What follows belongs to an exercise in optimizing a design on an open flow for a short achievable clock period and few clock cycles; a production flow would make more cautious choices. RTL that was checked went through simulation tests only; none was proved equivalent to the original. Not every run is shown, and edits may drop behaviour that the tests do not exercise. Only the layout flow was run in runs 2, 3, 5 and 7 to 11; the RTL was not checked for function there. Power and IR drop assume default switching activity.

run_1/m3.png
Bar = 100 um.
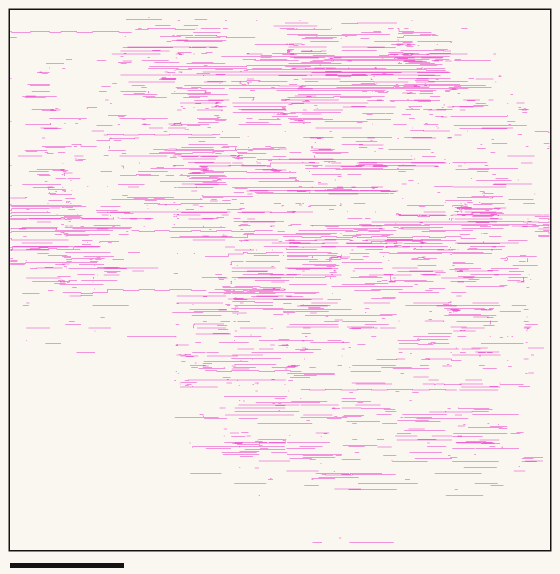
run_1/route_heat.png
The die is cut into 24 by 24 equal tiles; dark blue is low, red is high, scaled to the fullest tile. Values are wire area over tile area, all layers added.
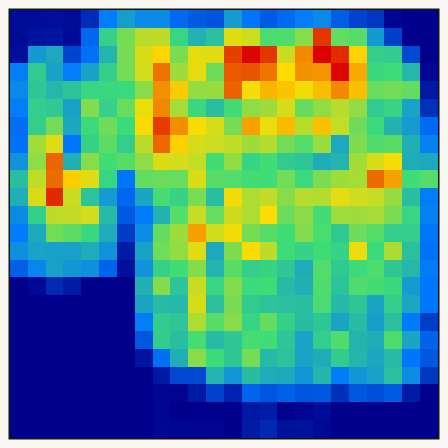
run_1/class_map.png
Bar = 100 um.
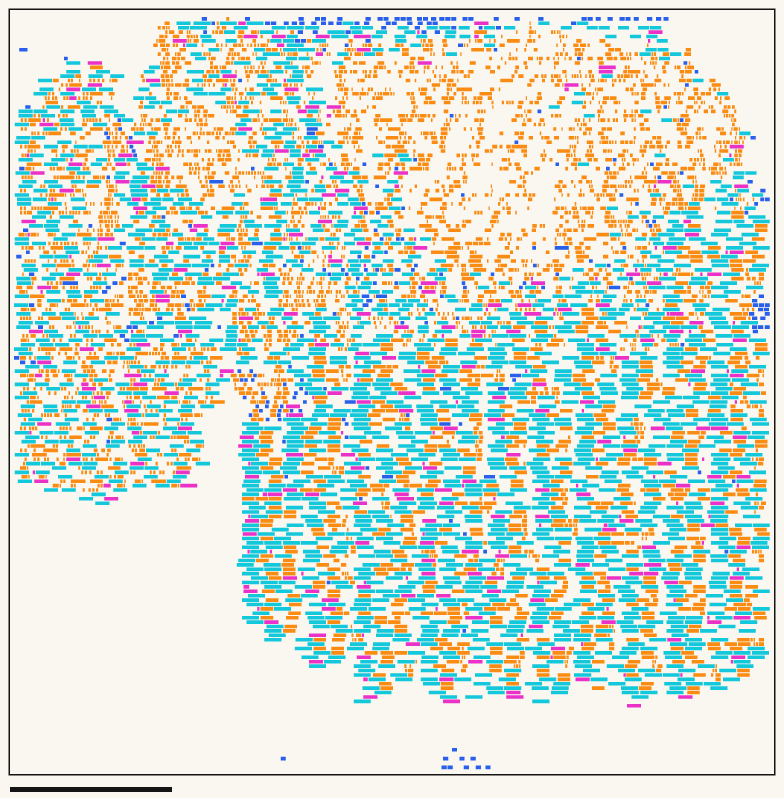
run_1/ff_map.png
Bar = 100 um. Other sequential cells in the stronger gray, the rest of the logic in the fainter gray.
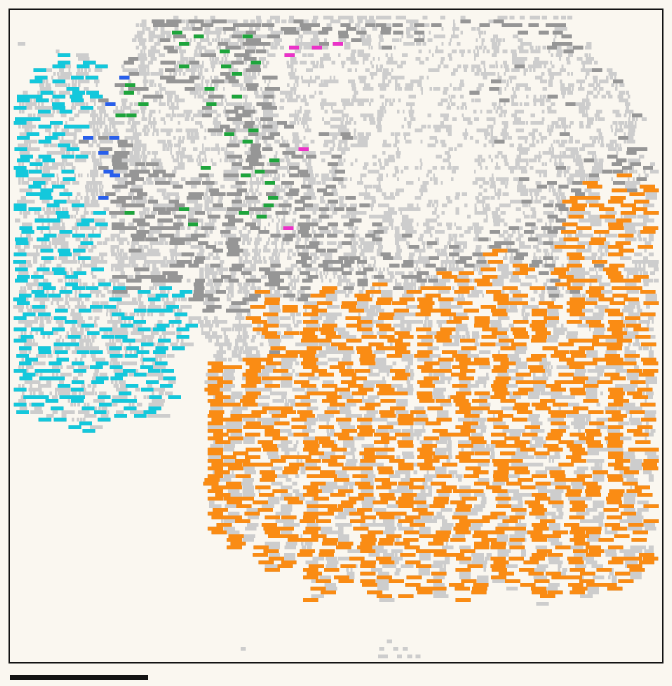
==> design/flow/design.v <==
module alu(
    input [31:0] a, b,
    input [4:0] sh,
    input s_add, s_sub, s_and, s_or, s_xor, s_nand, s_sll, s_srl, s_ones, s_const,
    input [31:0] cval,
    output [31:0] y
);
    wire [31:0] sum  = a + b;
    wire [31:0] diff = a - b;
    wire [31:0] shl  = a << sh;
    wire [31:0] shr  = a >> sh;
    assign y = ({32{s_add}}  & sum)
             | ({32{s_sub}}  & diff)
             | ({32{s_and}}  & (a & b))
             | ({32{s_or}}   & (a | b))
             | ({32{s_xor}}  & (a ^ b))
             | ({32{s_nand}} & ~(a & b))
             | ({32{s_sll}}  & shl)
             | ({32{s_srl}}  & shr)
             | ({32{s_ones}})
             | ({32{s_const}} & cval);
endmodule
module reg_file(
    input clk,
    input [4:0] ra1, ra2, wa,
    input we,
    input [31:0] wd,
    output [31:0] rr1, rr2
);
    reg [31:0] rf [1:31];
    assign rr1 = (ra1 == 5'd0) ? 32'h00000000 : rf[ra1];
    assign rr2 = (ra2 == 5'd0) ? 32'h00000000 : rf[ra2];
    always @(posedge clk)
        if (we && wa != 5'd0) rf[wa] <= wd;
endmodule
module computer(
    input clk, rstd,
    output [7:0]  imem_addr,
    input  [31:0] imem_data,
    output [7:0]  dmem_addr,
    output [31:0] dmem_wdata,
    output [3:0]  dmem_we,
    input  [31:0] dmem_rdata
);
    reg  [7:0]  fa;           
    reg  [31:0] fpc;          
    reg  [7:0]  ras;          
    reg  [255:0] bht;         
    reg         d_valid;
    reg  [31:0] d_ins, d_pc;
    reg  [1:0]  d_pk;         
    reg  [7:0]  d_pred8;      
    reg         e_valid, e_rw;
    reg  [4:0]  e_rd;
    reg  [31:0] e_a, e_b, e_imm, e_pcp1, e_btgt, e_pnext, e_cval;
    reg  [4:0]  e_sh;
    reg         e_fa_m, e_fa_w, e_fb_m, e_fb_w;
    reg         e_s_add, e_s_sub, e_s_and, e_s_or, e_s_xor, e_s_nand, e_s_sll, e_s_srl, e_s_ones, e_s_const;
    reg         e_load, e_cbr, e_jr, e_jal;
    reg  [1:0]  e_bop;        
    reg  [1:0]  e_ltype;      
    reg  [3:0]  e_swe;
    reg         e_mis_t, e_mis_nt;
    reg         e_st;         
    reg  [7:0]  e_pc8;
    reg         u_we, u_flip;    
    reg  [7:0]  u_idx;
    reg         m_rw, m_load;
    reg  [4:0]  m_rd;
    reg  [31:0] m_res, m_sdata;
    reg  [7:0]  m_daddr;
    reg  [3:0]  m_swe;
    reg  [1:0]  m_ltype;
    reg         w_rw;
    reg  [4:0]  w_rd;
    reg  [31:0] w_val;
    wire [5:0]  fop    = imem_data[31:26];
    wire        f_j    = (fop == 6'd40) || (fop == 6'd41);
    wire        f_jr   = (fop == 6'd42);
    wire        f_cbr  = (fop[5:2] == 4'b1000);
    wire        f_st   = (fop[1:0] == 2'b01) || imem_data[15];    
    wire        f_flip = bht[fa];
    wire        f_bt   = f_cbr && (f_st ^ f_flip);
    wire [7:0]  fa1    = fa + 8'd1;
    wire [7:0]  f_btgt = fa1 + imem_data[7:0];
    wire [1:0]  f_pk   = f_bt ? 2'd1 : f_j ? 2'd2 : f_jr ? 2'd3 : 2'd0;
    wire [7:0]  f_next = f_bt ? f_btgt : f_j ? imem_data[7:0] : f_jr ? ras : fa1;
    assign imem_addr = fa;
    wire [5:0]  dop  = d_ins[31:26];
    wire [4:0]  d_rs = d_ins[25:21];
    wire [4:0]  d_rt = d_ins[20:16];
    wire [4:0]  d_rdf = d_ins[15:11];
    wire [4:0]  d_fn = d_ins[4:0];
    wire [31:0] d_imm = {{16{d_ins[15]}}, d_ins[15:0]};
    wire d_rtype = (dop == 6'd0);
    wire d_addi  = (dop == 6'd1);
    wire d_lui   = (dop == 6'd3);
    wire d_andi  = (dop == 6'd4);
    wire d_ori   = (dop == 6'd5);
    wire d_xori  = (dop == 6'd6);
    wire d_ld    = (dop == 6'd16) || (dop == 6'd18) || (dop == 6'd20);
    wire d_st    = (dop == 6'd24) || (dop == 6'd26) || (dop == 6'd28);
    wire d_cbr   = (dop[5:2] == 4'b1000);
    wire d_jal   = (dop == 6'd41);
    wire d_jr    = (dop == 6'd42);
    wire d_iimm  = d_addi || d_andi || d_ori || d_xori;
    wire [4:0] d_wa = d_rtype ? d_rdf : (d_iimm || d_lui || d_ld) ? d_rt : d_jal ? 5'd31 : 5'd0;
    wire d_rwr = (d_wa != 5'd0);
    wire d_use_rs = d_rtype || d_iimm || d_ld || d_st || d_cbr || d_jr;
    wire d_use_rt = d_rtype || d_st || d_cbr;
    wire [31:0] rf_a, rf_b;
    reg_file rf_body(.clk(clk), .ra1(d_rs), .ra2(d_rt), .wa(w_rd), .we(w_rw), .wd(w_val), .rr1(rf_a), .rr2(rf_b));
    wire [31:0] d_a = (w_rw && w_rd == d_rs && d_rs != 5'd0) ? w_val : rf_a;
    wire [31:0] d_b = (w_rw && w_rd == d_rt && d_rt != 5'd0) ? w_val : rf_b;
    wire [31:0] d_pcp1 = d_pc + 32'd1;
    wire [31:0] d_btgt = d_pc + d_imm + 32'd1;
    wire [23:0] d_up   = (d_pk == 2'd1) ? d_btgt[31:8]
                       : (d_pk == 2'd2) ? {6'b0, d_ins[25:8]}
                       : (d_pk == 2'd3) ? d_pc[31:8]
                       : d_pcp1[31:8];
    wire [31:0] d_pnext = {d_up, d_pred8};
    wire stall = d_valid && e_valid && e_load && e_rw &&
                 ((d_use_rs && d_rs == e_rd) || (d_use_rt && d_rt == e_rd));
    wire [4:0] d_opr = d_rtype ? d_fn : d_addi ? 5'd0 : d_andi ? 5'd8 : d_ori ? 5'd9 : d_xori ? 5'd10 : 5'h1f;
    wire d_alu = d_rtype || d_iimm;
    wire [31:0] ea = e_fa_m ? m_res : e_fa_w ? w_val : e_a;
    wire [31:0] eb = e_fb_m ? m_res : e_fb_w ? w_val : e_b;
    wire [31:0] e_res;
    alu alu_body(.a(ea), .b(eb), .sh(e_sh),
                 .s_add(e_s_add), .s_sub(e_s_sub), .s_and(e_s_and), .s_or(e_s_or), .s_xor(e_s_xor),
                 .s_nand(e_s_nand), .s_sll(e_s_sll), .s_srl(e_s_srl), .s_ones(e_s_ones), .s_const(e_s_const),
                 .cval(e_cval), .y(e_res));
    wire [31:0] e_maddr = ea + e_imm;
    wire e_eq = (ea == eb);
    wire e_lt = (ea < eb);
    wire e_cond = (e_bop == 2'd0) ? e_eq : (e_bop == 2'd1) ? !e_eq : (e_bop == 2'd2) ? e_lt : (e_lt || e_eq);
    wire e_redir_b  = e_valid && e_cbr && (e_cond ? e_mis_t : e_mis_nt);
    wire e_redir_jr = e_valid && e_jr && (ea != e_pnext);
    wire redirect   = e_redir_b || e_redir_jr;
    wire [31:0] e_target = e_jr ? ea : e_cond ? e_btgt : e_pcp1;
    assign dmem_addr  = m_daddr;
    assign dmem_wdata = m_sdata;
    assign dmem_we    = m_swe;
    wire [31:0] m_ld = (m_ltype == 2'd0) ? dmem_rdata
                     : (m_ltype == 2'd1) ? {{16{dmem_rdata[15]}}, dmem_rdata[15:0]}
                     : {{24{dmem_rdata[7]}}, dmem_rdata[7:0]};
    wire [31:0] m_val = m_load ? m_ld : m_res;
    always @(posedge clk or negedge rstd) begin
        if (!rstd) begin
            fa <= 8'd0;
            fpc <= 32'd0;
            ras <= 8'd0;
            bht <= 256'd0;
            u_we <= 1'b0;
            d_valid <= 1'b0;
            e_valid <= 1'b0;
            e_rw <= 1'b0;
            e_swe <= 4'd0;
            m_rw <= 1'b0;
            m_swe <= 4'd0;
            w_rw <= 1'b0;
        end else begin
            if (redirect) begin
                fa <= e_target[7:0];
                fpc <= e_target;
            end else if (!stall) begin
                fa <= f_next;
            end
            if (e_valid && e_jal) ras <= e_pcp1[7:0];
            u_we <= e_valid && e_cbr;
            if (u_we) bht[u_idx] <= u_flip;
            if (redirect) d_valid <= 1'b0;
            else if (!stall) d_valid <= 1'b1;
            if (redirect || stall) begin
                e_valid <= 1'b0;
                e_rw <= 1'b0;
                e_swe <= 4'd0;
            end else begin
                e_valid <= d_valid;
                e_rw <= d_valid && d_rwr;
                e_swe <= !d_valid ? 4'd0 : (dop == 6'd24) ? 4'b1111 : (dop == 6'd26) ? 4'b0011 : (dop == 6'd28) ? 4'b0001 : 4'b0000;
            end
            m_rw <= e_rw;
            m_swe <= e_swe;
            w_rw <= m_rw;
        end
    end
    always @(posedge clk) begin
        if (!stall) begin
            d_ins <= imem_data;
            d_pc <= d_valid ? d_pnext : fpc;
            d_pk <= f_pk;
            d_pred8 <= f_next;
        end
        e_rd <= d_wa;
        e_a <= d_a;
        e_b <= d_iimm ? d_imm : d_b;
        e_imm <= d_imm;
        e_sh <= d_ins[10:6];
        e_pcp1 <= d_pcp1;
        e_btgt <= d_btgt;
        e_pnext <= d_pnext;
        e_mis_t <= (d_pk != 2'd1) && (d_ins[15:0] != 16'h0000);
        e_mis_nt <= (d_pk == 2'd1) && (d_ins[15:0] != 16'h0000);
        e_cval <= d_jal ? d_pcp1 : {d_ins[15:0], 16'h0000};
        e_fa_m <= e_rw && e_rd == d_rs;
        e_fa_w <= m_rw && m_rd == d_rs;
        e_fb_m <= !d_iimm && e_rw && e_rd == d_rt;
        e_fb_w <= !d_iimm && m_rw && m_rd == d_rt;
        e_s_add  <= d_alu && d_opr == 5'd0;
        e_s_sub  <= d_alu && d_opr == 5'd1;
        e_s_and  <= d_alu && d_opr == 5'd8;
        e_s_or   <= d_alu && d_opr == 5'd9;
        e_s_xor  <= d_alu && d_opr == 5'd10;
        e_s_nand <= d_alu && d_opr == 5'd11;
        e_s_sll  <= d_alu && d_opr == 5'd16;
        e_s_srl  <= d_alu && (d_opr == 5'd17 || d_opr == 5'd18);
        e_s_ones <= d_alu && !(d_opr == 5'd0 || d_opr == 5'd1 || d_opr == 5'd8 || d_opr == 5'd9 || d_opr == 5'd10 ||
                               d_opr == 5'd11 || d_opr == 5'd16 || d_opr == 5'd17 || d_opr == 5'd18);
        e_s_const <= d_lui || d_jal;
        e_load <= d_ld;
        e_st <= (dop[1:0] == 2'b01) || d_ins[15];
        e_pc8 <= d_pc[7:0];
        e_cbr <= d_cbr;
        e_jr <= d_jr;
        e_jal <= d_jal;
        e_bop <= dop[1:0];
        e_ltype <= (dop == 6'd16) ? 2'd0 : (dop == 6'd18) ? 2'd1 : 2'd2;
        u_idx <= e_pc8;
        u_flip <= e_cond ^ e_st;
        m_rd <= e_rd;
        m_res <= e_res;
        m_load <= e_load;
        m_ltype <= e_ltype;
        m_daddr <= e_maddr[9:2];
        m_sdata <= eb;
        w_rd <= m_rd;
        w_val <= m_val;
    end
endmodule
==> design/flow/run.sh <==
#!/bin/bash
# synth_recipe.tcl (not shown) runs the flow's synth.tcl, then flattens the netlist and writes it again
# the make line also repeats each setting of config.mk as NAME=value (left out here)
make -C /OpenROAD-flow-scripts/flow DESIGN_CONFIG=/design/flow/config.mk WORK_HOME=/design/flow/orfs CLKGATE_MAP_FILE= SYNTH_SCRIPT=/design/flow/synth_recipe.tcl finish
==> design/flow/config.mk <==
export PLATFORM = sky130hd
export DESIGN_NAME = computer
export DESIGN_NICKNAME = computer
export VERILOG_FILES = /design/flow/design.v
export SDC_FILE = /design/flow/constraint.sdc
export NUM_CORES = 4
export LEC_CHECK = 0
export ABC_CLOCK_PERIOD_IN_PS = 2500
export CAP_MARGIN = 20
export CORE_MARGIN = 2
export CORE_UTILIZATION = 40
export SETUP_SLACK_MARGIN = 5
export SLEW_MARGIN = 20
==> design/flow/constraint.sdc <==
create_clock -name core_clock -period 10.0 [get_ports {clk}]
set_input_delay 2.0000 -clock core_clock [delete_from_list [all_inputs] [get_ports {clk}]]
set_output_delay 2.0000 -clock core_clock [all_outputs]
set_load 0.01 [all_outputs]
==> impl_metrics.yaml, run 1 <==
run_status:
  status: "timing/DRC/antenna clean"
power_and_ir_drop:
  p_int_mw: 14.6
  power.switching_mw: 6.87
  sequentialPowerShare: 0.434
  p_comb_frac: 0.233
  clkPwrFrac: 0.333
  p_sw_frac: 0.321
  power_density_nw_per_um2: 217
  pg_comb_mw: 4.99
  p_total_mw: 21.4
  top_power_group: "registers"
  ir_worst_vdd_uv: 185
  p_leak_nw: 35.6
  p_clk_mw: 7.15
grt:
  grt_pass1_wl_um: 441000
  busiest_layer: "met2"
  overflow: 0
  met3_usage: 0.0601
  grt_max_degree: 134
  grtUsageMet1: 0.375
  use_met2: 0.424
  grt_antenna_before_repair: 27
  grt_pass1_vias: 59100
cts:
  post_cts_buffers: 2
  cts_sinks: 1759
  worstSkewPairLatency_ns: 0.85
  root_buffer: "clkbuf_16"
  cts_buffers: 185
  ctsHoldBuffers: 0
  htreeDepth: 4
  clk_path_buf_depth: 3
  clkTransAtPathRegs_ns: 0.06
  cts_tree: "built"
  cts_resized: 42
synthesis:
  synth-compound-area-share: 0.0989
  synth.area.mux_share: 0.230
  synth-edff-count: 1066
  synth_seq_area_share: 0.542
  yosys_warnings: 2
  synth.top_cell.area_share: 0.365
  synth_nets: 6694
  synthDistinctLibCells: 91
  avgSynthCellArea_um2: 13.5
  synth.area.top_cells: "edfxtp_1 (37%), mux4_2 (16%), dfrtp_1 (9.0%), dfxtp_1 (8.6%), mux2i_1 (3.4%)"
  dominantRegCellSynth: "edfxtp_1"
  synthTopCellsByCount: "edfxtp_1 (1,066), mux4_2 (638), o21ai_0 (572)"
  synth_top_family_by_area: "multiplexers"
  synth-xor-area-share: 0.0165
  synth_cells: 6476
  synth_seq_cells: 1759
  synthAdderAreaFrac: 0.0221
  post-synth-top-count-cell: "edfxtp_1"
  yosys.area_share.simple: 0.0624
  yosys.area.top_type: "edfxtp_1"
  async_flop_share: 0.180
  synth_area_um2: 87600
layout:
  largest_reg_flops: 992
  largest-register: "rf_body.rf"
  finalNetCount: 6711
  utilization: 0.455
  mostFrequentLayoutCell: "edfxtp_1"
  final_cell_mix: "edfxtp_1 (1,066), mux4_2 (638), o21ai_0 (565)"
  top_regs: "rf_body.rf (992), bht (256)"
  fin_area_um2: 98800
  fin_cells: 9513
  area_delta_synth_final_pct: 12.8
  drive_gt1_frac: 0.218
placement:
  dpl_worst_slack_ns: 3.71
  numPortBuffers: 117
  gp_congestion: 1.01
  dpl-instance-area_um2: 92100
  dp_hpwl_um: 202000
  placed_cells: 9144
critical_path:
  cp_data_arrival_time_ns: 5.69
  critPathCaptureType: "flop"
  cp_slowest_stage_delay_ns: 0.71
  worstSetupPathType: "reg -> reg"
  cp_common_cell: "mux2_2"
  cp-start-kind: "flop"
  slowest_stage: "mux2i_1"
  path_max_fanout: 19
  crit_chain: "clkbuf_16 > mux2_2 > mux2i_1 > inv_1 > ha_1 > nor2_1 > a221oi_1 > o41ai_4 > buf_4 > mux2_2 > a21oi_4 > buf_12 > buf_12 > mux2_2"
  critPathRequiredTime_ns: 10.71
floorplanning:
  dieArea_um2: 223000
  dieHeight_um: 472
  ioPinCount: 118
  die_x_um: 472
  row_count: 171
  core_um2: 217000
  start_util: 0.403
sta:
  fin_crit_ns: 4.97
  setup_viol: 0
  finalWorstSetupSlack_ns: 5.03
  hold_slack_ns: 0.328
  rsz0062_at_grt: "true"
  slew_headroom: 0.107
  fin_skew_ns: 0.0368
  slew_viol_final: 0
  finalHoldViolations: 0
  setup_tns_ns: 0
  fmax_ghz: 0.201
  tightest_slew_ns: 1.33
  finalCritPeriodShare: 0.497
worst_hold_path:
  hold_path_class: "reg -> reg"
detailed_routing:
  wl_met3_um: 29700
  drc: 0
  avgViaCountPerCell: 6.36
  ant_nets: 0
  wl_per_cell_um: 33.0
  top_layer: "met5"
  met1Wirelength_um: 126000
  wl_met2_um: 142000
  first_pass_iters: 6
  drtIter0Drc: 7947
run:
  maxCapViolCount: 0
Testbench counts for the RTL of run 1, summed over its fixed seeds: cycles 18,174.
-- m3.png (at the start) --
The layer carries 29.7 mm of wire. The wires run mostly horizontal.

-- route_heat.png (at the start) --
38% of the tiles are over half the peak. The fullest tile reaches 0.61. The mean over all tiles is 0.24.
wirelength, routed: 314,000 um
GRT Util Overall: 0.276
via count of the routed design: 60,500

-- class_map.png (at the start) --
Key: sequential cells = cyan [cells 1,759]; remaining logic cells = orange [cells 4,253]; clock drivers and dummy loads = magenta [cells 343]; remaining buffers and delay cells = blue [cells 294]

-- ff_map.png (at the start) --
Key: e_pcp1 = green [placed flops 32]; u_idx = blue [placed flops 8, where north-west]; bht = cyan [placed flops 256]; e_imm = magenta [placed flops 6, where north]; rf_body.rf = orange [placed flops 992]
sequential share of cell area: 0.481
Register Area: 47,600 um^2
sequential power: 9.30 mW

## run 1: area by class of cell
type / count / area (um^2)
fill: 19100 / 119000
sequential: 1759 / 47600
multi-input combinational: 4106 / 38100
clock buffer: 247 / 5110
tap: 2854 / 3570
timing repair buffer: 294 / 2730
clock inverter: 96 / 1140
inverter: 147 / 553
antenna: 10 / 25.0
## run 1: path summary, 6_finish.rpt
kind	from	endpoint	slack, ns	depth (start not counted)
max in group asynchronous	rstd	bht[125]	7.21	3
worst min register to register	e_pc8[3]	u_idx[3]	0.33	0
worst max register to register	e_fa_w	fpc[31]	5.03	14
worst max-delay path	e_fa_w	fpc[31]	5.03	14
worst min-delay path	e_pc8[3]	u_idx[3]	0.33	0
min in group asynchronous	rstd	bht[227]	1.02	1
## run 1: worst max-delay path, delay by kind of cell (launching register included)
family                     cells  cell delay [ns]
muxes                          4             1.82
buffers and inverters          5             1.27
AOI/OAI and AO/OA              3             0.72
adders and majority gates      1             0.43
DFF                            1             0.42
and+or+nand+nor                1             0.13
==> run 2: changes to the inputs <==
--- a/design/flow/design.v
+++ b/design/flow/design.v
@@ -47,3 +47,2 @@
     reg  [7:0]  ras;          
-    reg  [255:0] bht;         
     reg         d_valid;
@@ -63,6 +62,2 @@
     reg         e_mis_t, e_mis_nt;
-    reg         e_st;         
-    reg  [7:0]  e_pc8;
-    reg         u_we, u_flip;    
-    reg  [7:0]  u_idx;
     reg         m_rw, m_load;
@@ -80,5 +75,3 @@
     wire        f_cbr  = (fop[5:2] == 4'b1000);
-    wire        f_st   = (fop[1:0] == 2'b01) || imem_data[15];    
-    wire        f_flip = bht[fa];
-    wire        f_bt   = f_cbr && (f_st ^ f_flip);
+    wire        f_bt   = f_cbr && ((fop[1:0] == 2'b01) || imem_data[15]);
     wire [7:0]  fa1    = fa + 8'd1;
@@ -115,3 +108,3 @@
     wire [31:0] d_pcp1 = d_pc + 32'd1;
-    wire [31:0] d_btgt = d_pc + d_imm + 32'd1;
+    wire [31:0] d_btgt = d_pcp1 + d_imm;
     wire [23:0] d_up   = (d_pk == 2'd1) ? d_btgt[31:8]
@@ -152,4 +145,2 @@
             ras <= 8'd0;
-            bht <= 256'd0;
-            u_we <= 1'b0;
             d_valid <= 1'b0;
@@ -169,4 +160,2 @@
             if (e_valid && e_jal) ras <= e_pcp1[7:0];
-            u_we <= e_valid && e_cbr;
-            if (u_we) bht[u_idx] <= u_flip;
             if (redirect) d_valid <= 1'b0;
@@ -202,4 +191,4 @@
         e_pnext <= d_pnext;
-        e_mis_t <= (d_pk != 2'd1) && (d_ins[15:0] != 16'h0000);
-        e_mis_nt <= (d_pk == 2'd1) && (d_ins[15:0] != 16'h0000);
+        e_mis_t <= (d_btgt != d_pnext);
+        e_mis_nt <= (d_pcp1 != d_pnext);
         e_cval <= d_jal ? d_pcp1 : {d_ins[15:0], 16'h0000};
@@ -221,4 +210,2 @@
         e_load <= d_ld;
-        e_st <= (dop[1:0] == 2'b01) || d_ins[15];
-        e_pc8 <= d_pc[7:0];
         e_cbr <= d_cbr;
@@ -228,4 +215,2 @@
         e_ltype <= (dop == 6'd16) ? 2'd0 : (dop == 6'd18) ? 2'd1 : 2'd2;
-        u_idx <= e_pc8;
-        u_flip <= e_cond ^ e_st;
         m_rd <= e_rd;
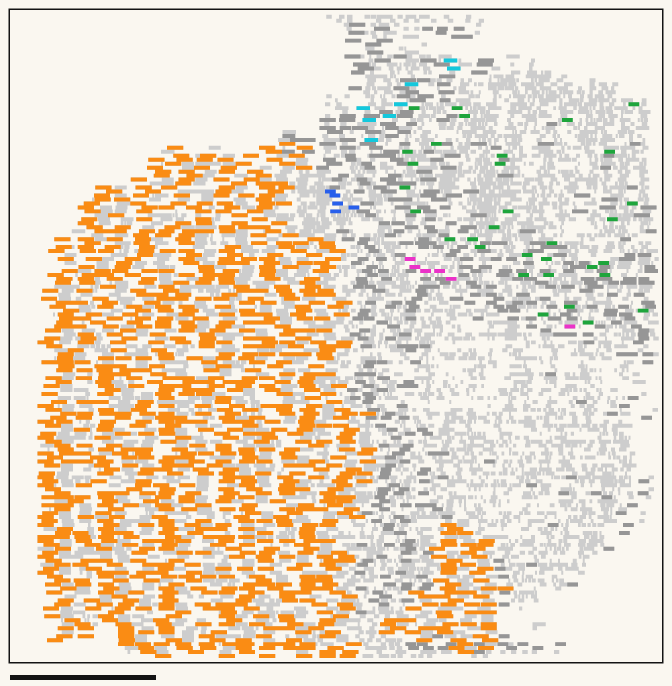
run_2/ff_map.png
Bar = 100 um. Other sequential cells in the stronger gray, the rest of the logic in the fainter gray.
Key: rf_body.rf = orange [placed flops 992]; e_imm = magenta [placed flops 6]; e_pcp1 = green [placed flops 32]; w_rd = blue [placed flops 5]; ras = cyan [placed flops 8, where north]
Another 441 sequential cells are not colored.

==> impl_metrics.yaml, run 2 <==
grt:
  busiest_layer: "met2"
  met3_usage: 0.0613
  use_met2: 0.446
  grt_antenna_before_repair: 13
  grt_pass1_vias: 53900
  grtUsageMet1: 0.360
  overflow: 0
  grt_use_total: 0.282
  grt_pass1_wl_um: 401000
  grt_max_degree: 123
detailed_routing:
  ant_nets: 0
  first_pass_iters: 9
  totalWireLength_um: 288000
  wl_met3_um: 27600
  top_layer: "met5"
  drtIter0Drc: 7089
  drc: 0
  wl_per_cell_um: 32.8
  dr_total_vias: 55800
  met1Wirelength_um: 108000
  avgViaCountPerCell: 6.37
  wl_met2_um: 133000
power_and_ir_drop:
  p_leak_nw: 31.3
  clkPwrFrac: 0.293
  ir_worst_vdd_uv: 197
  p_int_mw: 13.2
  powerSeq_mw: 8.08
  p_comb_frac: 0.306
  p_total_mw: 20.2
  top_power_group: "registers"
  pg_comb_mw: 6.17
  power.switching_mw: 7.00
  sequentialPowerShare: 0.401
  p_clk_mw: 5.91
  p_sw_frac: 0.347
  power_density_nw_per_um2: 224
sta:
  fin_skew_ns: 0.0740
  tightest_slew_ns: 1.15
  finalCritPeriodShare: 0.518
  rsz0062_at_grt: "true"
  hold_slack_ns: 0.351
  setup_tns_ns: 0
  setup_viol: 0
  finalHoldViolations: 0
  slew_headroom: 0.236
  fmax_ghz: 0.193
  slew_viol_final: 0
cts:
  cts_resized: 166
  clkTransAtPathRegs_ns: 0.06
  ctsHoldBuffers: 0
  cts_sinks: 1484
  htreeDepth: 4
  root_buffer: "clkbuf_16"
  worstSkewPairLatency_ns: 0.86
  cts_tree: "built"
  clk_path_buf_depth: 3
  cts_buffers: 160
  post_cts_buffers: 61
layout:
  finalNetCount: 6218
  mostFrequentLayoutCell: "edfxtp_1"
  largest_reg_flops: 992
  fin_cells: 8758
  drive_gt1_frac: 0.249
  fin_area_um2: 90100
  final_cell_mix: "edfxtp_1 (1,066), mux4_2 (591), nor2_1 (416)"
  utilization: 0.463
  area_delta_synth_final_pct: 15.0
  largest-register: "rf_body.rf"
synthesis:
  async_flop_share: 0.0398
  post-synth-top-count-cell: "edfxtp_1"
  yosys.area.top_type: "edfxtp_1"
  synth.area.top_cells: "edfxtp_1 (41%), mux4_2 (17%), dfxtp_1 (9.2%), mux2i_1 (3.8%), ha_1 (2.4%)"
  synth_nets: 6134
  synthDistinctLibCells: 104
  synth_cells: 5913
  synth-edff-count: 1066
  dominantRegCellSynth: "edfxtp_1"
  synth.top_cell.area_share: 0.408
  synth_seq_area_share: 0.519
  synthTopCellsByCount: "edfxtp_1 (1,066), mux4_2 (591), nor2_1 (460)"
  synth_seq_cells: 1484
  synth_area_um2: 78400
  avgSynthCellArea_um2: 13.3
  yosys_warnings: 2
critical_path:
  worstSetupPathType: "reg -> reg"
  cp_num_cells: 20
  reg2reg_to: "e_mis_t"
  rr_startpoint: "d_pc[2]"
  worst-path-buf-inv: 4
  cp_slowest_stage_delay_ns: 0.49
  critPathCaptureType: "flop"
  crit_family: "simple AND/OR/NAND/NOR gates"
  cp_common_cell: "nand4_1"
  r2r_setup_slack_ns: 4.82
  path_max_fanout: 6
  slowest_stage: "a2111oi_2"
  rr_worst_depth: 20
  endpoint: "e_mis_t"
  crit_path_start: "d_pc[2]"
  cp_data_arrival_time_ns: 5.89
  critPathRequiredTime_ns: 10.71
  crit_chain: "nand4_1 > buf_4 > nor2_4 > nand4_1 > xor2_2 > inv_1 > ha_1 > and4_1 > o21ai_1 > nand2_1 > a311o_1 > nand4_1 > buf_4 > inv_2 > xnor2_1 > a22o_1 > a2111oi_2 > nand4_1 > nor4_2 > or4b_1"
  cp-start-kind: "flop"
placement:
  dpl_worst_slack_ns: 3.53
  placed_cells: 8351
  gp_congestion: 1.05
  numPortBuffers: 117
  dp_hpwl_um: 184000
  dpl-instance-area_um2: 82600
floorplanning:
  core_um2: 195000
  dieArea_um2: 200000
  start_util: 0.402
  die_x_um: 447
  row_count: 162
  dieHeight_um: 447
  ioPinCount: 118
worst_hold_path:
  min_delay_path_depth: 0
  hold_path_class: "reg -> reg"
  hp-start: "e_load"
  whs_endpoint: "m_load"
run_status:
  status: "timing/DRC/antenna clean"
run:
  maxCapViolCount: 0
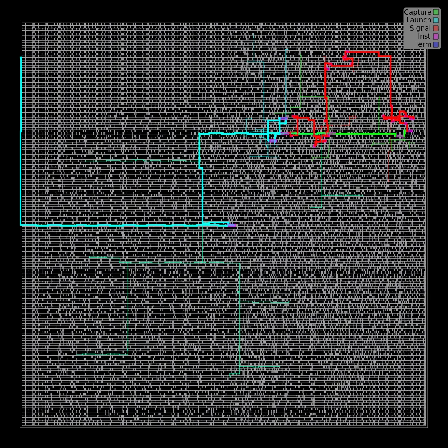
run_2/critical_path.png
worst setup margin: 4.82 ns
fin crit period: 5.18 ns

## run 2: changes by cell type in the layout (fill, tap and decap cells not counted), moves of 28 or more
| cell | change |
|---|---|
| a21oi_1 | +29 |
| dfrtp_1 | -256 |
| buf_4 | +78 |
| nand2_1 | -59 |
| mux2_2 | -43 |
| nor2_1 | -69 |
| clkbuf_16 | -30 |
| mux4_2 | -47 |
| inv_1 | +28 |
| o21ai_0 | -368 |
## run 2: cell families (layout without fill, tap and decap cells)
kind of cell | Yosys count | after routing | share of synthesized area
AOI/OAI and AO/OA | 1179 | 1180 | 0.100
xor gates and xnor gates | 190 | 190 | 0.0219
adders and majority gates | 155 | 155 | 0.0251
buffers and inverters | 628 | 842 | 0.0308
DFF | 1484 | 1484 | 0.519
muxes | 1040 | 1040 | 0.230
other | 0 | 6 | 0
and+or+nand+nor | 1237 | 1237 | 0.0735
## run 2: layout make-up
| cell class | count | area (um^2) |
|---|---|---|
| sequential | 1484 | 40800 |
| multi-input combinational | 3802 | 36900 |
| tap | 2624 | 3280 |
| inverter | 177 | 677 |
| fill | 17100 | 105000 |
| antenna | 6 | 15.0 |
| timing repair buffer | 372 | 3270 |
| clock inverter | 79 | 821 |
| clock buffer | 214 | 4350 |
==> run 3: changes to the inputs <==
--- a/design/flow/design.v
+++ b/design/flow/design.v
@@ -45,4 +45,7 @@
     reg  [7:0]  fa;           
-    reg  [31:0] fpc;          
+    reg         boot;         
+    reg  [31:0] r_a, r_btgt, r_pcp1;    
+    reg         r_jr, r_cond;
     reg  [7:0]  ras;          
+    reg  [255:0] bht;         
     reg         d_valid;
@@ -55,3 +58,2 @@
     reg  [4:0]  e_sh;
-    reg         e_fa_m, e_fa_w, e_fb_m, e_fb_w;
     reg         e_s_add, e_s_sub, e_s_and, e_s_or, e_s_xor, e_s_nand, e_s_sll, e_s_srl, e_s_ones, e_s_const;
@@ -62,2 +64,6 @@
     reg         e_mis_t, e_mis_nt;
+    reg         e_st;         
+    reg  [7:0]  e_pc8;
+    reg         u_we, u_flip;    
+    reg  [7:0]  u_idx;
     reg         m_rw, m_load;
@@ -75,3 +81,5 @@
     wire        f_cbr  = (fop[5:2] == 4'b1000);
-    wire        f_bt   = f_cbr && ((fop[1:0] == 2'b01) || imem_data[15]);
+    wire        f_st   = (fop[1:0] == 2'b01) || imem_data[15];    
+    wire        f_flip = bht[fa];
+    wire        f_bt   = f_cbr && (f_st ^ f_flip);
     wire [7:0]  fa1    = fa + 8'd1;
@@ -105,6 +113,15 @@
     reg_file rf_body(.clk(clk), .ra1(d_rs), .ra2(d_rt), .wa(w_rd), .we(w_rw), .wd(w_val), .rr1(rf_a), .rr2(rf_b));
-    wire [31:0] d_a = (w_rw && w_rd == d_rs && d_rs != 5'd0) ? w_val : rf_a;
-    wire [31:0] d_b = (w_rw && w_rd == d_rt && d_rt != 5'd0) ? w_val : rf_b;
+    wire [31:0] e_res, m_val;
+    wire d_fa_e = e_rw && e_rd == d_rs;
+    wire d_fa_m = m_rw && m_rd == d_rs;
+    wire d_fa_w = w_rw && w_rd == d_rs;
+    wire d_fb_e = e_rw && e_rd == d_rt;
+    wire d_fb_m = m_rw && m_rd == d_rt;
+    wire d_fb_w = w_rw && w_rd == d_rt;
+    wire [31:0] d_a0 = d_fa_m ? m_val : d_fa_w ? w_val : rf_a;
+    wire [31:0] d_b0 = d_fb_m ? m_val : d_fb_w ? w_val : rf_b;
+    wire [31:0] d_a  = d_fa_e ? e_res : d_a0;
+    wire [31:0] d_b  = d_iimm ? d_imm : d_fb_e ? e_res : d_b0;
     wire [31:0] d_pcp1 = d_pc + 32'd1;
-    wire [31:0] d_btgt = d_pcp1 + d_imm;
+    wire [31:0] d_btgt = d_pc + d_imm + 32'd1;
     wire [23:0] d_up   = (d_pk == 2'd1) ? d_btgt[31:8]
@@ -118,5 +135,4 @@
     wire d_alu = d_rtype || d_iimm;
-    wire [31:0] ea = e_fa_m ? m_res : e_fa_w ? w_val : e_a;
-    wire [31:0] eb = e_fb_m ? m_res : e_fb_w ? w_val : e_b;
-    wire [31:0] e_res;
+    wire [31:0] ea = e_a;
+    wire [31:0] eb = e_b;
     alu alu_body(.a(ea), .b(eb), .sh(e_sh),
@@ -132,3 +148,4 @@
     wire redirect   = e_redir_b || e_redir_jr;
-    wire [31:0] e_target = e_jr ? ea : e_cond ? e_btgt : e_pcp1;
+    wire [7:0]  e_target = e_jr ? ea[7:0] : e_cond ? e_btgt[7:0] : e_pcp1[7:0];
+    wire [31:0] fpc = boot ? 32'd0 : r_jr ? r_a : r_cond ? r_btgt : r_pcp1;
     assign dmem_addr  = m_daddr;
@@ -139,3 +156,3 @@
                      : {{24{dmem_rdata[7]}}, dmem_rdata[7:0]};
-    wire [31:0] m_val = m_load ? m_ld : m_res;
+    assign m_val = m_load ? m_ld : m_res;
     always @(posedge clk or negedge rstd) begin
@@ -143,4 +160,6 @@
             fa <= 8'd0;
-            fpc <= 32'd0;
+            boot <= 1'b1;
             ras <= 8'd0;
+            bht <= 256'd0;
+            u_we <= 1'b0;
             d_valid <= 1'b0;
@@ -153,5 +172,5 @@
         end else begin
+            boot <= 1'b0;
             if (redirect) begin
-                fa <= e_target[7:0];
-                fpc <= e_target;
+                fa <= e_target;
             end else if (!stall) begin
@@ -160,2 +179,4 @@
             if (e_valid && e_jal) ras <= e_pcp1[7:0];
+            u_we <= e_valid && e_cbr;
+            if (u_we) bht[u_idx] <= u_flip;
             if (redirect) d_valid <= 1'b0;
@@ -185,3 +206,3 @@
         e_a <= d_a;
-        e_b <= d_iimm ? d_imm : d_b;
+        e_b <= d_b;
         e_imm <= d_imm;
@@ -191,9 +212,5 @@
         e_pnext <= d_pnext;
-        e_mis_t <= (d_btgt != d_pnext);
-        e_mis_nt <= (d_pcp1 != d_pnext);
+        e_mis_t <= (d_pk != 2'd1) && (d_ins[15:0] != 16'h0000);
+        e_mis_nt <= (d_pk == 2'd1) && (d_ins[15:0] != 16'h0000);
         e_cval <= d_jal ? d_pcp1 : {d_ins[15:0], 16'h0000};
-        e_fa_m <= e_rw && e_rd == d_rs;
-        e_fa_w <= m_rw && m_rd == d_rs;
-        e_fb_m <= !d_iimm && e_rw && e_rd == d_rt;
-        e_fb_w <= !d_iimm && m_rw && m_rd == d_rt;
         e_s_add  <= d_alu && d_opr == 5'd0;
@@ -210,2 +227,4 @@
         e_load <= d_ld;
+        e_st <= (dop[1:0] == 2'b01) || d_ins[15];
+        e_pc8 <= d_pc[7:0];
         e_cbr <= d_cbr;
@@ -215,2 +234,9 @@
         e_ltype <= (dop == 6'd16) ? 2'd0 : (dop == 6'd18) ? 2'd1 : 2'd2;
+        r_a <= ea;
+        r_btgt <= e_btgt;
+        r_pcp1 <= e_pcp1;
+        r_jr <= e_jr;
+        r_cond <= e_cond;
+        u_idx <= e_pc8;
+        u_flip <= e_cond ^ e_st;
         m_rd <= e_rd;
==> design/flow/flow/run.sh (new file) <==
#!/bin/bash
set -euo pipefail
MARGIN=${MARGIN:-7}
bash standard.sh SETUP_SLACK_MARGIN=$MARGIN finish > orfs_flow.log 2>&1
==> design/flow/standard.sh (new file) <==
#!/bin/bash
# synth_recipe.tcl (not shown) runs the flow's synth.tcl, then flattens the netlist and writes it again
# the make line also repeats each setting of config.mk as NAME=value (left out here)
make -C /OpenROAD-flow-scripts/flow DESIGN_CONFIG=/design/flow/config.mk WORK_HOME=/design/flow/orfs CLKGATE_MAP_FILE= SYNTH_SCRIPT=/design/flow/synth_recipe.tcl "${@:-finish}"
--- a/design/flow/config.mk
+++ b/design/flow/config.mk
@@ -11,3 +11,2 @@
 export CORE_UTILIZATION = 40
-export SETUP_SLACK_MARGIN = 5
 export SLEW_MARGIN = 20
removed: design/flow/run.sh
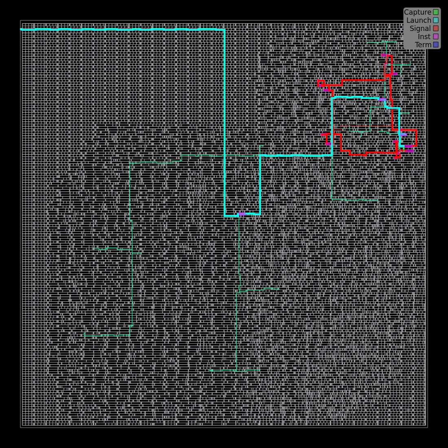
run_3/critical_path.png
Layout Utilization: 0.500
worst setup margin: 6.30 ns

==> impl_metrics.yaml, run 3 <==
run_status:
  status: "timing/DRC/antenna clean"
layout:
  top_regs: "rf_body.rf (992), bht (256)"
  clock_buffers: 257
  multi_input_cells: 4053
  n_all_inverters: 173
  diodes: 7
  buffers_excl_clock: 752
  multiInputGateArea_um2: 41600
  finalNetCount: 7208
  area.sequential_um2: 48900
  final_cell_mix: "edfxtp_1 (1,066), mux4_2 (667), o21ai_0 (487)"
  bufAreaShareNonClock: 0.0761
  mostFrequentLayoutCell: "edfxtp_1"
  area_delta_synth_final_pct: 24.2
  fin_cells: 10100
  design.seq.count: 1822
  final-clk-cell-share: 0.0600
  multi_input_area_share: 0.379
  largest-register: "rf_body.rf"
detailed_routing:
  top_layer: "met5"
  ant_nets: 0
  avgViaCountPerCell: 6.35
  drtIter0Drc: 9116
  drc: 0
  wl_met2_um: 153000
  first_pass_iters: 8
  wl_per_cell_um: 33.2
  wl_met3_um: 34900
sta:
  setup_viol: 0
  setup_tns_ns: 0
  slew_headroom: 0.108
  slew_viol_final: 0
  tightest_slew_ns: 1.33
  finalCritPeriodShare: 0.370
  fin_skew_ns: 0.0919
  finalHoldViolations: 0
  rsz0062_at_grt: "true"
synthesis:
  synthAdderAreaFrac: 0.0218
  synth_area_um2: 88500
  synth-xor-area-share: 0.0161
  synth_seq_cells: 1822
  async_flop_share: 0.156
  synthDistinctLibCells: 92
  synthTopCellsByCount: "edfxtp_1 (1,066), mux4_2 (665), o21ai_0 (569)"
  synth.area.top_cells: "edfxtp_1 (36%), mux4_2 (17%), dfxtp_1 (11%), dfrtp_1 (8.0%), o21ai_0 (3.2%)"
  synth.area.mux_share: 0.220
  yosys.area_share.simple: 0.0602
  post-synth-top-count-cell: "edfxtp_1"
  avgSynthCellArea_um2: 13.5
  yosys_warnings: 2
  yosys.area.top_type: "edfxtp_1"
  dominantRegCellSynth: "edfxtp_1"
  synth-edff-count: 1066
  synth_seq_area_share: 0.549
  synth.top_cell.area_share: 0.362
  synth_nets: 6748
  synth_cells: 6530
critical_path:
  cp-start-kind: "flop"
  cp_slowest_stage_delay_ns: 0.53
  worstSetupPathType: "reg -> reg"
  crit_family: "multiplexers"
  crit_chain: "buf_8 > buf_4 > mux4_2 > mux2i_4 > o22ai_1 > nor4_1 > and4bb_1 > nor4_4 > mux2i_4 > buf_12 > mux2_4 > mux2i_1 > mux2i_1"
  cp_data_arrival_time_ns: 4.42
  critPathRequiredTime_ns: 10.72
  path_max_fanout: 5
grt:
  use_met2: 0.446
  grt_use_total: 0.289
  overflow: 0
  grtUsageMet1: 0.380
  busiest_layer: "met2"
  grt_antenna_before_repair: 21
  grt_pass1_vias: 62200
  grt_pass1_wl_um: 465000
  grt_max_degree: 153
cts:
  cts_buffers: 188
  ctsHoldBuffers: 0
  htreeDepth: 4
  root_buffer: "clkbuf_16"
  cts_sinks: 1822
  clkTransAtPathRegs_ns: 0.07
  clk_path_buf_depth: 3
  worstSkewPairLatency_ns: 0.88
  cts_tree: "built"
floorplanning:
  die_x_um: 474
  row_count: 172
  dieArea_um2: 225000
  dieHeight_um: 474
  start_util: 0.403
  nWellTaps: 2958
placement:
  placed_cells: 9245
  numPortBuffers: 117
  gp_congestion: 0.991
worst_hold_path:
  hold_path_class: "reg -> reg"
power_and_ir_drop:
  p_total_mw: 24.1
  sequentialPowerShare: 0.405
  clkPwrFrac: 0.310
  ir_worst_vdd_uv: 199
  power.switching_mw: 7.83
  powerSeq_mw: 9.77
  p_comb_frac: 0.284
  p_sw_frac: 0.325
  p_int_mw: 16.3
  power_density_nw_per_um2: 219
  top_power_group: "registers"
  p_leak_nw: 40.0
run:
  maxCapViolCount: 0
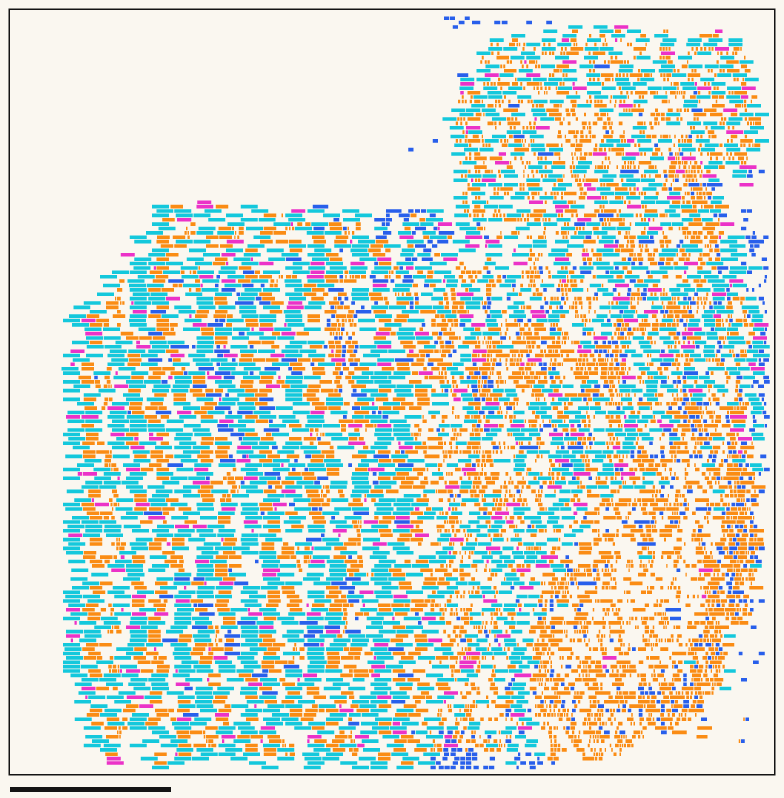
run_3/class_map.png
Bar = 100 um.
Key: sequential cells = cyan [cells 1,822]; remaining buffers and delay cells = blue [cells 752]; remaining logic cells = orange [cells 4,226]; clock drivers and dummy loads = magenta [cells 353]
CORE AREA: 220,000 um^2
sequential share of cell area: 0.445

==> run 3: per-stage QoR <==
step / hold slack, ns / area, um^2 / setup slack, ns
after CTS: 0.294 / 107000 / 6.37
after floorplan: 0.310 / 89000 / 6.37
after global routing: 0.299 / 110000 / 6.18
after global placement: 0.310 / 93200 / 5.13
after detailed placement: 0.312 / 93200 / 5.05
final: 0.296 / 110000 / 6.30
==> run 3: timing repair <==
item                                    4_1_cts  5_1_grt
resized for setup                          1035      354
cloned                                       48       15
buffers inserted                            295      154
pin swaps                                   177      191
endpoints found under the setup margin      686      487
==> run 3: final timing paths <==
| path | startpoint | to | slack (ns) | cells after the start |
|---|---|---|---|---|
| worst max-delay path | fa[0] | fa[1] | 6.30 | 13 |
| worst min-delay path | e_pcp1[23] | r_pcp1[23] | 0.30 | 0 |
| worst max register to register | fa[0] | fa[1] | 6.30 | 13 |
| worst min register to register | e_pcp1[23] | r_pcp1[23] | 0.30 | 0 |
| max in group asynchronous | rstd | fa[0] | 7.65 | 2 |
| min in group asynchronous | rstd | bht[72] | 1.04 | 1 |
==> run 4: changes to the inputs <==
--- a/design/flow/design.v
+++ b/design/flow/design.v
@@ -49,3 +49,3 @@
     reg  [7:0]  ras;          
-    reg  [255:0] bht;         
+    reg  [63:0]  bht;           
     reg         d_valid;
@@ -67,3 +67,3 @@
     reg         u_we, u_flip;    
-    reg  [7:0]  u_idx;
+    reg  [5:0]  u_idx;
     reg         m_rw, m_load;
@@ -82,8 +82,13 @@
     wire        f_st   = (fop[1:0] == 2'b01) || imem_data[15];    
-    wire        f_flip = bht[fa];
-    wire        f_bt   = f_cbr && (f_st ^ f_flip);
+    wire        f_flip = bht[fa[5:0]];
     wire [7:0]  fa1    = fa + 8'd1;
     wire [7:0]  f_btgt = fa1 + imem_data[7:0];
-    wire [1:0]  f_pk   = f_bt ? 2'd1 : f_j ? 2'd2 : f_jr ? 2'd3 : 2'd0;
-    wire [7:0]  f_next = f_bt ? f_btgt : f_j ? imem_data[7:0] : f_jr ? ras : fa1;
+    wire [7:0]  f_oth  = f_j ? imem_data[7:0] : f_jr ? ras : fa1;
+    wire [1:0]  f_opk  = f_j ? 2'd2 : f_jr ? 2'd3 : 2'd0;
+    wire [7:0]  f_tk   = f_cbr ? f_btgt : f_oth;
+    wire [7:0]  f_nt   = f_cbr ? fa1 : f_oth;
+    wire [1:0]  f_pktk = f_cbr ? 2'd1 : f_opk;
+    wire [1:0]  f_pknt = f_cbr ? 2'd0 : f_opk;
+    wire [7:0]  f_next = f_flip ? (f_st ? f_nt : f_tk) : (f_st ? f_tk : f_nt);
+    wire [1:0]  f_pk   = f_flip ? (f_st ? f_pknt : f_pktk) : (f_st ? f_pktk : f_pknt);
     assign imem_addr = fa;
@@ -114,6 +119,6 @@
     wire [31:0] e_res, m_val;
-    wire d_fa_e = e_rw && e_rd == d_rs;
+    wire d_fa_e = e_valid && e_rw && e_rd == d_rs;
     wire d_fa_m = m_rw && m_rd == d_rs;
     wire d_fa_w = w_rw && w_rd == d_rs;
-    wire d_fb_e = e_rw && e_rd == d_rt;
+    wire d_fb_e = e_valid && e_rw && e_rd == d_rt;
     wire d_fb_m = m_rw && m_rd == d_rt;
@@ -162,3 +167,3 @@
             ras <= 8'd0;
-            bht <= 256'd0;
+            bht <= 64'd0;
             u_we <= 1'b0;
@@ -166,4 +171,2 @@
             e_valid <= 1'b0;
-            e_rw <= 1'b0;
-            e_swe <= 4'd0;
             m_rw <= 1'b0;
@@ -183,13 +186,5 @@
             else if (!stall) d_valid <= 1'b1;
-            if (redirect || stall) begin
-                e_valid <= 1'b0;
-                e_rw <= 1'b0;
-                e_swe <= 4'd0;
-            end else begin
-                e_valid <= d_valid;
-                e_rw <= d_valid && d_rwr;
-                e_swe <= !d_valid ? 4'd0 : (dop == 6'd24) ? 4'b1111 : (dop == 6'd26) ? 4'b0011 : (dop == 6'd28) ? 4'b0001 : 4'b0000;
-            end
-            m_rw <= e_rw;
-            m_swe <= e_swe;
+            e_valid <= d_valid && !redirect && !stall;
+            m_rw <= e_valid && e_rw;
+            m_swe <= e_valid ? e_swe : 4'd0;
             w_rw <= m_rw;
@@ -205,2 +200,4 @@
         e_rd <= d_wa;
+        e_rw <= d_rwr;
+        e_swe <= (dop == 6'd24) ? 4'b1111 : (dop == 6'd26) ? 4'b0011 : (dop == 6'd28) ? 4'b0001 : 4'b0000;
         e_a <= d_a;
@@ -239,3 +236,3 @@
         r_cond <= e_cond;
-        u_idx <= e_pc8;
+        u_idx <= e_pc8[5:0];
         u_flip <= e_cond ^ e_st;
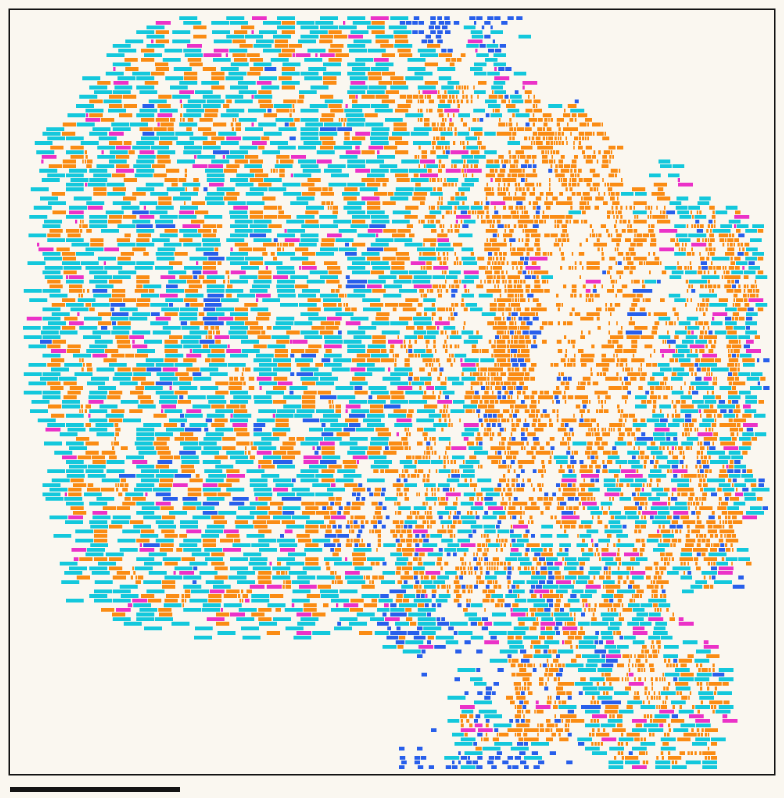
run_4/class_map.png
Bar = 100 um.
Key: clock drivers and dummy loads = magenta [cells 323]; remaining logic cells = orange [cells 3,688]; remaining buffers and delay cells = blue [cells 603]; sequential cells = cyan [cells 1,626]

==> impl_metrics.yaml, run 4 <==
synthesis:
  synth_seq_cells: 1626
  yosys_warnings: 2
  post-synth-top-count-cell: "edfxtp_1"
  dominantRegCellSynth: "edfxtp_1"
  synth_nets: 5942
  synthTopCellsByCount: "edfxtp_1 (1,066), mux4_2 (631), dfxtp_1 (471)"
  synth_seq_area_share: 0.550
  yosys.area.top_type: "edfxtp_1"
  synth-edff-count: 1066
  synth_area_um2: 79400
  async_flop_share: 0.0547
  synth.top_cell.area_share: 0.403
  synth_cells: 5724
  synthDistinctLibCells: 97
  synth.area.top_cells: "edfxtp_1 (40%), mux4_2 (18%), dfxtp_1 (12%), mux2i_1 (3.1%), dfrtp_1 (2.8%)"
layout:
  drive_gt1_frac: 0.338
  seq_share: 0.453
  buffers_excl_clock: 603
  multiInputGateArea_um2: 36400
  finalNetCount: 6313
  largest_reg_flops: 992
  diodes: 4
  top_regs: "rf_body.rf (992), bht (64)"
  largest-register: "rf_body.rf"
  n_all_inverters: 167
  clock_buffers: 234
  fill_cells: 16600
  final_cell_mix: "edfxtp_1 (1,066), mux4_2 (631), dfxtp_1 (354)"
  bufAreaShareNonClock: 0.0692
  final-clk-cell-share: 0.0613
  area_delta_synth_final_pct: 22.2
  mostFrequentLayoutCell: "edfxtp_1"
  multi_input_cells: 3521
placement:
  numPortBuffers: 117
  gp_congestion: 0.976
  dp_hpwl_um: 169000
critical_path:
  worstSetupPathType: "reg -> reg"
  path_max_fanout: 8
  crit_chain: "inv_1 > ha_1 > nor2_1 > nand3_1 > nor2_2 > and3_2 > and4_2 > mux2i_4 > and2_4 > mux2_2 > a211oi_2 > a21oi_1"
  endpoint: "fa[5]"
  cp_slowest_stage_delay_ns: 0.48
  critPathRequiredTime_ns: 10.73
  r2r_setup_slack_ns: 6.44
  reg2reg_to: "fa[5]"
  crit_path_start: "e_b[26]"
  critPathCaptureType: "flop"
  rr_worst_depth: 12
power_and_ir_drop:
  sequentialPowerShare: 0.419
  ir_worst_vdd_uv: 211
  clkPwrFrac: 0.314
  top_power_group: "registers"
  p_int_mw: 14.6
  power.switching_mw: 6.80
  p_comb_frac: 0.266
  powerSeq_mw: 8.96
  pg_comb_mw: 5.70
  p_clk_mw: 6.72
floorplanning:
  nWellTaps: 2640
  row_count: 163
  core_um2: 197000
  die_x_um: 450
  dieHeight_um: 450
  start_util: 0.403
  dieArea_um2: 202000
  ioPinCount: 118
detailed_routing:
  ant_nets: 0
  met1Wirelength_um: 108000
  top_layer: "met5"
  drc: 0
  drtIter0Drc: 6799
  dr_total_vias: 55700
  avgViaCountPerCell: 6.27
  wl_met2_um: 140000
  wl_per_cell_um: 32.9
  first_pass_iters: 6
grt:
  grt_max_degree: 84
  use_met2: 0.457
  overflow: 0
  grt_use_total: 0.279
  met3_usage: 0.0559
  grt_pass1_wl_um: 407000
  grt_pass1_vias: 55300
  grt_antenna_before_repair: 9
run_status:
  status: "timing/DRC/antenna clean"
cts:
  ctsHoldBuffers: 0
  post_cts_buffers: 221
  cts_sinks: 1626
  htreeDepth: 4
  cts_buffers: 176
  cts_resized: 817
  worstSkewPairLatency_ns: 0.87
  clk_path_buf_depth: 3
sta:
  rsz0062_at_grt: "true"
  slew_viol_final: 0
  tightest_slew_ns: 1.13
  fin_skew_ns: 0.0670
  finalCritPeriodShare: 0.356
  slew_headroom: 0.247
  setup_viol: 0
  finalHoldViolations: 0
worst_hold_path:
  hold_path_class: "reg -> reg"
  min_delay_path_depth: 0
  whs_endpoint: "m_ltype[1]"
run:
  maxCapViolCount: 0
Testbench counts for the RTL of run 4, summed over its fixed seeds: cycles 18,236.
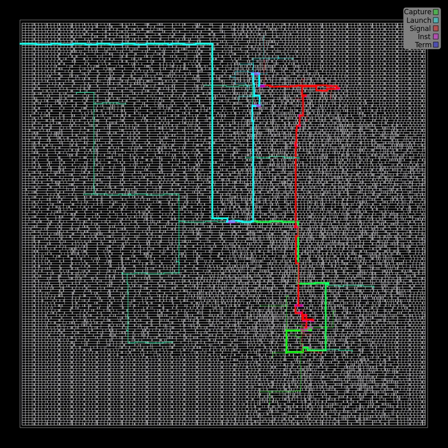
run_4/critical_path.png
worst setup margin: 6.44 ns
Layout Utilization: 0.492
TNS Setup: 0 ns
Finished Layout Cells: 8,884
fin crit period: 3.56 ns

-- run 4: worst max-delay path, delay by kind of cell (launching register included) --
family / cells / cell delay, ns
AO/OA/AOI/OAI: 2 / 0.29
adder cells (fa/ha/maj): 1 / 0.43
buffers and inverters: 1 / 0.11
flip-flops: 1 / 0.48
multiplexers: 2 / 0.67
AND/OR/NAND/NOR: 6 / 1.48
-- run 4: cell families (layout without fill, tap and decap cells) --
group | Yosys count | after routing | share of synthesized area
AOI/OAI and AO/OA | 1154 | 1156 | 0.0937
xor gates and xnor gates | 170 | 171 | 0.0188
adders and majority gates | 152 | 152 | 0.0243
DFF | 1626 | 1626 | 0.550
muxes | 976 | 976 | 0.224
and+or+nand+nor | 1061 | 1065 | 0.0597
buffers and inverters | 584 | 1093 | 0.0294
other | 1 | 5 | 0.0000472
-- run 4: stage by stage --
stage	setup WS [ns]	instance area (um^2)	instances	hold WS (ns)	power [mW]
floorplan	6.30	79700	5724	0.310	11.5
CTS	6.42	94500	8747	0.299	20.8
finish	6.44	97000	8884	0.299	21.4
detailed placement	5.41	83700	8173	0.312	13.2
global placement	5.39	83700	8173	0.309	13.1
global route	6.34	97000	8880	0.317	22.1
==> run 5: changes to the inputs <==
--- a/design/flow/design.v
+++ b/design/flow/design.v
@@ -1 +1,28 @@
+module ks_add #(parameter N = 32) (
+    input  [N-1:0] a, b,
+    input          ci,
+    output [N-1:0] s,
+    output         co
+);
+    localparam L = $clog2(N);
+    reg [N-1:0] g [0:L];
+    reg [N-1:0] p [0:L];
+    integer k, i;
+    always @* begin
+        g[0] = a & b;
+        p[0] = a ^ b;
+        g[0][0] = (a[0] & b[0]) | ((a[0] ^ b[0]) & ci);
+        for (k = 0; k < L; k = k + 1)
+            for (i = 0; i < N; i = i + 1)
+                if (i >= (1 << k)) begin
+                    g[k+1][i] = g[k][i] | (p[k][i] & g[k][i-(1<<k)]);
+                    p[k+1][i] = p[k][i] & p[k][i-(1<<k)];
+                end else begin
+                    g[k+1][i] = g[k][i];
+                    p[k+1][i] = p[k][i];
+                end
+    end
+    assign s  = p[0] ^ {g[L][N-2:0], ci};
+    assign co = g[L][N-1];
+endmodule
 module alu(
@@ -5,8 +32,12 @@
     input [31:0] cval,
-    output [31:0] y
-);
-    wire [31:0] sum  = a + b;
-    wire [31:0] diff = a - b;
+    output [31:0] y,
+    output lt
+);
+    wire [31:0] sum, diff;
+    wire co_sum, co_diff;
+    ks_add #(32) add_u(.a(a), .b(b),  .ci(1'b0), .s(sum),  .co(co_sum));
+    ks_add #(32) sub_u(.a(a), .b(~b), .ci(1'b1), .s(diff), .co(co_diff));
     wire [31:0] shl  = a << sh;
     wire [31:0] shr  = a >> sh;
+    assign lt = !co_diff;
     assign y = ({32{s_add}}  & sum)
@@ -45,2 +76,5 @@
     reg  [7:0]  fa;           
+    reg  [7:0]  fa_o;         
+    reg  [7:0]  ras;          
+    reg  [63:0] bht;          
     reg         boot;         
@@ -48,4 +82,2 @@
     reg         r_jr, r_cond;
-    reg  [7:0]  ras;          
-    reg  [63:0]  bht;           
     reg         d_valid;
@@ -60,3 +92,3 @@
     reg         e_load, e_cbr, e_jr, e_jal;
-    reg  [1:0]  e_bop;        
+    reg         e_c_eq, e_c_ne, e_c_lt, e_c_le;    
     reg  [1:0]  e_ltype;      
@@ -84,3 +116,5 @@
     wire [7:0]  fa1    = fa + 8'd1;
-    wire [7:0]  f_btgt = fa1 + imem_data[7:0];
+    wire [7:0]  f_btgt;
+    wire        f_btco;
+    ks_add #(8) fadd(.a(fa1), .b(imem_data[7:0]), .ci(1'b0), .s(f_btgt), .co(f_btco));
     wire [7:0]  f_oth  = f_j ? imem_data[7:0] : f_jr ? ras : fa1;
@@ -93,3 +127,3 @@
     wire [1:0]  f_pk   = f_flip ? (f_st ? f_pknt : f_pktk) : (f_st ? f_pktk : f_pknt);
-    assign imem_addr = fa;
+    assign imem_addr = fa_o;
     wire [5:0]  dop  = d_ins[31:26];
@@ -130,3 +164,5 @@
     wire [31:0] d_pcp1 = d_pc + 32'd1;
-    wire [31:0] d_btgt = d_pc + d_imm + 32'd1;
+    wire [31:0] d_btgt;
+    wire        d_btco;
+    ks_add #(32) badd(.a(d_pc), .b(d_imm), .ci(1'b1), .s(d_btgt), .co(d_btco));
     wire [23:0] d_up   = (d_pk == 2'd1) ? d_btgt[31:8]
@@ -142,2 +178,3 @@
     wire [31:0] eb = e_b;
+    wire        e_lt;
     alu alu_body(.a(ea), .b(eb), .sh(e_sh),
@@ -145,11 +182,16 @@
                  .s_nand(e_s_nand), .s_sll(e_s_sll), .s_srl(e_s_srl), .s_ones(e_s_ones), .s_const(e_s_const),
-                 .cval(e_cval), .y(e_res));
-    wire [31:0] e_maddr = ea + e_imm;
+                 .cval(e_cval), .y(e_res), .lt(e_lt));
+    wire [9:0]  e_maddr;
+    wire        e_maco;
+    ks_add #(10) madd(.a(ea[9:0]), .b(e_imm[9:0]), .ci(1'b0), .s(e_maddr), .co(e_maco));
     wire e_eq = (ea == eb);
-    wire e_lt = (ea < eb);
-    wire e_cond = (e_bop == 2'd0) ? e_eq : (e_bop == 2'd1) ? !e_eq : (e_bop == 2'd2) ? e_lt : (e_lt || e_eq);
-    wire e_redir_b  = e_valid && e_cbr && (e_cond ? e_mis_t : e_mis_nt);
-    wire e_redir_jr = e_valid && e_jr && (ea != e_pnext);
-    wire redirect   = e_redir_b || e_redir_jr;
-    wire [7:0]  e_target = e_jr ? ea[7:0] : e_cond ? e_btgt[7:0] : e_pcp1[7:0];
+    wire e_cond = (e_c_eq && e_eq) || (e_c_ne && !e_eq) || (e_c_lt && e_lt) || (e_c_le && (e_lt || e_eq));
+    wire e_r1 = e_valid && e_cbr && e_mis_t;     
+    wire e_r0 = e_valid && e_cbr && e_mis_nt;    
+    wire e_rj = e_valid && e_jr && (ea != e_pnext);
+    wire redirect = e_rj || (e_cond ? e_r1 : e_r0);
+    wire [7:0] f_ns  = stall ? fa : f_next;
+    wire [7:0] fa_c1 = e_r1 ? e_btgt[7:0] : f_ns;
+    wire [7:0] fa_c0 = e_r0 ? e_pcp1[7:0] : f_ns;
+    wire [7:0] fa_n  = e_rj ? ea[7:0] : e_cond ? fa_c1 : fa_c0;
     wire [31:0] fpc = boot ? 32'd0 : r_jr ? r_a : r_cond ? r_btgt : r_pcp1;
@@ -165,2 +207,3 @@
             fa <= 8'd0;
+            fa_o <= 8'd0;
             boot <= 1'b1;
@@ -176,7 +219,4 @@
             boot <= 1'b0;
-            if (redirect) begin
-                fa <= e_target;
-            end else if (!stall) begin
-                fa <= f_next;
-            end
+            fa <= fa_n;
+            fa_o <= fa_n;
             if (e_valid && e_jal) ras <= e_pcp1[7:0];
@@ -229,3 +269,6 @@
         e_jal <= d_jal;
-        e_bop <= dop[1:0];
+        e_c_eq <= (dop[1:0] == 2'd0);
+        e_c_ne <= (dop[1:0] == 2'd1);
+        e_c_lt <= (dop[1:0] == 2'd2);
+        e_c_le <= (dop[1:0] == 2'd3);
         e_ltype <= (dop == 6'd16) ? 2'd0 : (dop == 6'd18) ? 2'd1 : 2'd2;
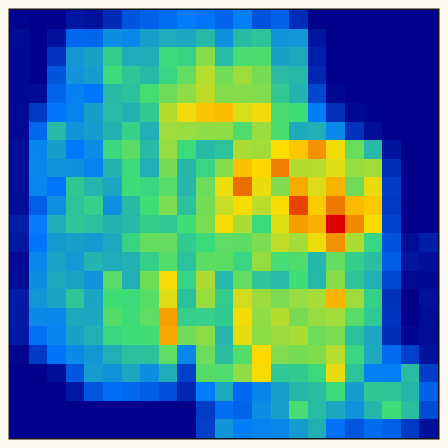
run_5/route_heat.png
The die is cut into 23 by 23 equal tiles; dark blue is low, red is high, scaled to the fullest tile. Values are wire area over tile area, all layers added.
The mean over all tiles is 0.26. The fullest tile reaches 0.73. 29% of the tiles are over half the peak. The densest ninth of the die: center.
GRT Util Overall: 0.288
via count of the routed design: 57,200
DR WL/cell: 33.3 um
wirelength, routed: 301,000 um

==> impl_metrics.yaml, run 5 <==
power_and_ir_drop:
  power_density_nw_per_um2: 222
  ir_worst_vdd_uv: 216
  power.switching_mw: 7.16
  p_comb_frac: 0.289
  sequentialPowerShare: 0.412
  clkPwrFrac: 0.299
  p_int_mw: 14.9
synthesis:
  synth_area_um2: 79600
  async_flop_share: 0.0547
  post-synth-top-count-cell: "edfxtp_1"
  synth_cells: 5752
  synth.area.top_cells: "edfxtp_1 (40%), mux4_2 (18%), dfxtp_1 (12%), mux2i_1 (3.1%), dfrtp_1 (2.8%)"
  synth_seq_area_share: 0.549
  synth-edff-count: 1066
  synth_nets: 5970
  dominantRegCellSynth: "edfxtp_1"
  synthTopCellsByCount: "edfxtp_1 (1,066), mux4_2 (628), dfxtp_1 (473)"
floorplanning:
  row_count: 163
  dieArea_um2: 203000
  core_um2: 198000
  nWellTaps: 2640
  dieHeight_um: 450
critical_path:
  worst-path-buf-inv: 3
  cp_data_arrival_time_ns: 1.63
  critPathCaptureType: "output pin"
  endpoint: "imem_addr[0]"
  slowest_stage: "dfrtp_1"
  crit_path_start: "fa_o[0]"
  cp_common_cell: "buf_12"
  path_max_fanout: 2
  cp_num_cells: 3
detailed_routing:
  avgViaCountPerCell: 6.33
  ant_nets: 0
cts:
  cts_sinks: 1628
  cts_buffers: 175
  cts_tree: "built"
  worstSkewPairLatency_ns: 0.85
  post_cts_buffers: 271
  cts_resized: 981
  clkTransAtPathRegs_ns: 0.06
layout:
  largest_reg_flops: 992
  finalNetCount: 6466
  n_all_inverters: 164
  drive_gt1_frac: 0.365
  top_regs: "rf_body.rf (992), bht (64)"
  biggestCellCategory: "flip-flops and latches"
  buffers_excl_clock: 742
  bufAreaShareNonClock: 0.0826
  design.seq.count: 1628
  fin_cells: 9041
  area_delta_synth_final_pct: 24.7
  fill_cells: 16500
  diodes: 3
  multiInputGateArea_um2: 37200
  clock_buffers: 222
sta:
  hold_slack_ns: 0.326
  finalHoldViolations: 0
  tightest_slew_ns: 1.18
  slew_headroom: 0.214
  fin_skew_ns: 0.0431
  fin_crit_ns: 3.63
  fmax_ghz: 0.275
  setup_viol: 0
  rsz0062_at_grt: "true"
  finalCritPeriodShare: 0.363
  finalWorstSetupSlack_ns: 6.37
run_status:
  status: "timing/DRC/antenna clean"
placement:
  numPortBuffers: 117
  gp_congestion: 0.998
  dpl-instance-area_um2: 84200
grt:
  overflow: 0
  grt_antenna_before_repair: 7
  grt_pass1_wl_um: 419000
worst_hold_path:
  hold_path_class: "reg -> reg"
  whs_endpoint: "r_btgt[8]"
run:
  maxCapViolCount: 0
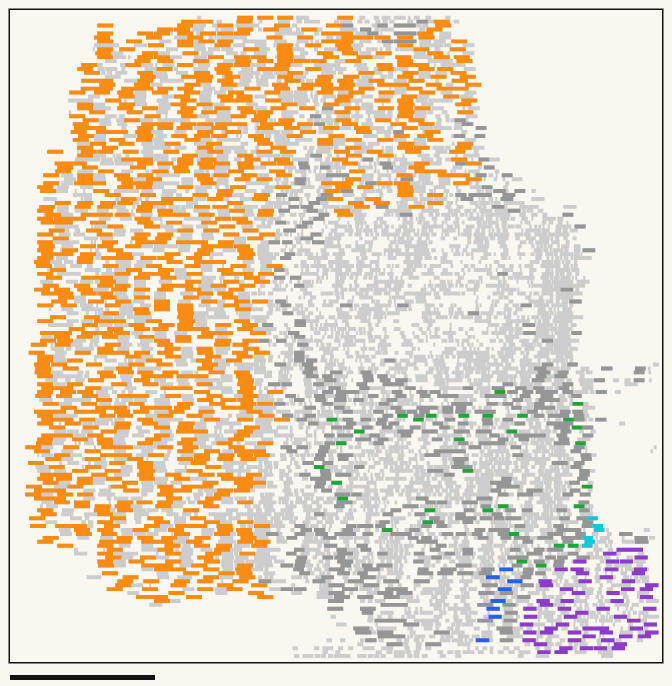
run_5/ff_map.png
Bar = 100 um. Other sequential cells in the stronger gray, the rest of the logic in the fainter gray.
Key: rf_body.rf = orange [placed flops 992]; u_idx = cyan [placed flops 6, where south-east]; r_a = green [placed flops 32]; bht = purple [placed flops 64, where south-east]; fa_o = blue [placed flops 8, where south-east]
Another 526 sequential cells are not colored.
sequential power: 9.07 mW
Layout Utilization: 0.502
sequential share of cell area: 0.443
Register Area: 44,000 um^2

run 5: power by group through the flow:
stage	sequential (mW)	clock (mW)	combinational, mW
global placement	9.20	0	4.24
finish	9.07	6.59	6.36
CTS	9.05	6.65	5.51
detailed placement	9.23	0	4.23
floorplan	8.73	0	2.98
global route	9.14	6.91	6.66
run 5: cells by family (layout without fill, tap and decap cells):
group | after synthesis | in the layout | share of synthesized area
muxes | 965 | 965 | 0.221
AOI/OAI and AO/OA | 1153 | 1153 | 0.0968
buffers and inverters | 587 | 1233 | 0.0287
adders and majority gates | 152 | 152 | 0.0243
and+or+nand+nor | 1109 | 1109 | 0.0622
xor gates and xnor gates | 157 | 157 | 0.0173
other | 1 | 4 | 0.0000471
DFF | 1628 | 1628 | 0.549
run 5: layer usage:
| metal | GRT usage | vias to the layer above | wire length [um] | part of all wire |
|---|---|---|---|---|
| met5 | 0 | - | 50 | 0.00017 |
| met4 | 0.182 | 6 | 23300 | 0.077 |
| met3 | 0.0532 | 843 | 26500 | 0.088 |
| met2 | 0.449 | 3235 | 138000 | 0.46 |
| met1 | 0.371 | 29500 | 114000 | 0.38 |
| li1 | - | 23600 | - | - |
==> run 6: changes to the inputs <==
--- a/design/flow/design.v
+++ b/design/flow/design.v
@@ -6,3 +6,3 @@
 );
-    localparam L = $clog2(N);
+    localparam L = (N > 16) ? 5 : (N > 8) ? 4 : (N > 4) ? 3 : (N > 2) ? 2 : 1;    
     reg [N-1:0] g [0:L];
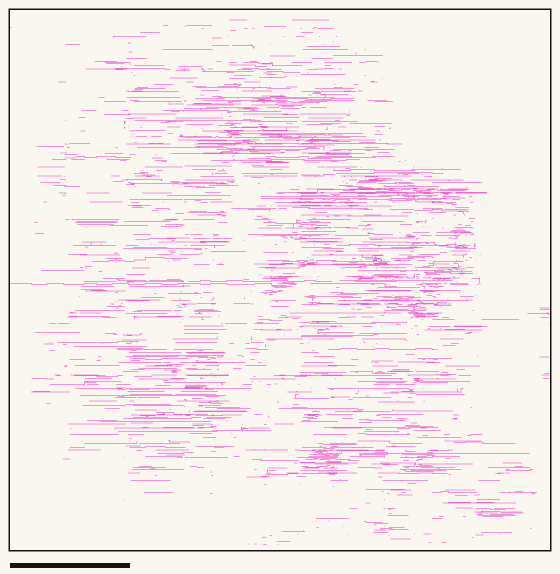
run_6/m3.png
Bar = 100 um.
The longest straight run is 142 um. The wires run mostly horizontal.

==> impl_metrics.yaml, run 6 <==
run_status:
  status: "timing/DRC/antenna clean"
floorplanning:
  core_um2: 198000
  row_count: 163
  die_x_um: 450
  ioPinCount: 118
  dieHeight_um: 450
  dieArea_um2: 203000
  nWellTaps: 2640
  start_util: 0.403
sta:
  fin_skew_ns: 0.0431
  slew_headroom: 0.214
  rsz0062_at_grt: "true"
  fmax_ghz: 0.275
  setup_viol: 0
  slew_viol_final: 0
  hold_slack_ns: 0.326
  tightest_slew_ns: 1.18
  setup_tns_ns: 0
  finalCritPeriodShare: 0.363
  finalHoldViolations: 0
cts:
  htreeDepth: 4
  root_buffer: "clkbuf_16"
  ctsHoldBuffers: 0
  cts_buffers: 175
  clk_path_buf_depth: 3
  cts_sinks: 1628
  cts_tree: "built"
  worstSkewPairLatency_ns: 0.85
  clkTransAtPathRegs_ns: 0.06
grt:
  grt_max_degree: 65
  grt_antenna_before_repair: 7
  overflow: 0
  grt_pass1_vias: 55700
  grt_use_total: 0.288
  met3_usage: 0.0532
  busiest_layer: "met2"
  grt_pass1_wl_um: 419000
  grtUsageMet1: 0.371
  use_met2: 0.449
placement:
  dpl-instance-area_um2: 84200
  dp_hpwl_um: 179000
  gp_congestion: 0.998
  dpl_worst_slack_ns: 5.33
  numPortBuffers: 117
  placed_cells: 8223
run:
  maxCapViolCount: 0
synthesis:
  async_flop_share: 0.0547
  synthTopCellsByCount: "edfxtp_1 (1,066), mux4_2 (628), dfxtp_1 (473)"
  synth_area_um2: 79600
  synth-edff-count: 1066
  synth.area.mux_share: 0.221
  yosys.area.top_type: "edfxtp_1"
  synth_cells: 5752
  synth.area.top_cells: "edfxtp_1 (40%), mux4_2 (18%), dfxtp_1 (12%), mux2i_1 (3.1%), dfrtp_1 (2.8%)"
  avgSynthCellArea_um2: 13.8
  post-synth-top-count-cell: "edfxtp_1"
  yosys.area_share.simple: 0.0622
  synth-compound-area-share: 0.0968
  synth_nets: 5970
  synth_seq_cells: 1628
  yosys_warnings: 11
  synth-xor-area-share: 0.0173
  synth_seq_area_share: 0.549
  synth_top_family_by_area: "multiplexers"
  dominantRegCellSynth: "edfxtp_1"
  synthDistinctLibCells: 90
  synth.top_cell.area_share: 0.402
  synthAdderAreaFrac: 0.0243
critical_path:
  critPathCaptureType: "output pin"
  path_max_fanout: 2
  cp_data_arrival_time_ns: 1.63
  worstSetupPathType: "reg -> out"
  cp_slowest_stage_delay_ns: 0.41
  crit_chain: "buf_12 > buf_12 > buf_6"
  cp_common_cell: "buf_12"
  cp-start-kind: "flop"
  slowest_stage: "dfrtp_1"
  critPathRequiredTime_ns: 8.00
layout:
  area_delta_synth_final_pct: 24.7
  n_all_inverters: 164
  largest-register: "rf_body.rf"
  drive_gt1_frac: 0.365
  fill_cells: 16500
  fin_area_um2: 99200
  final_cell_mix: "edfxtp_1 (1,066), mux4_2 (628), buf_4 (410)"
  multi_input_area_share: 0.375
  design.seq.count: 1628
  buffers_excl_clock: 742
  bufAreaShareNonClock: 0.0826
  biggestCellCategory: "flip-flops and latches"
  utilization: 0.502
  multiInputGateArea_um2: 37200
  seq_share: 0.443
  final-clk-cell-share: 0.0584
  finalNetCount: 6466
  clock_buffers: 222
  area.sequential_um2: 44000
  top_regs: "rf_body.rf (992), bht (64)"
  largest_reg_flops: 992
  diodes: 3
  mostFrequentLayoutCell: "edfxtp_1"
  multi_input_cells: 3537
detailed_routing:
  totalWireLength_um: 301000
  drtIter0Drc: 7664
  dr_total_vias: 57200
  avgViaCountPerCell: 6.33
  drc: 0
  ant_nets: 0
  first_pass_iters: 6
  wl_per_cell_um: 33.3
power_and_ir_drop:
  power_density_nw_per_um2: 222
  p_total_mw: 22.0
  p_leak_nw: 35.7
  ir_worst_vdd_uv: 216
worst_hold_path:
  hold_path_class: "reg -> reg"
Testbench counts for the RTL of run 6, summed over its fixed seeds: cycles 18,236.
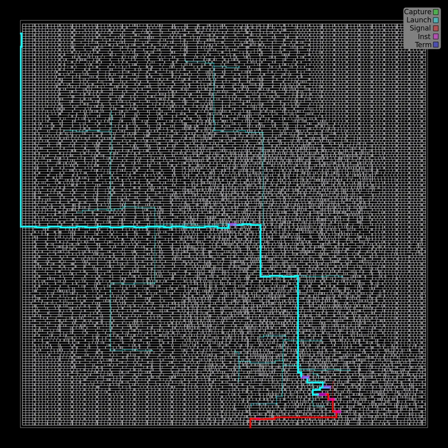
run_6/critical_path.png
Finished Layout Cells: 9,041
fin crit period: 3.63 ns
worst setup margin: 6.37 ns

run 6: what timing repair did:
item,4_1_cts,5_1_grt
cloned,28,12
gates resized for setup,981,322
pin swaps,140,161
buffers inserted,271,177
setup endpoints to repair,324,248
run 6: layer usage:
metal,routed length [um],up-vias
li1,-,23600
met1,114000,29500
met2,138000,3235
met3,26500,843
met4,23300,6
met5,50,-
run 6: worst max-delay path: cells and delay by family, from the launching register on:
family	cells	cell delay, ns
buffers and inverters	3	0.37
flip-flops	1	0.41
run 6: path summary, 6_finish.rpt:
kind                       startpoint      endpoint  slack [ns]  depth (start not counted)
min                         e_btgt[8]     r_btgt[8]        0.33                          0
max reg2reg                  d_ins[0]      d_pc[12]        6.44                         16
min in group asynchronous        rstd          m_rw        1.12                          1
max                           fa_o[0]  imem_addr[0]        6.37                          3
min reg2reg                 e_btgt[8]     r_btgt[8]        0.33                          0
max in group asynchronous        rstd       fa_o[2]        7.65                          2
run 6: report_power, final:
part           total (mW)  leakage, nW  switching, mW  internal, mW
combinational        6.36         17.7           3.42          2.94
sequential           9.07         15.1          0.881          8.19
clock                6.59         2.87           2.86          3.72
total                22.0         35.7           7.16          14.9
==> run 7: changes to the inputs <==
--- a/design/flow/design.v
+++ b/design/flow/design.v
@@ -6,3 +6,3 @@
 );
-    localparam L = (N > 16) ? 5 : (N > 8) ? 4 : (N > 4) ? 3 : (N > 2) ? 2 : 1;    
+    localparam L = $clog2(N);
     reg [N-1:0] g [0:L];
@@ -85,3 +85,2 @@
     reg  [1:0]  d_pk;         
-    reg  [7:0]  d_pred8;      
     reg         e_valid, e_rw;
@@ -109,2 +108,3 @@
     reg  [31:0] w_val;
+    wire        stall;        
     wire [5:0]  fop    = imem_data[31:26];
@@ -119,11 +119,20 @@
     ks_add #(8) fadd(.a(fa1), .b(imem_data[7:0]), .ci(1'b0), .s(f_btgt), .co(f_btco));
-    wire [7:0]  f_oth  = f_j ? imem_data[7:0] : f_jr ? ras : fa1;
-    wire [1:0]  f_opk  = f_j ? 2'd2 : f_jr ? 2'd3 : 2'd0;
-    wire [7:0]  f_tk   = f_cbr ? f_btgt : f_oth;
-    wire [7:0]  f_nt   = f_cbr ? fa1 : f_oth;
-    wire [1:0]  f_pktk = f_cbr ? 2'd1 : f_opk;
-    wire [1:0]  f_pknt = f_cbr ? 2'd0 : f_opk;
-    wire [7:0]  f_next = f_flip ? (f_st ? f_nt : f_tk) : (f_st ? f_tk : f_nt);
-    wire [1:0]  f_pk   = f_flip ? (f_st ? f_pknt : f_pktk) : (f_st ? f_pktk : f_pknt);
+    wire        f_take = f_cbr && (f_st ^ f_flip);
+    wire        f_seq  = !f_take && !f_j && !f_jr;
+    wire [1:0]  f_pk   = f_take ? 2'd1 : f_j ? 2'd2 : f_jr ? 2'd3 : 2'd0;
+    wire [7:0]  f_ns   = ({8{!stall && f_take}} & f_btgt)
+                       | ({8{!stall && f_j}}    & imem_data[7:0])
+                       | ({8{!stall && f_jr}}   & ras)
+                       | ({8{!stall && f_seq}}  & fa1)
+                       | ({8{stall}}            & fa);
     assign imem_addr = fa_o;
+    wire        p_rtype = (fop == 6'd0);
+    wire        p_iimm  = (fop == 6'd1) || (fop == 6'd4) || (fop == 6'd5) || (fop == 6'd6);
+    wire        p_lui   = (fop == 6'd3);
+    wire        p_ld    = (fop == 6'd16) || (fop == 6'd18) || (fop == 6'd20);
+    wire        p_st    = (fop == 6'd24) || (fop == 6'd26) || (fop == 6'd28);
+    wire        p_jal   = (fop == 6'd41);
+    wire [4:0]  p_wa    = p_rtype ? imem_data[15:11] : (p_iimm || p_lui || p_ld) ? imem_data[20:16] : p_jal ? 5'd31 : 5'd0;
+    reg         d_rtype, d_iimm, d_lui, d_ld, d_st, d_cbr, d_jal, d_jr, d_rwr, d_use_rs, d_use_rt;
+    reg  [4:0]  d_wa;
     wire [5:0]  dop  = d_ins[31:26];
@@ -134,5 +143,3 @@
     wire [31:0] d_imm = {{16{d_ins[15]}}, d_ins[15:0]};
-    wire d_rtype = (dop == 6'd0);
     wire d_addi  = (dop == 6'd1);
-    wire d_lui   = (dop == 6'd3);
     wire d_andi  = (dop == 6'd4);
@@ -140,12 +147,2 @@
     wire d_xori  = (dop == 6'd6);
-    wire d_ld    = (dop == 6'd16) || (dop == 6'd18) || (dop == 6'd20);
-    wire d_st    = (dop == 6'd24) || (dop == 6'd26) || (dop == 6'd28);
-    wire d_cbr   = (dop[5:2] == 4'b1000);
-    wire d_jal   = (dop == 6'd41);
-    wire d_jr    = (dop == 6'd42);
-    wire d_iimm  = d_addi || d_andi || d_ori || d_xori;
-    wire [4:0] d_wa = d_rtype ? d_rdf : (d_iimm || d_lui || d_ld) ? d_rt : d_jal ? 5'd31 : 5'd0;
-    wire d_rwr = (d_wa != 5'd0);
-    wire d_use_rs = d_rtype || d_iimm || d_ld || d_st || d_cbr || d_jr;
-    wire d_use_rt = d_rtype || d_st || d_cbr;
     wire [31:0] rf_a, rf_b;
@@ -171,4 +168,4 @@
                        : d_pcp1[31:8];
-    wire [31:0] d_pnext = {d_up, d_pred8};
-    wire stall = d_valid && e_valid && e_load && e_rw &&
+    wire [31:0] d_pnext = {d_up, fa};
+    assign stall = d_valid && e_valid && e_load && e_rw &&
                  ((d_use_rs && d_rs == e_rd) || (d_use_rt && d_rt == e_rd));
@@ -192,6 +189,4 @@
     wire redirect = e_rj || (e_cond ? e_r1 : e_r0);
-    wire [7:0] f_ns  = stall ? fa : f_next;
-    wire [7:0] fa_c1 = e_r1 ? e_btgt[7:0] : f_ns;
-    wire [7:0] fa_c0 = e_r0 ? e_pcp1[7:0] : f_ns;
-    wire [7:0] fa_n  = e_rj ? ea[7:0] : e_cond ? fa_c1 : fa_c0;
+    wire [7:0] e_tgt = e_rj ? ea[7:0] : e_cond ? e_btgt[7:0] : e_pcp1[7:0];
+    wire [7:0] fa_n  = redirect ? e_tgt : f_ns;
     wire [31:0] fpc = boot ? 32'd0 : r_jr ? r_a : r_cond ? r_btgt : r_pcp1;
@@ -235,5 +230,16 @@
             d_ins <= imem_data;
+            d_rtype <= p_rtype;
+            d_iimm <= p_iimm;
+            d_lui <= p_lui;
+            d_ld <= p_ld;
+            d_st <= p_st;
+            d_cbr <= f_cbr;
+            d_jal <= p_jal;
+            d_jr <= f_jr;
+            d_wa <= p_wa;
+            d_rwr <= (p_wa != 5'd0);
+            d_use_rs <= p_rtype || p_iimm || p_ld || p_st || f_cbr || f_jr;
+            d_use_rt <= p_rtype || p_st || f_cbr;
             d_pc <= d_valid ? d_pnext : fpc;
             d_pk <= f_pk;
-            d_pred8 <= f_next;
         end
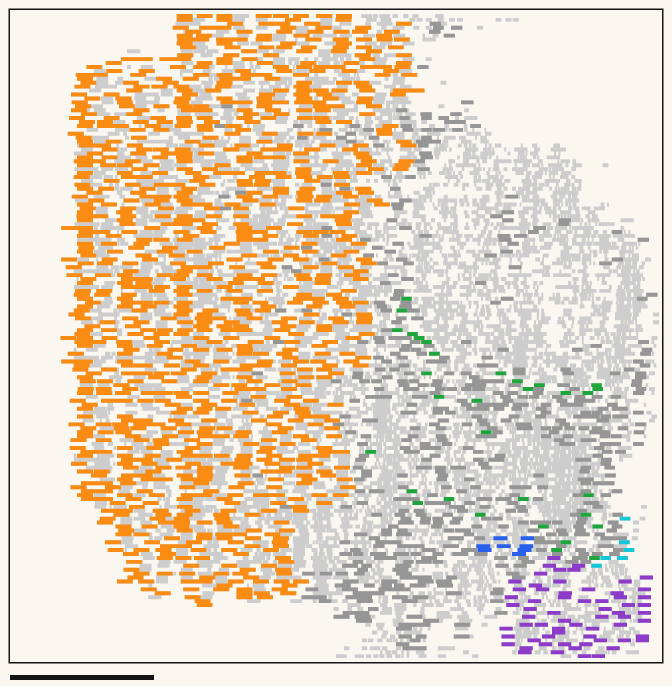
run_7/ff_map.png
Bar = 100 um. Other sequential cells in the stronger gray, the rest of the logic in the fainter gray.
Key: bht = purple [placed flops 64, where south-east]; rf_body.rf = orange [placed flops 992]; r_a = green [placed flops 32]; fa_o = blue [placed flops 8, where south-east]; u_idx = cyan [placed flops 6, where south-east]
sequential share of cell area: 0.443
Register Area: 44,200 um^2
sequential power: 9.00 mW
Layout Utilization: 0.500

==> impl_metrics.yaml, run 7 <==
run_status:
  status: "timing/DRC/antenna clean"
synthesis:
  avgSynthCellArea_um2: 14.0
  synth_nets: 5944
  synth_top_family_by_area: "multiplexers"
  synth_area_um2: 80100
  synthAdderAreaFrac: 0.0241
  yosys.area.top_type: "edfxtp_1"
  synthTopCellsByCount: "edfxtp_1 (1,073), mux4_2 (636), dfxtp_1 (473)"
  yosys_warnings: 11
  post-synth-top-count-cell: "edfxtp_1"
  yosys.area_share.simple: 0.0600
  synth.top_cell.area_share: 0.402
  synth_cells: 5726
  synth-compound-area-share: 0.0949
  synth.area.mux_share: 0.224
  synthDistinctLibCells: 101
  dominantRegCellSynth: "edfxtp_1"
  synth-edff-count: 1073
  synth_seq_cells: 1635
  synth_seq_area_share: 0.548
  synth.area.top_cells: "edfxtp_1 (40%), mux4_2 (18%), dfxtp_1 (12%), mux2i_1 (2.9%), dfrtp_1 (2.7%)"
  async_flop_share: 0.0544
  synth-xor-area-share: 0.0165
layout:
  fin_cells: 8943
  drive_gt1_frac: 0.372
  largest_reg_flops: 992
  area_delta_synth_final_pct: 24.5
  largest-register: "rf_body.rf"
  diodes: 0
  finalNetCount: 6353
  top_regs: "rf_body.rf (992), bht (64)"
  final_cell_mix: "edfxtp_1 (1,073), mux4_2 (636), dfxtp_1 (373)"
  mostFrequentLayoutCell: "edfxtp_1"
sta:
  setup_tns_ns: 0
  slew_viol_final: 0
  rsz0062_at_grt: "true"
  tightest_slew_ns: 1.17
  finalHoldViolations: 0
  finalCritPeriodShare: 0.366
  slew_headroom: 0.219
  setup_viol: 0
  finalWorstSetupSlack_ns: 6.34
  fin_skew_ns: 0.0449
  fmax_ghz: 0.273
  fin_crit_ns: 3.66
  hold_slack_ns: 0.318
placement:
  placed_cells: 8187
  dpl_worst_slack_ns: 4.42
  gp_congestion: 1.00
  dp_hpwl_um: 173000
  numPortBuffers: 117
  dpl-instance-area_um2: 84500
power_and_ir_drop:
  p_total_mw: 21.7
  p_int_mw: 14.8
  top_power_group: "registers"
  sequentialPowerShare: 0.414
  p_leak_nw: 35.7
  p_clk_mw: 6.79
  pg_comb_mw: 5.93
  clkPwrFrac: 0.313
  power.switching_mw: 6.91
  p_sw_frac: 0.318
  power_density_nw_per_um2: 218
  ir_worst_vdd_uv: 156
  p_comb_frac: 0.273
critical_path:
  critPathCaptureType: "flop"
  cp_slowest_stage_delay_ns: 0.37
  crit_path_start: "e_a[0]"
  rr_startpoint: "e_a[0]"
  slowest_stage: "dfxtp_4"
  crit_chain: "inv_4 > ha_4 > inv_2 > fa_2 > nor3b_4 > o31ai_4 > a311oi_4 > nand4b_1 > and3b_2 > or3_4 > a22o_4 > mux2_4 > a21oi_4 > buf_12 > mux2i_1"
  cp_data_arrival_time_ns: 4.41
  worst-path-buf-inv: 3
  crit_family: "simple AND/OR/NAND/NOR gates"
  path_max_fanout: 8
  cp-start-kind: "flop"
  critPathRequiredTime_ns: 10.75
  worstSetupPathType: "reg -> reg"
grt:
  busiest_layer: "met2"
  use_met2: 0.465
  met3_usage: 0.0574
  overflow: 0
  grtUsageMet1: 0.359
  grt_pass1_vias: 55700
  grt_use_total: 0.287
  grt_pass1_wl_um: 419000
  grt_max_degree: 83
  grt_antenna_before_repair: 6
detailed_routing:
  drtIter0Drc: 7574
  totalWireLength_um: 305000
  drc: 0
  avgViaCountPerCell: 6.44
  ant_nets: 0
  first_pass_iters: 6
  dr_total_vias: 57600
  wl_per_cell_um: 34.1
cts:
  root_buffer: "clkbuf_16"
  cts_sinks: 1635
  clkTransAtPathRegs_ns: 0.06
  ctsHoldBuffers: 0
  cts_resized: 950
  cts_tree: "built"
  post_cts_buffers: 199
  worstSkewPairLatency_ns: 0.86
  htreeDepth: 4
  clk_path_buf_depth: 3
  cts_buffers: 173
floorplanning:
  start_util: 0.402
  ioPinCount: 118
  dieHeight_um: 452
  die_x_um: 452
  row_count: 164
  dieArea_um2: 204000
run:
  maxCapViolCount: 0
worst_hold_path:
  hp-start: "e_pcp1[28]"
  hold_path_class: "reg -> reg"
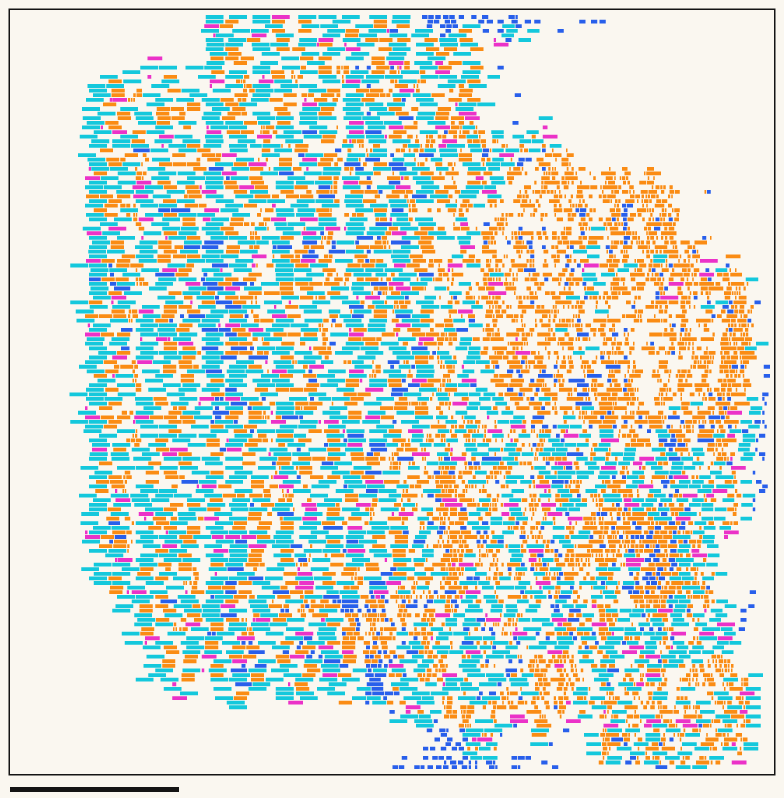
run_7/class_map.png
Bar = 100 um.
Key: remaining logic cells = orange [cells 3,657]; remaining buffers and delay cells = blue [cells 668]; sequential cells = cyan [cells 1,635]; clock drivers and dummy loads = magenta [cells 327]
CORE AREA: 199,000 um^2
final instance area: 99,800 um^2

## run 7: changes by cell type in the layout (fill, tap and decap cells not counted), sizes merged, moves of 26 or more
| cell | delta |
|---|---|
| buf | -79 |
| xnor2 | +28 |
| a221oi | +26 |
| a21oi | -39 |
| xor2 | -34 |
| inv | +43 |
| o21ai | -35 |
| o211ai | -38 |
| a221o | -31 |
| nand2 | -73 |
| a211oi | +54 |
## run 7: final cells by class
cell class              instances  area, um^2
repair buffers                668        7870
well taps                    2656        3320
clock inverters               104        1210
fillers                     16700       99700
multi-input cells            3447       37600
clock buffers                 223        4780
flip-flops and latches       1635       44200
inverters                     210         822
## run 7: path summary, 6_finish.rpt
check	cells after the start	to	slack (ns)
worst max-delay path	15	fa_o[2]	6.34
worst min-delay path	0	r_pcp1[28]	0.32
worst max register to register	15	fa_o[2]	6.34
worst min register to register	0	r_pcp1[28]	0.32
max in group asynchronous	2	fa_o[3]	7.93
min in group asynchronous	1	w_rw	1.00
## run 7: metal layers
layer  wire [um]  vias to the layer above
met5          27                        -
li1            -                    23300
met4       20900                        4
met2      144000                     3676
met1      110000                    29700
met3       29300                      853
==> run 8: changes to the inputs <==
--- a/design/flow/design.v
+++ b/design/flow/design.v
@@ -202,3 +202,2 @@
             fa <= 8'd0;
-            fa_o <= 8'd0;
             boot <= 1'b1;
@@ -210,3 +209,2 @@
             m_rw <= 1'b0;
-            m_swe <= 4'd0;
             w_rw <= 1'b0;
@@ -215,3 +213,2 @@
             fa <= fa_n;
-            fa_o <= fa_n;
             if (e_valid && e_jal) ras <= e_pcp1[7:0];
@@ -223,5 +220,8 @@
             m_rw <= e_valid && e_rw;
-            m_swe <= e_valid ? e_swe : 4'd0;
             w_rw <= m_rw;
         end
+    end
+    always @(posedge clk) begin
+        fa_o <= rstd ? fa_n : 8'd0;
+        m_swe <= (rstd && e_valid) ? e_swe : 4'd0;
     end
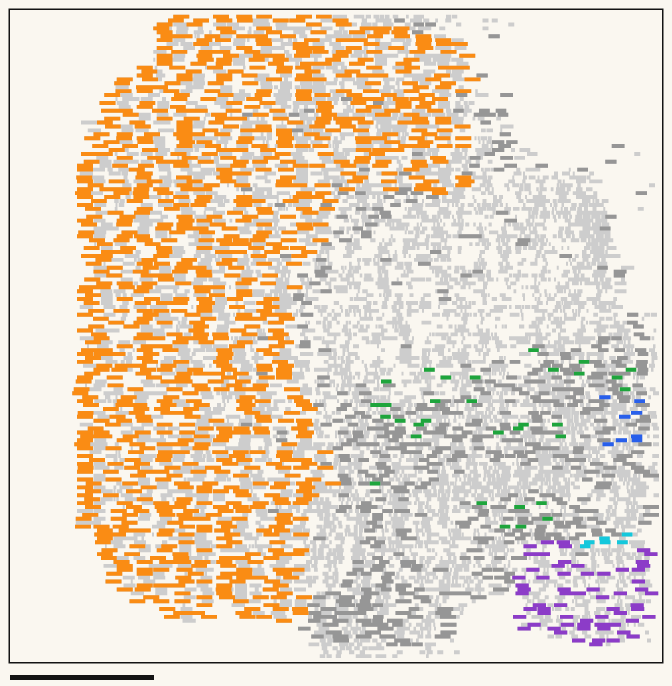
run_8/ff_map.png
Bar = 100 um. Other sequential cells in the stronger gray, the rest of the logic in the fainter gray.
Key: fa_o = blue [placed flops 8]; bht = purple [placed flops 64, where south-east]; r_a = green [placed flops 32]; u_idx = cyan [placed flops 6, where south-east]; rf_body.rf = orange [placed flops 992]

==> impl_metrics.yaml, run 8 <==
run_status:
  status: "timing/DRC/antenna clean"
placement:
  gp_congestion: 1.00
  dpl-instance-area_um2: 84900
  placed_cells: 8311
  dpl_worst_slack_ns: 5.05
  numPortBuffers: 117
synthesis:
  dominantRegCellSynth: "edfxtp_1"
  async_flop_share: 0.0523
  synthDistinctLibCells: 92
  synthAdderAreaFrac: 0.0241
  synth-edff-count: 1073
  synth.area.mux_share: 0.219
  synth.area.top_cells: "edfxtp_1 (40%), mux4_2 (17%), dfxtp_1 (12%), mux2i_1 (3.5%), dfrtp_1 (2.6%)"
  synth_area_um2: 80300
  synth_seq_cells: 1643
  synth_cells: 5837
  synth-xor-area-share: 0.0170
  yosys.area.top_type: "edfxtp_1"
  synth_top_family_by_area: "multiplexers"
  synth-compound-area-share: 0.0976
  synth_nets: 6055
  post-synth-top-count-cell: "edfxtp_1"
  synth_seq_area_share: 0.549
  yosys_warnings: 11
  synth.top_cell.area_share: 0.401
  synthTopCellsByCount: "edfxtp_1 (1,073), mux4_2 (609), dfxtp_1 (484)"
  avgSynthCellArea_um2: 13.8
  yosys.area_share.simple: 0.0630
detailed_routing:
  totalWireLength_um: 301000
  wl_met3_um: 27600
  ant_nets: 0
  first_pass_iters: 6
  met1Wirelength_um: 114000
  wl_met2_um: 140000
  wl_per_cell_um: 33.5
  drtIter0Drc: 7643
  dr_total_vias: 57200
  avgViaCountPerCell: 6.36
  drc: 0
power_and_ir_drop:
  p_leak_nw: 35.0
  powerSeq_mw: 9.07
  sequentialPowerShare: 0.428
  p_sw_frac: 0.318
  p_comb_frac: 0.260
  pg_comb_mw: 5.51
  ir_worst_vdd_uv: 136
  p_int_mw: 14.4
  p_total_mw: 21.2
  top_power_group: "registers"
  clkPwrFrac: 0.312
floorplanning:
  dieArea_um2: 204000
  row_count: 164
  ioPinCount: 118
  die_x_um: 452
  core_um2: 200000
  dieHeight_um: 452
  start_util: 0.402
layout:
  multi_input_cells: 3572
  final-clk-cell-share: 0.0590
  multi_input_area_share: 0.375
  n_all_inverters: 185
  diodes: 6
  final_cell_mix: "edfxtp_1 (1,073), mux4_2 (609), nor2_1 (378)"
  design.seq.count: 1643
  area_delta_synth_final_pct: 21.5
  seq_share: 0.455
  largest-register: "rf_body.rf"
  mostFrequentLayoutCell: "edfxtp_1"
  largest_reg_flops: 992
  buffers_excl_clock: 606
  multiInputGateArea_um2: 36600
  fill_cells: 17000
  top_regs: "rf_body.rf (992), bht (64)"
  fin_area_um2: 97500
  bufAreaShareNonClock: 0.0693
  area.sequential_um2: 44400
  finalNetCount: 6400
critical_path:
  reg2reg_to: "fa[7]"
  slowest_stage: "or4_4"
  worstSetupPathType: "reg -> reg"
  worst-path-buf-inv: 3
  cp_slowest_stage_delay_ns: 0.51
  cp-start-kind: "flop"
  cp_num_cells: 14
  critPathRequiredTime_ns: 10.78
  path_max_fanout: 6
  critPathCaptureType: "flop"
  crit_chain: "inv_1 > ha_4 > or4_4 > nor3_4 > and2_1 > a21bo_4 > a2111oi_4 > o21ai_2 > a2bb2oi_4 > buf_12 > mux2i_4 > buf_6 > mux2_4 > o21ai_1"
sta:
  setup_viol: 0
  fmax_ghz: 0.273
  tightest_slew_ns: 1.16
  rsz0062_at_grt: "true"
  finalCritPeriodShare: 0.366
  fin_crit_ns: 3.66
  finalHoldViolations: 0
  slew_viol_final: 0
  setup_tns_ns: 0
  slew_headroom: 0.227
  hold_slack_ns: 0.321
grt:
  grt_antenna_before_repair: 11
  overflow: 0
  met3_usage: 0.0557
  busiest_layer: "met2"
  grt_use_total: 0.286
  grt_pass1_wl_um: 418000
  grt_pass1_vias: 55500
  grtUsageMet1: 0.369
  use_met2: 0.454
worst_hold_path:
  hold_path_class: "reg -> reg"
  hp-start: "e_pcp1[23]"
  whs_endpoint: "r_pcp1[23]"
  min_delay_path_depth: 0
cts:
  ctsHoldBuffers: 0
  clk_path_buf_depth: 3
  htreeDepth: 4
  clkTransAtPathRegs_ns: 0.07
  root_buffer: "clkbuf_16"
  cts_buffers: 174
  worstSkewPairLatency_ns: 0.88
  cts_sinks: 1643
run:
  maxCapViolCount: 0
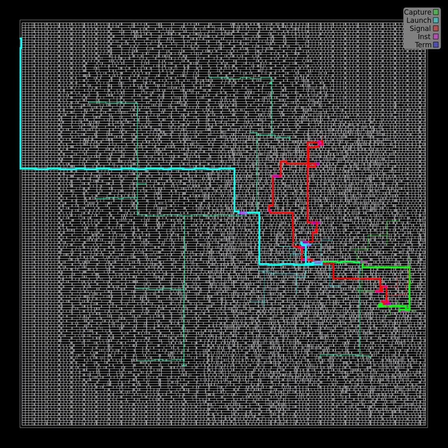
run_8/critical_path.png
worst setup margin: 6.34 ns
Layout Utilization: 0.488
Finished Layout Cells: 8,995

==> run 8: changes by cell type in the layout (fill, tap and decap cells not counted), moves of 25 or more <==
cell,previous run,this run
a211oi_2,61,11
a221o_1,14,53
inv_1,182,157
mux2i_1,218,262
mux4_2,636,609
nand2_1,251,324
o211ai_1,19,47
o21ai_0,110,141
==> run 8: what timing repair did <==
action,in CTS,in global routing
cloned,34,9
buffers inserted,200,107
endpoints found under the hold margin,0,0
pin swaps,137,124
resized for setup,805,246
endpoints found under the setup margin,343,224
==> run 8: how the worst max path moves through the flow <==
stage | startpoint | end | slack (ns)
after floorplan | imem_data[0] | fa_o[6] | 6.29
after global placement | flop | e_a[14] | 4.99
after detailed placement | flop | e_a[14] | 5.05
after CTS | e_a[14] | fa[1] | 6.28
after global routing | e_a[13] | fa[2] | 6.26
final | e_b[13] | fa[7] | 6.34
==> run 8: worst register-to-register path, delay by kind of cell (launching register included) <==
family	cells	cell delay (ns)
flops	1	0.39
buf+inv	3	0.43
compound gates	5	1.10
fa+ha+maj	1	0.25
mux	2	0.59
simple gates	3	0.83
==> run 9: changes to the inputs <==
--- a/design/flow/design.v
+++ b/design/flow/design.v
@@ -79,11 +79,11 @@
     reg  [63:0] bht;          
-    reg         boot;         
-    reg  [31:0] r_a, r_btgt, r_pcp1;    
-    reg         r_jr, r_cond;
+    reg  [23:0] pc_hi;        
+    reg         r_redir;      
+    reg  [23:0] r_thi;
     reg         d_valid;
-    reg  [31:0] d_ins, d_pc;
-    reg  [1:0]  d_pk;         
+    reg  [31:0] d_ins;
+    reg  [7:0]  d_pc8;        
     reg         e_valid, e_rw;
     reg  [4:0]  e_rd;
-    reg  [31:0] e_a, e_b, e_imm, e_pcp1, e_btgt, e_pnext, e_cval;
+    reg  [31:0] e_a, e_b, e_imm, e_pcp1, e_btgt, e_pnext, e_cval, e_jtgt;
     reg  [4:0]  e_sh;
@@ -94,3 +94,4 @@
     reg  [3:0]  e_swe;
-    reg         e_mis_t, e_mis_nt;
+    reg         e_mis_t, e_mis_nt, e_mis_j;
+    reg         e_j, e_oth;
     reg         e_st;         
@@ -121,3 +122,2 @@
     wire        f_seq  = !f_take && !f_j && !f_jr;
-    wire [1:0]  f_pk   = f_take ? 2'd1 : f_j ? 2'd2 : f_jr ? 2'd3 : 2'd0;
     wire [7:0]  f_ns   = ({8{!stall && f_take}} & f_btgt)
@@ -135,3 +135,3 @@
     wire [4:0]  p_wa    = p_rtype ? imem_data[15:11] : (p_iimm || p_lui || p_ld) ? imem_data[20:16] : p_jal ? 5'd31 : 5'd0;
-    reg         d_rtype, d_iimm, d_lui, d_ld, d_st, d_cbr, d_jal, d_jr, d_rwr, d_use_rs, d_use_rt;
+    reg         d_rtype, d_iimm, d_lui, d_ld, d_st, d_cbr, d_jal, d_jr, d_j, d_rwr, d_use_rs, d_use_rt;
     reg  [4:0]  d_wa;
@@ -160,2 +160,3 @@
     wire [31:0] d_b  = d_iimm ? d_imm : d_fb_e ? e_res : d_b0;
+    wire [31:0] d_pc   = {pc_hi, d_pc8};
     wire [31:0] d_pcp1 = d_pc + 32'd1;
@@ -164,7 +165,11 @@
     ks_add #(32) badd(.a(d_pc), .b(d_imm), .ci(1'b1), .s(d_btgt), .co(d_btco));
-    wire [23:0] d_up   = (d_pk == 2'd1) ? d_btgt[31:8]
-                       : (d_pk == 2'd2) ? {6'b0, d_ins[25:8]}
-                       : (d_pk == 2'd3) ? d_pc[31:8]
-                       : d_pcp1[31:8];
-    wire [31:0] d_pnext = {d_up, fa};
+    wire [31:0] d_pnext = {pc_hi, fa};
+    wire [7:0]  d_lo1 = d_pc8 + 8'd1;
+    wire [7:0]  d_bt8;
+    wire        d_c8;
+    ks_add #(8) badd8(.a(d_pc8), .b(d_ins[7:0]), .ci(1'b1), .s(d_bt8), .co(d_c8));
+    wire d_mis_nt = (d_lo1 != fa) || (d_pc8 == 8'hff);
+    wire d_bthi_same = (d_ins[15:8] == 8'h00 && !d_c8) || (d_ins[15:8] == 8'hff && d_c8);
+    wire d_mis_t  = (d_bt8 != fa) || !d_bthi_same;
+    wire d_mis_j  = ({6'b0, d_ins[25:8]} != pc_hi);
     assign stall = d_valid && e_valid && e_load && e_rw &&
@@ -187,7 +192,8 @@
     wire e_r0 = e_valid && e_cbr && e_mis_nt;    
+    wire e_ro = e_valid && e_oth && e_mis_nt;    
+    wire e_rjj = e_valid && e_j && e_mis_j;      
     wire e_rj = e_valid && e_jr && (ea != e_pnext);
-    wire redirect = e_rj || (e_cond ? e_r1 : e_r0);
-    wire [7:0] e_tgt = e_rj ? ea[7:0] : e_cond ? e_btgt[7:0] : e_pcp1[7:0];
-    wire [7:0] fa_n  = redirect ? e_tgt : f_ns;
-    wire [31:0] fpc = boot ? 32'd0 : r_jr ? r_a : r_cond ? r_btgt : r_pcp1;
+    wire redirect = e_rj || e_rjj || e_ro || (e_cond ? e_r1 : e_r0);
+    wire [31:0] e_tgt = e_rj ? ea : e_rjj ? e_jtgt : (e_cbr && e_cond) ? e_btgt : e_pcp1;
+    wire [7:0]  fa_n  = redirect ? e_tgt[7:0] : f_ns;
     assign dmem_addr  = m_daddr;
@@ -202,3 +208,4 @@
             fa <= 8'd0;
-            boot <= 1'b1;
+            pc_hi <= 24'd0;
+            r_redir <= 1'b0;
             ras <= 8'd0;
@@ -211,3 +218,4 @@
         end else begin
-            boot <= 1'b0;
+            r_redir <= redirect;
+            if (r_redir) pc_hi <= r_thi;
             fa <= fa_n;
@@ -242,4 +250,4 @@
             d_use_rt <= p_rtype || p_st || f_cbr;
-            d_pc <= d_valid ? d_pnext : fpc;
-            d_pk <= f_pk;
+            d_pc8 <= fa;
+            d_j <= f_j;
         end
@@ -255,4 +263,8 @@
         e_pnext <= d_pnext;
-        e_mis_t <= (d_pk != 2'd1) && (d_ins[15:0] != 16'h0000);
-        e_mis_nt <= (d_pk == 2'd1) && (d_ins[15:0] != 16'h0000);
+        e_mis_t <= d_mis_t;
+        e_mis_nt <= d_mis_nt;
+        e_mis_j <= d_mis_j;
+        e_jtgt <= {6'b0, d_ins[25:0]};
+        e_j <= d_j;
+        e_oth <= !(d_cbr || d_j || d_jr);
         e_cval <= d_jal ? d_pcp1 : {d_ins[15:0], 16'h0000};
@@ -271,3 +283,3 @@
         e_st <= (dop[1:0] == 2'b01) || d_ins[15];
-        e_pc8 <= d_pc[7:0];
+        e_pc8 <= d_pc8;
         e_cbr <= d_cbr;
@@ -280,7 +292,3 @@
         e_ltype <= (dop == 6'd16) ? 2'd0 : (dop == 6'd18) ? 2'd1 : 2'd2;
-        r_a <= ea;
-        r_btgt <= e_btgt;
-        r_pcp1 <= e_pcp1;
-        r_jr <= e_jr;
-        r_cond <= e_cond;
+        r_thi <= e_tgt[31:8];
         u_idx <= e_pc8[5:0];
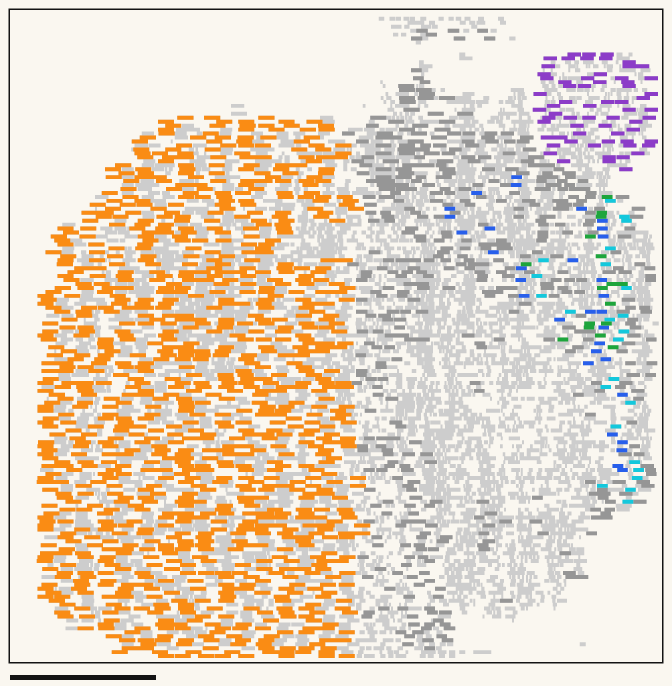
run_9/ff_map.png
Bar = 100 um. Other sequential cells in the stronger gray, the rest of the logic in the fainter gray.
Key: r_thi = cyan [placed flops 24, where east]; e_jtgt = green [placed flops 16, where east]; rf_body.rf = orange [placed flops 992]; e_pcp1 = blue [placed flops 32]; bht = purple [placed flops 64, where north-east]
Another 458 sequential cells are not colored.

==> impl_metrics.yaml, run 9 <==
run_status:
  status: "timing/DRC/antenna clean"
cts:
  cts_tree: "built"
  worstSkewPairLatency_ns: 0.88
  clkTransAtPathRegs_ns: 0.07
  post_cts_buffers: 255
  root_buffer: "clkbuf_16"
  clk_path_buf_depth: 3
  cts_sinks: 1586
synthesis:
  dominantRegCellSynth: "edfxtp_1"
  synth_cells: 5714
  post-synth-top-count-cell: "edfxtp_1"
  yosys.area.top_type: "edfxtp_1"
  async_flop_share: 0.0694
  synthTopCellsByCount: "edfxtp_1 (1,048), mux4_2 (616), dfxtp_1 (428)"
  synth.area.top_cells: "edfxtp_1 (40%), mux4_2 (18%), dfxtp_1 (11%), dfrtp_1 (3.5%), mux2i_1 (3.1%)"
  synth_seq_area_share: 0.543
  synth_area_um2: 78900
detailed_routing:
  drc: 0
  wl_per_cell_um: 33.5
  dr_total_vias: 56700
  top_layer: "met4"
  avgViaCountPerCell: 6.37
  wl_met2_um: 144000
  drtIter0Drc: 7503
  wl_met3_um: 28100
  totalWireLength_um: 298000
critical_path:
  slowest_stage: "or4_4"
  cp_slowest_stage_delay_ns: 0.52
  crit_family: "simple AND/OR/NAND/NOR gates"
layout:
  drive_gt1_frac: 0.368
  mostFrequentLayoutCell: "edfxtp_1"
  area_delta_synth_final_pct: 24.5
  multiInputGateArea_um2: 37400
  largest-register: "rf_body.rf"
  design.seq.count: 1586
  multi_input_cells: 3517
  diodes: 3
  buffers_excl_clock: 670
placement:
  dpl_worst_slack_ns: 4.98
  gp_congestion: 1.00
  placed_cells: 8155
  numPortBuffers: 117
power_and_ir_drop:
  powerSeq_mw: 8.53
  top_power_group: "registers"
  clkPwrFrac: 0.314
  pg_comb_mw: 5.52
  ir_worst_vdd_uv: 203
  p_leak_nw: 35.0
  p_sw_frac: 0.325
  p_int_mw: 13.8
  power_density_nw_per_um2: 209
grt:
  grt_antenna_before_repair: 4
  grtUsageMet1: 0.361
  grt_pass1_vias: 55900
  grt_max_degree: 74
  busiest_layer: "met2"
  grt_pass1_wl_um: 416000
sta:
  hold_slack_ns: 0.326
  tightest_slew_ns: 1.13
  fmax_ghz: 0.280
  setup_viol: 0
  slew_viol_final: 0
  setup_tns_ns: 0
  slew_headroom: 0.248
worst_hold_path:
  hold_path_class: "reg -> reg"
floorplanning:
  die_x_um: 448
  ioPinCount: 118
  dieHeight_um: 448
  start_util: 0.404
run:
  maxCapViolCount: 0
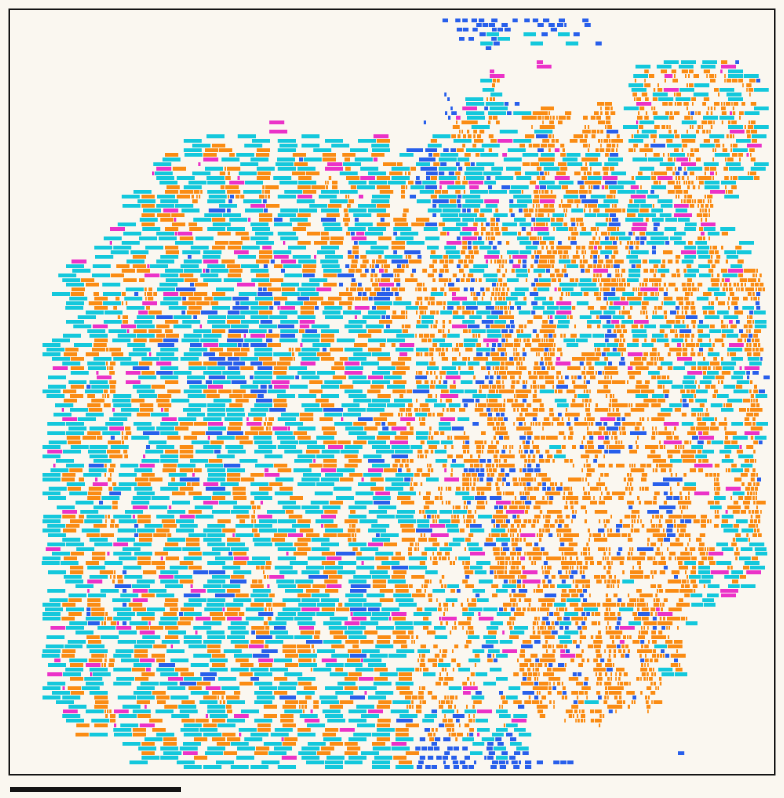
run_9/class_map.png
Bar = 100 um.
Key: remaining logic cells = orange [cells 3,701]; remaining buffers and delay cells = blue [cells 670]; sequential cells = cyan [cells 1,586]; clock drivers and dummy loads = magenta [cells 314]
row cnt: 162
Layout Utilization: 0.502
final instance area: 98,200 um^2
CORE AREA: 195,000 um^2

==> run 9: cell count changes in the layout (fill, tap and decap cells not counted), moves of 25 or more <==
cell and delta:
dfxtp_1 -73, mux2i_1 -65, nand2_1 -50, o21ai_0 -39, a21oi_1 -35, nand3_1 +29
dfrtp_1 +25, edfxtp_1 -25
==> run 9: cells by family (layout without fill, tap and decap cells) <==
logic type | Yosys count | in the layout | share of synthesized area
and+or+nand+nor | 1105 | 1105 | 0.0644
xor gates and xnor gates | 176 | 176 | 0.0195
AOI/OAI and AO/OA | 1120 | 1122 | 0.0976
muxes | 962 | 962 | 0.221
buffers and inverters | 613 | 1168 | 0.0301
other | 0 | 3 | 0
DFF | 1586 | 1586 | 0.543
adders and majority gates | 152 | 152 | 0.0244
==> run 9: worst paths after layout <==
check                         start   endpoint  slack [ns]  depth (start not counted)
setup / recovery            e_b[13]    fa_o[3]        6.43                         13
hold / removal             e_pc8[1]   u_idx[1]        0.33                          0
setup reg to reg            e_b[13]    fa_o[3]        6.43                         13
hold reg to reg            e_pc8[1]   u_idx[1]        0.33                          0
max in group asynchronous      rstd  pc_hi[21]        7.35                          2
min in group asynchronous      rstd    bht[13]        1.22                          1
==> run 10: changes to the inputs <==
--- a/design/flow/config.mk
+++ b/design/flow/config.mk
@@ -10,3 +10,3 @@
 export CORE_MARGIN = 2
-export CORE_UTILIZATION = 40
+export CORE_UTILIZATION = 55
 export SLEW_MARGIN = 20
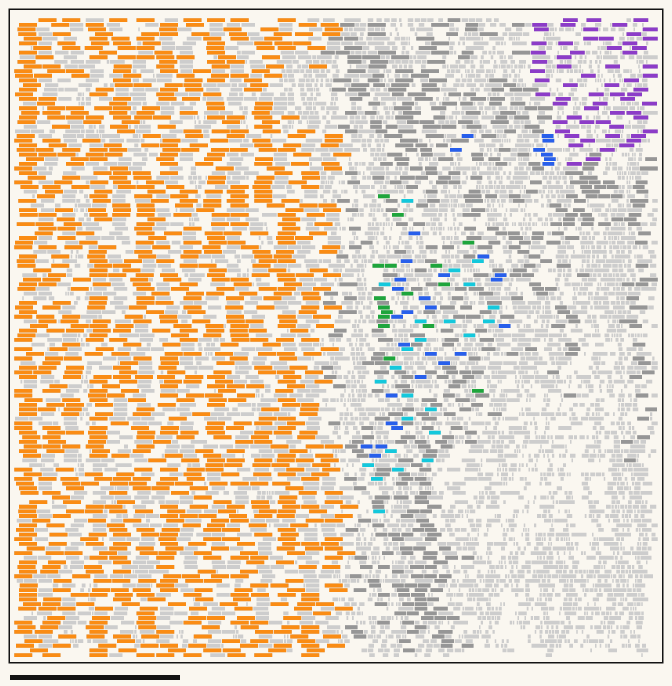
run_10/ff_map.png
Bar = 100 um. Other sequential cells in the stronger gray, the rest of the logic in the fainter gray.
Key: r_thi = cyan [placed flops 24]; e_jtgt = green [placed flops 16, where center]; e_pcp1 = blue [placed flops 32]; rf_body.rf = orange [placed flops 992]; bht = purple [placed flops 64, where north-east]
Another 458 sequential cells are not colored.
sequential power: 8.51 mW
Layout Utilization: 0.681
sequential share of cell area: 0.446
Register Area: 43,100 um^2

==> impl_metrics.yaml, run 10 <==
run_status:
  status: "timing/DRC/antenna clean"
synthesis:
  synthDistinctLibCells: 88
  synth.area.top_cells: "edfxtp_1 (40%), mux4_2 (18%), dfxtp_1 (11%), dfrtp_1 (3.5%), mux2i_1 (3.1%)"
  yosys_warnings: 11
  post-synth-top-count-cell: "edfxtp_1"
  synth_area_um2: 78900
  synth_seq_cells: 1586
  dominantRegCellSynth: "edfxtp_1"
  synth_seq_area_share: 0.543
  synthTopCellsByCount: "edfxtp_1 (1,048), mux4_2 (616), dfxtp_1 (428)"
  avgSynthCellArea_um2: 13.8
  synth.top_cell.area_share: 0.399
  synth-edff-count: 1048
  async_flop_share: 0.0694
  yosys.area.top_type: "edfxtp_1"
  synth_cells: 5714
  synth_nets: 5932
critical_path:
  crit_chain: "buf_12 > inv_4 > ha_4 > or3_4 > or4_4 > or4_4 > a32oi_4 > buf_6 > buf_6 > o21a_4 > buf_12 > o21ai_1 > a311oi_2 > a21o_1"
  worst-path-buf-inv: 5
  path_max_fanout: 8
  crit_family: "simple AND/OR/NAND/NOR gates"
  critPathCaptureType: "flop"
  cp_data_arrival_time_ns: 4.33
  cp_slowest_stage_delay_ns: 0.54
  worstSetupPathType: "reg -> reg"
  cp-start-kind: "flop"
  slowest_stage: "or4_4"
detailed_routing:
  wl_met3_um: 29900
  avgViaCountPerCell: 7.01
  dr_total_vias: 56900
  wl_per_cell_um: 36.4
  first_pass_iters: 6
  ant_nets: 0
  met1Wirelength_um: 108000
  totalWireLength_um: 295000
  drtIter0Drc: 7631
  drc: 0
  wl_met2_um: 136000
  top_layer: "met5"
layout:
  mostFrequentLayoutCell: "edfxtp_1"
  area_delta_synth_final_pct: 22.5
  drive_gt1_frac: 0.363
  finalNetCount: 6313
  final-clk-cell-share: 0.0549
  largest_reg_flops: 992
  buffers_excl_clock: 636
  fill_cells: 9811
  multiInputGateArea_um2: 37700
  biggestCellCategory: "flip-flops and latches"
  multi_input_cells: 3521
  design.seq.count: 1586
  diodes: 4
  n_all_inverters: 184
  bufAreaShareNonClock: 0.0767
  clock_buffers: 220
  top_regs: "rf_body.rf (992), bht (64)"
  fin_area_um2: 96600
  final_cell_mix: "edfxtp_1 (1,048), mux4_2 (616), nor2_1 (362)"
  largest-register: "rf_body.rf"
power_and_ir_drop:
  p_int_mw: 13.6
  power.switching_mw: 6.56
  pg_comb_mw: 5.56
  p_total_mw: 20.2
  p_clk_mw: 6.09
  p_sw_frac: 0.326
  power_density_nw_per_um2: 209
  clkPwrFrac: 0.302
  top_power_group: "registers"
  p_leak_nw: 34.7
  sequentialPowerShare: 0.422
  ir_worst_vdd_uv: 223
  p_comb_frac: 0.276
cts:
  worstSkewPairLatency_ns: 0.82
  htreeDepth: 4
  cts_resized: 1061
  root_buffer: "clkbuf_16"
  cts_sinks: 1586
  cts_buffers: 166
  clk_path_buf_depth: 3
  cts_tree: "built"
  clkTransAtPathRegs_ns: 0.06
  ctsHoldBuffers: 0
  post_cts_buffers: 269
grt:
  grt_use_total: 0.399
  overflow: 0
  grt_pass1_vias: 55600
  grt_max_degree: 77
  grt_antenna_before_repair: 15
  grt_pass1_wl_um: 414000
floorplanning:
  dieArea_um2: 146000
  dieHeight_um: 383
  die_x_um: 383
  nWellTaps: 1890
  start_util: 0.556
  row_count: 138
  core_um2: 142000
  ioPinCount: 118
worst_hold_path:
  hold_path_class: "reg -> reg"
sta:
  fmax_ghz: 0.278
  slew_headroom: 0.247
  slew_viol_final: 0
  tightest_slew_ns: 1.13
  hold_slack_ns: 0.330
  finalHoldViolations: 0
  finalCritPeriodShare: 0.359
  fin_skew_ns: 0.0771
  rsz0062_at_grt: "true"
  setup_viol: 0
run:
  maxCapViolCount: 0
placement:
  numPortBuffers: 117
  placed_cells: 7411
  dpl_worst_slack_ns: 4.94
  dpl-instance-area_um2: 82500
  dp_hpwl_um: 168000
  gp_congestion: 1.02
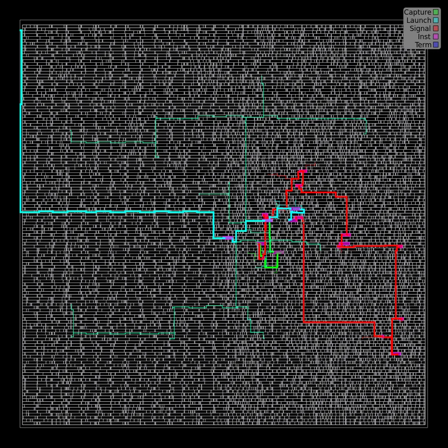
run_10/critical_path.png
Finished Layout Cells: 8,122
worst setup margin: 6.41 ns
fin crit period: 3.59 ns

run 10: cells by family (layout without fill, tap and decap cells):
family | Yosys count | after routing | share of synthesized area
buf+inv | 613 | 1121 | 0.0301
mux | 962 | 962 | 0.221
xor+xnor | 176 | 176 | 0.0195
other cells | 0 | 4 | 0
compound gates | 1120 | 1124 | 0.0976
flops | 1586 | 1586 | 0.543
simple gates | 1105 | 1107 | 0.0644
fa+ha+maj | 152 | 152 | 0.0244
run 10: routing by layer:
| layer | GRT usage | up-vias |
|---|---|---|
| li1 | - | 23300 |
| met1 | 0.523 | 29100 |
| met2 | 0.621 | 3639 |
| met3 | 0.0862 | 918 |
| met4 | 0.224 | 6 |
| met5 | 0 | - |
run 10: final timing paths:
kind                           from         to  slack (ns)  cells past startpoint
min in group asynchronous      rstd     ras[4]        1.24                      1
min reg2reg                e_pc8[0]   u_idx[0]        0.33                      0
max reg2reg                 e_a[13]  r_thi[13]        6.41                     14
max                         e_a[13]  r_thi[13]        6.41                     14
max in group asynchronous      rstd      fa[0]        7.59                      2
min                        e_pc8[0]   u_idx[0]        0.33                      0
==> run 11: changes to the inputs <==
--- a/design/flow/config.mk
+++ b/design/flow/config.mk
@@ -11,2 +11,4 @@
 export CORE_UTILIZATION = 55
+export CTS_CLUSTER_DIAMETER = 80
+export CTS_CLUSTER_SIZE = 30
 export SLEW_MARGIN = 20
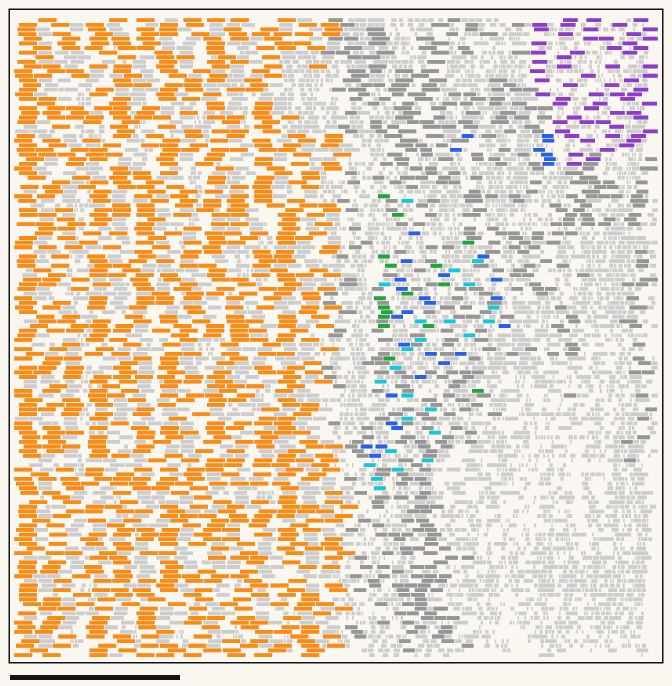
run_11/ff_map.png
Bar = 100 um. Other sequential cells in the stronger gray, the rest of the logic in the fainter gray.
Key: rf_body.rf = orange [placed flops 992]; bht = purple [placed flops 64, where north-east]; e_jtgt = green [placed flops 16, where center]; e_pcp1 = blue [placed flops 32]; r_thi = cyan [placed flops 24]
Another 458 sequential cells are not colored.
sequential share of cell area: 0.460
Register Area: 43,000 um^2
sequential power: 8.50 mW
Layout Utilization: 0.660

==> impl_metrics.yaml, run 11 <==
detailed_routing:
  wl_met3_um: 29700
  totalWireLength_um: 290000
  first_pass_iters: 8
  drtIter0Drc: 7321
  top_layer: "met5"
critical_path:
  path_max_fanout: 5
  worstSetupPathType: "reg -> reg"
  reg2reg_to: "fa_o[5]"
  slowest_stage: "nor4_2"
  cp-start-kind: "flop"
  critPathRequiredTime_ns: 10.62
  r2r_setup_slack_ns: 6.38
  cp_data_arrival_time_ns: 4.24
  crit_chain: "buf_4 > xnor2_1 > nand4_1 > nor4_2 > a21oi_4 > a311oi_4 > o211ai_4 > buf_12 > a2111oi_4 > a211oi_1"
  rr_worst_depth: 10
synthesis:
  synth_seq_cells: 1586
  synthDistinctLibCells: 88
  synth-edff-count: 1048
  synth_cells: 5714
  synthAdderAreaFrac: 0.0244
  yosys_warnings: 11
  synth_seq_area_share: 0.543
  synth_nets: 5932
  synth-compound-area-share: 0.0976
  async_flop_share: 0.0694
  avgSynthCellArea_um2: 13.8
  synthTopCellsByCount: "edfxtp_1 (1,048), mux4_2 (616), dfxtp_1 (428)"
  post-synth-top-count-cell: "edfxtp_1"
  synth-xor-area-share: 0.0195
  yosys.area.top_type: "edfxtp_1"
  synth_top_family_by_area: "multiplexers"
floorplanning:
  core_um2: 142000
  die_x_um: 383
  start_util: 0.556
layout:
  area_delta_synth_final_pct: 18.7
  mostFrequentLayoutCell: "edfxtp_1"
  fin_cells: 7936
  fin_area_um2: 93600
power_and_ir_drop:
  power_density_nw_per_um2: 193
  p_total_mw: 18.1
  p_leak_nw: 33.2
  ir_worst_vdd_uv: 193
sta:
  hold_slack_ns: 0.335
  setup_viol: 0
  finalHoldViolations: 0
  fin_skew_ns: 0.0630
  finalWorstSetupSlack_ns: 6.38
  tightest_slew_ns: 1.20
grt:
  use_met2: 0.612
  grt_max_degree: 77
  grtUsageMet1: 0.517
  grt_use_total: 0.390
  grt_pass1_wl_um: 405000
  busiest_layer: "met2"
placement:
  dpl_worst_slack_ns: 4.94
  placed_cells: 7411
cts:
  clk_path_buf_depth: 3
  cts_sinks: 1586
  htreeDepth: 3
  clkTransAtPathRegs_ns: 0.11
  root_buffer: "clkbuf_16"
  worstSkewPairLatency_ns: 0.76
worst_hold_path:
  whs_endpoint: "m_ltype[1]"
  hold_path_class: "reg -> reg"
run_status:
  status: "timing/DRC/antenna clean"
run:
  maxCapViolCount: 0
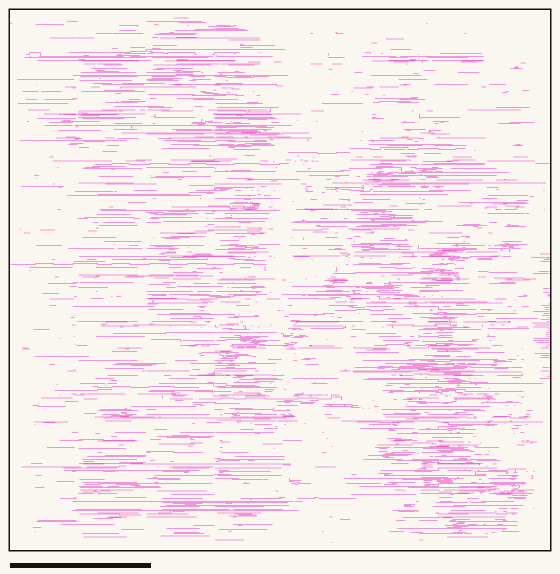
run_11/m3.png
Bar = 100 um.
The layer carries 29.7 mm of wire. The longest straight run is 161 um. The layer holds 10% of the routed length. 938 nets have wire on it. The wires run mostly horizontal.
via count of the routed design: 56,100
met3 Resource Use GR: 0.0773

run 11: cell types whose count changed in the layout (fill, tap and decap cells not counted), sizes merged, moves of 2 or more:
cell    before  now
bufinv       8    2
inv        185  203
clkinv      65   27
o211ai      62   64
clkbuf     227   99
buf        564  533
run 11: repair_timing:
| item | in CTS | in global routing |
|---|---|---|
| setup buffers | 234 | 97 |
| gates cloned | 37 | 12 |
| endpoints found under the setup margin | 308 | 198 |
| pin swaps | 145 | 117 |
| resized for setup | 1071 | 241 |
run 11: final cells by class:
class                   count  share of cell area
clock buffers              86              0.0217
multi-input cells        3523               0.403
diodes                      4            0.000107
flip-flops and latches   1586               0.460
well taps                1890              0.0253
clock inverters            54             0.00811
repair buffers            609              0.0740
inverters                 184             0.00802
run 11: critical path, delay by kind of cell (launching register included):
family                    cells  cell delay (ns)
AOI/OAI and AO/OA             5             1.35
DFF                           1             0.38
buffers and inverters         2             0.37
and+or+nand+nor               2             1.02
xor gates and xnor gates      1             0.40
run 11: power by group:
group	internal (mW)	switching [mW]	leakage [nW]
clock network	1.67	2.40	1.34
registers	7.72	0.780	14.8
logic	2.45	3.07	17.1
total	11.8	6.25	33.2

## separate check: timing with driven ports
How much do the figures lean on ideal ports? The routed layouts below were timed once more, with nothing changed but the port constraints. Step 1 assumes that a clkbuf_16 drives the clock port and a buf_2 every other input. Step 2, shift: input delay + t, output delay - t, t = (earliest + latest rising clock arrival at the registers) / 2. This alone moves slack from input paths to output paths. a / b / c = ideal / step 1 / step 2; a / b = the first two.
| run | t (ns) | setup slack, ns | worst data-port slew with drivers (ns) |
|---|---|---|---|
| run 1 | 0.920 | 5.026 / 5.026 / 4.751 | 0.14 |
| run 2 | 0.905 | 4.824 / 4.824 / 4.824 | 0.08 |
| run 3 | 0.921 | 6.300 / 6.300 / 5.612 | 0.28 |
| run 4 | 0.937 | 6.440 / 6.373 / 5.818 | 0.13 |
| run 5 | 0.920 | 6.369 / 6.282 / 5.672 | 0.07 |
| run 6 | 0.920 | 6.369 / 6.282 / 5.672 | 0.07 |
| run 7 | 0.933 | 6.339 / 6.339 / 5.610 | 0.06 |
| run 8 | 0.939 | 6.342 / 6.342 / 5.572 | 0.05 |
| run 9 | 0.926 | 6.426 / 6.426 / 5.746 | 0.09 |
| run 10 | 0.862 | 6.407 / 6.407 / 5.886 | 0.13 |
| run 11 | 0.805 | 6.380 / 6.380 / 5.839 | 0.12 |
After both steps setup and hold are still met in every run listed. For run 8, which loses most, drivers alone change the setup slack by 0.000 ns; drivers and shift together by -0.770 ns.
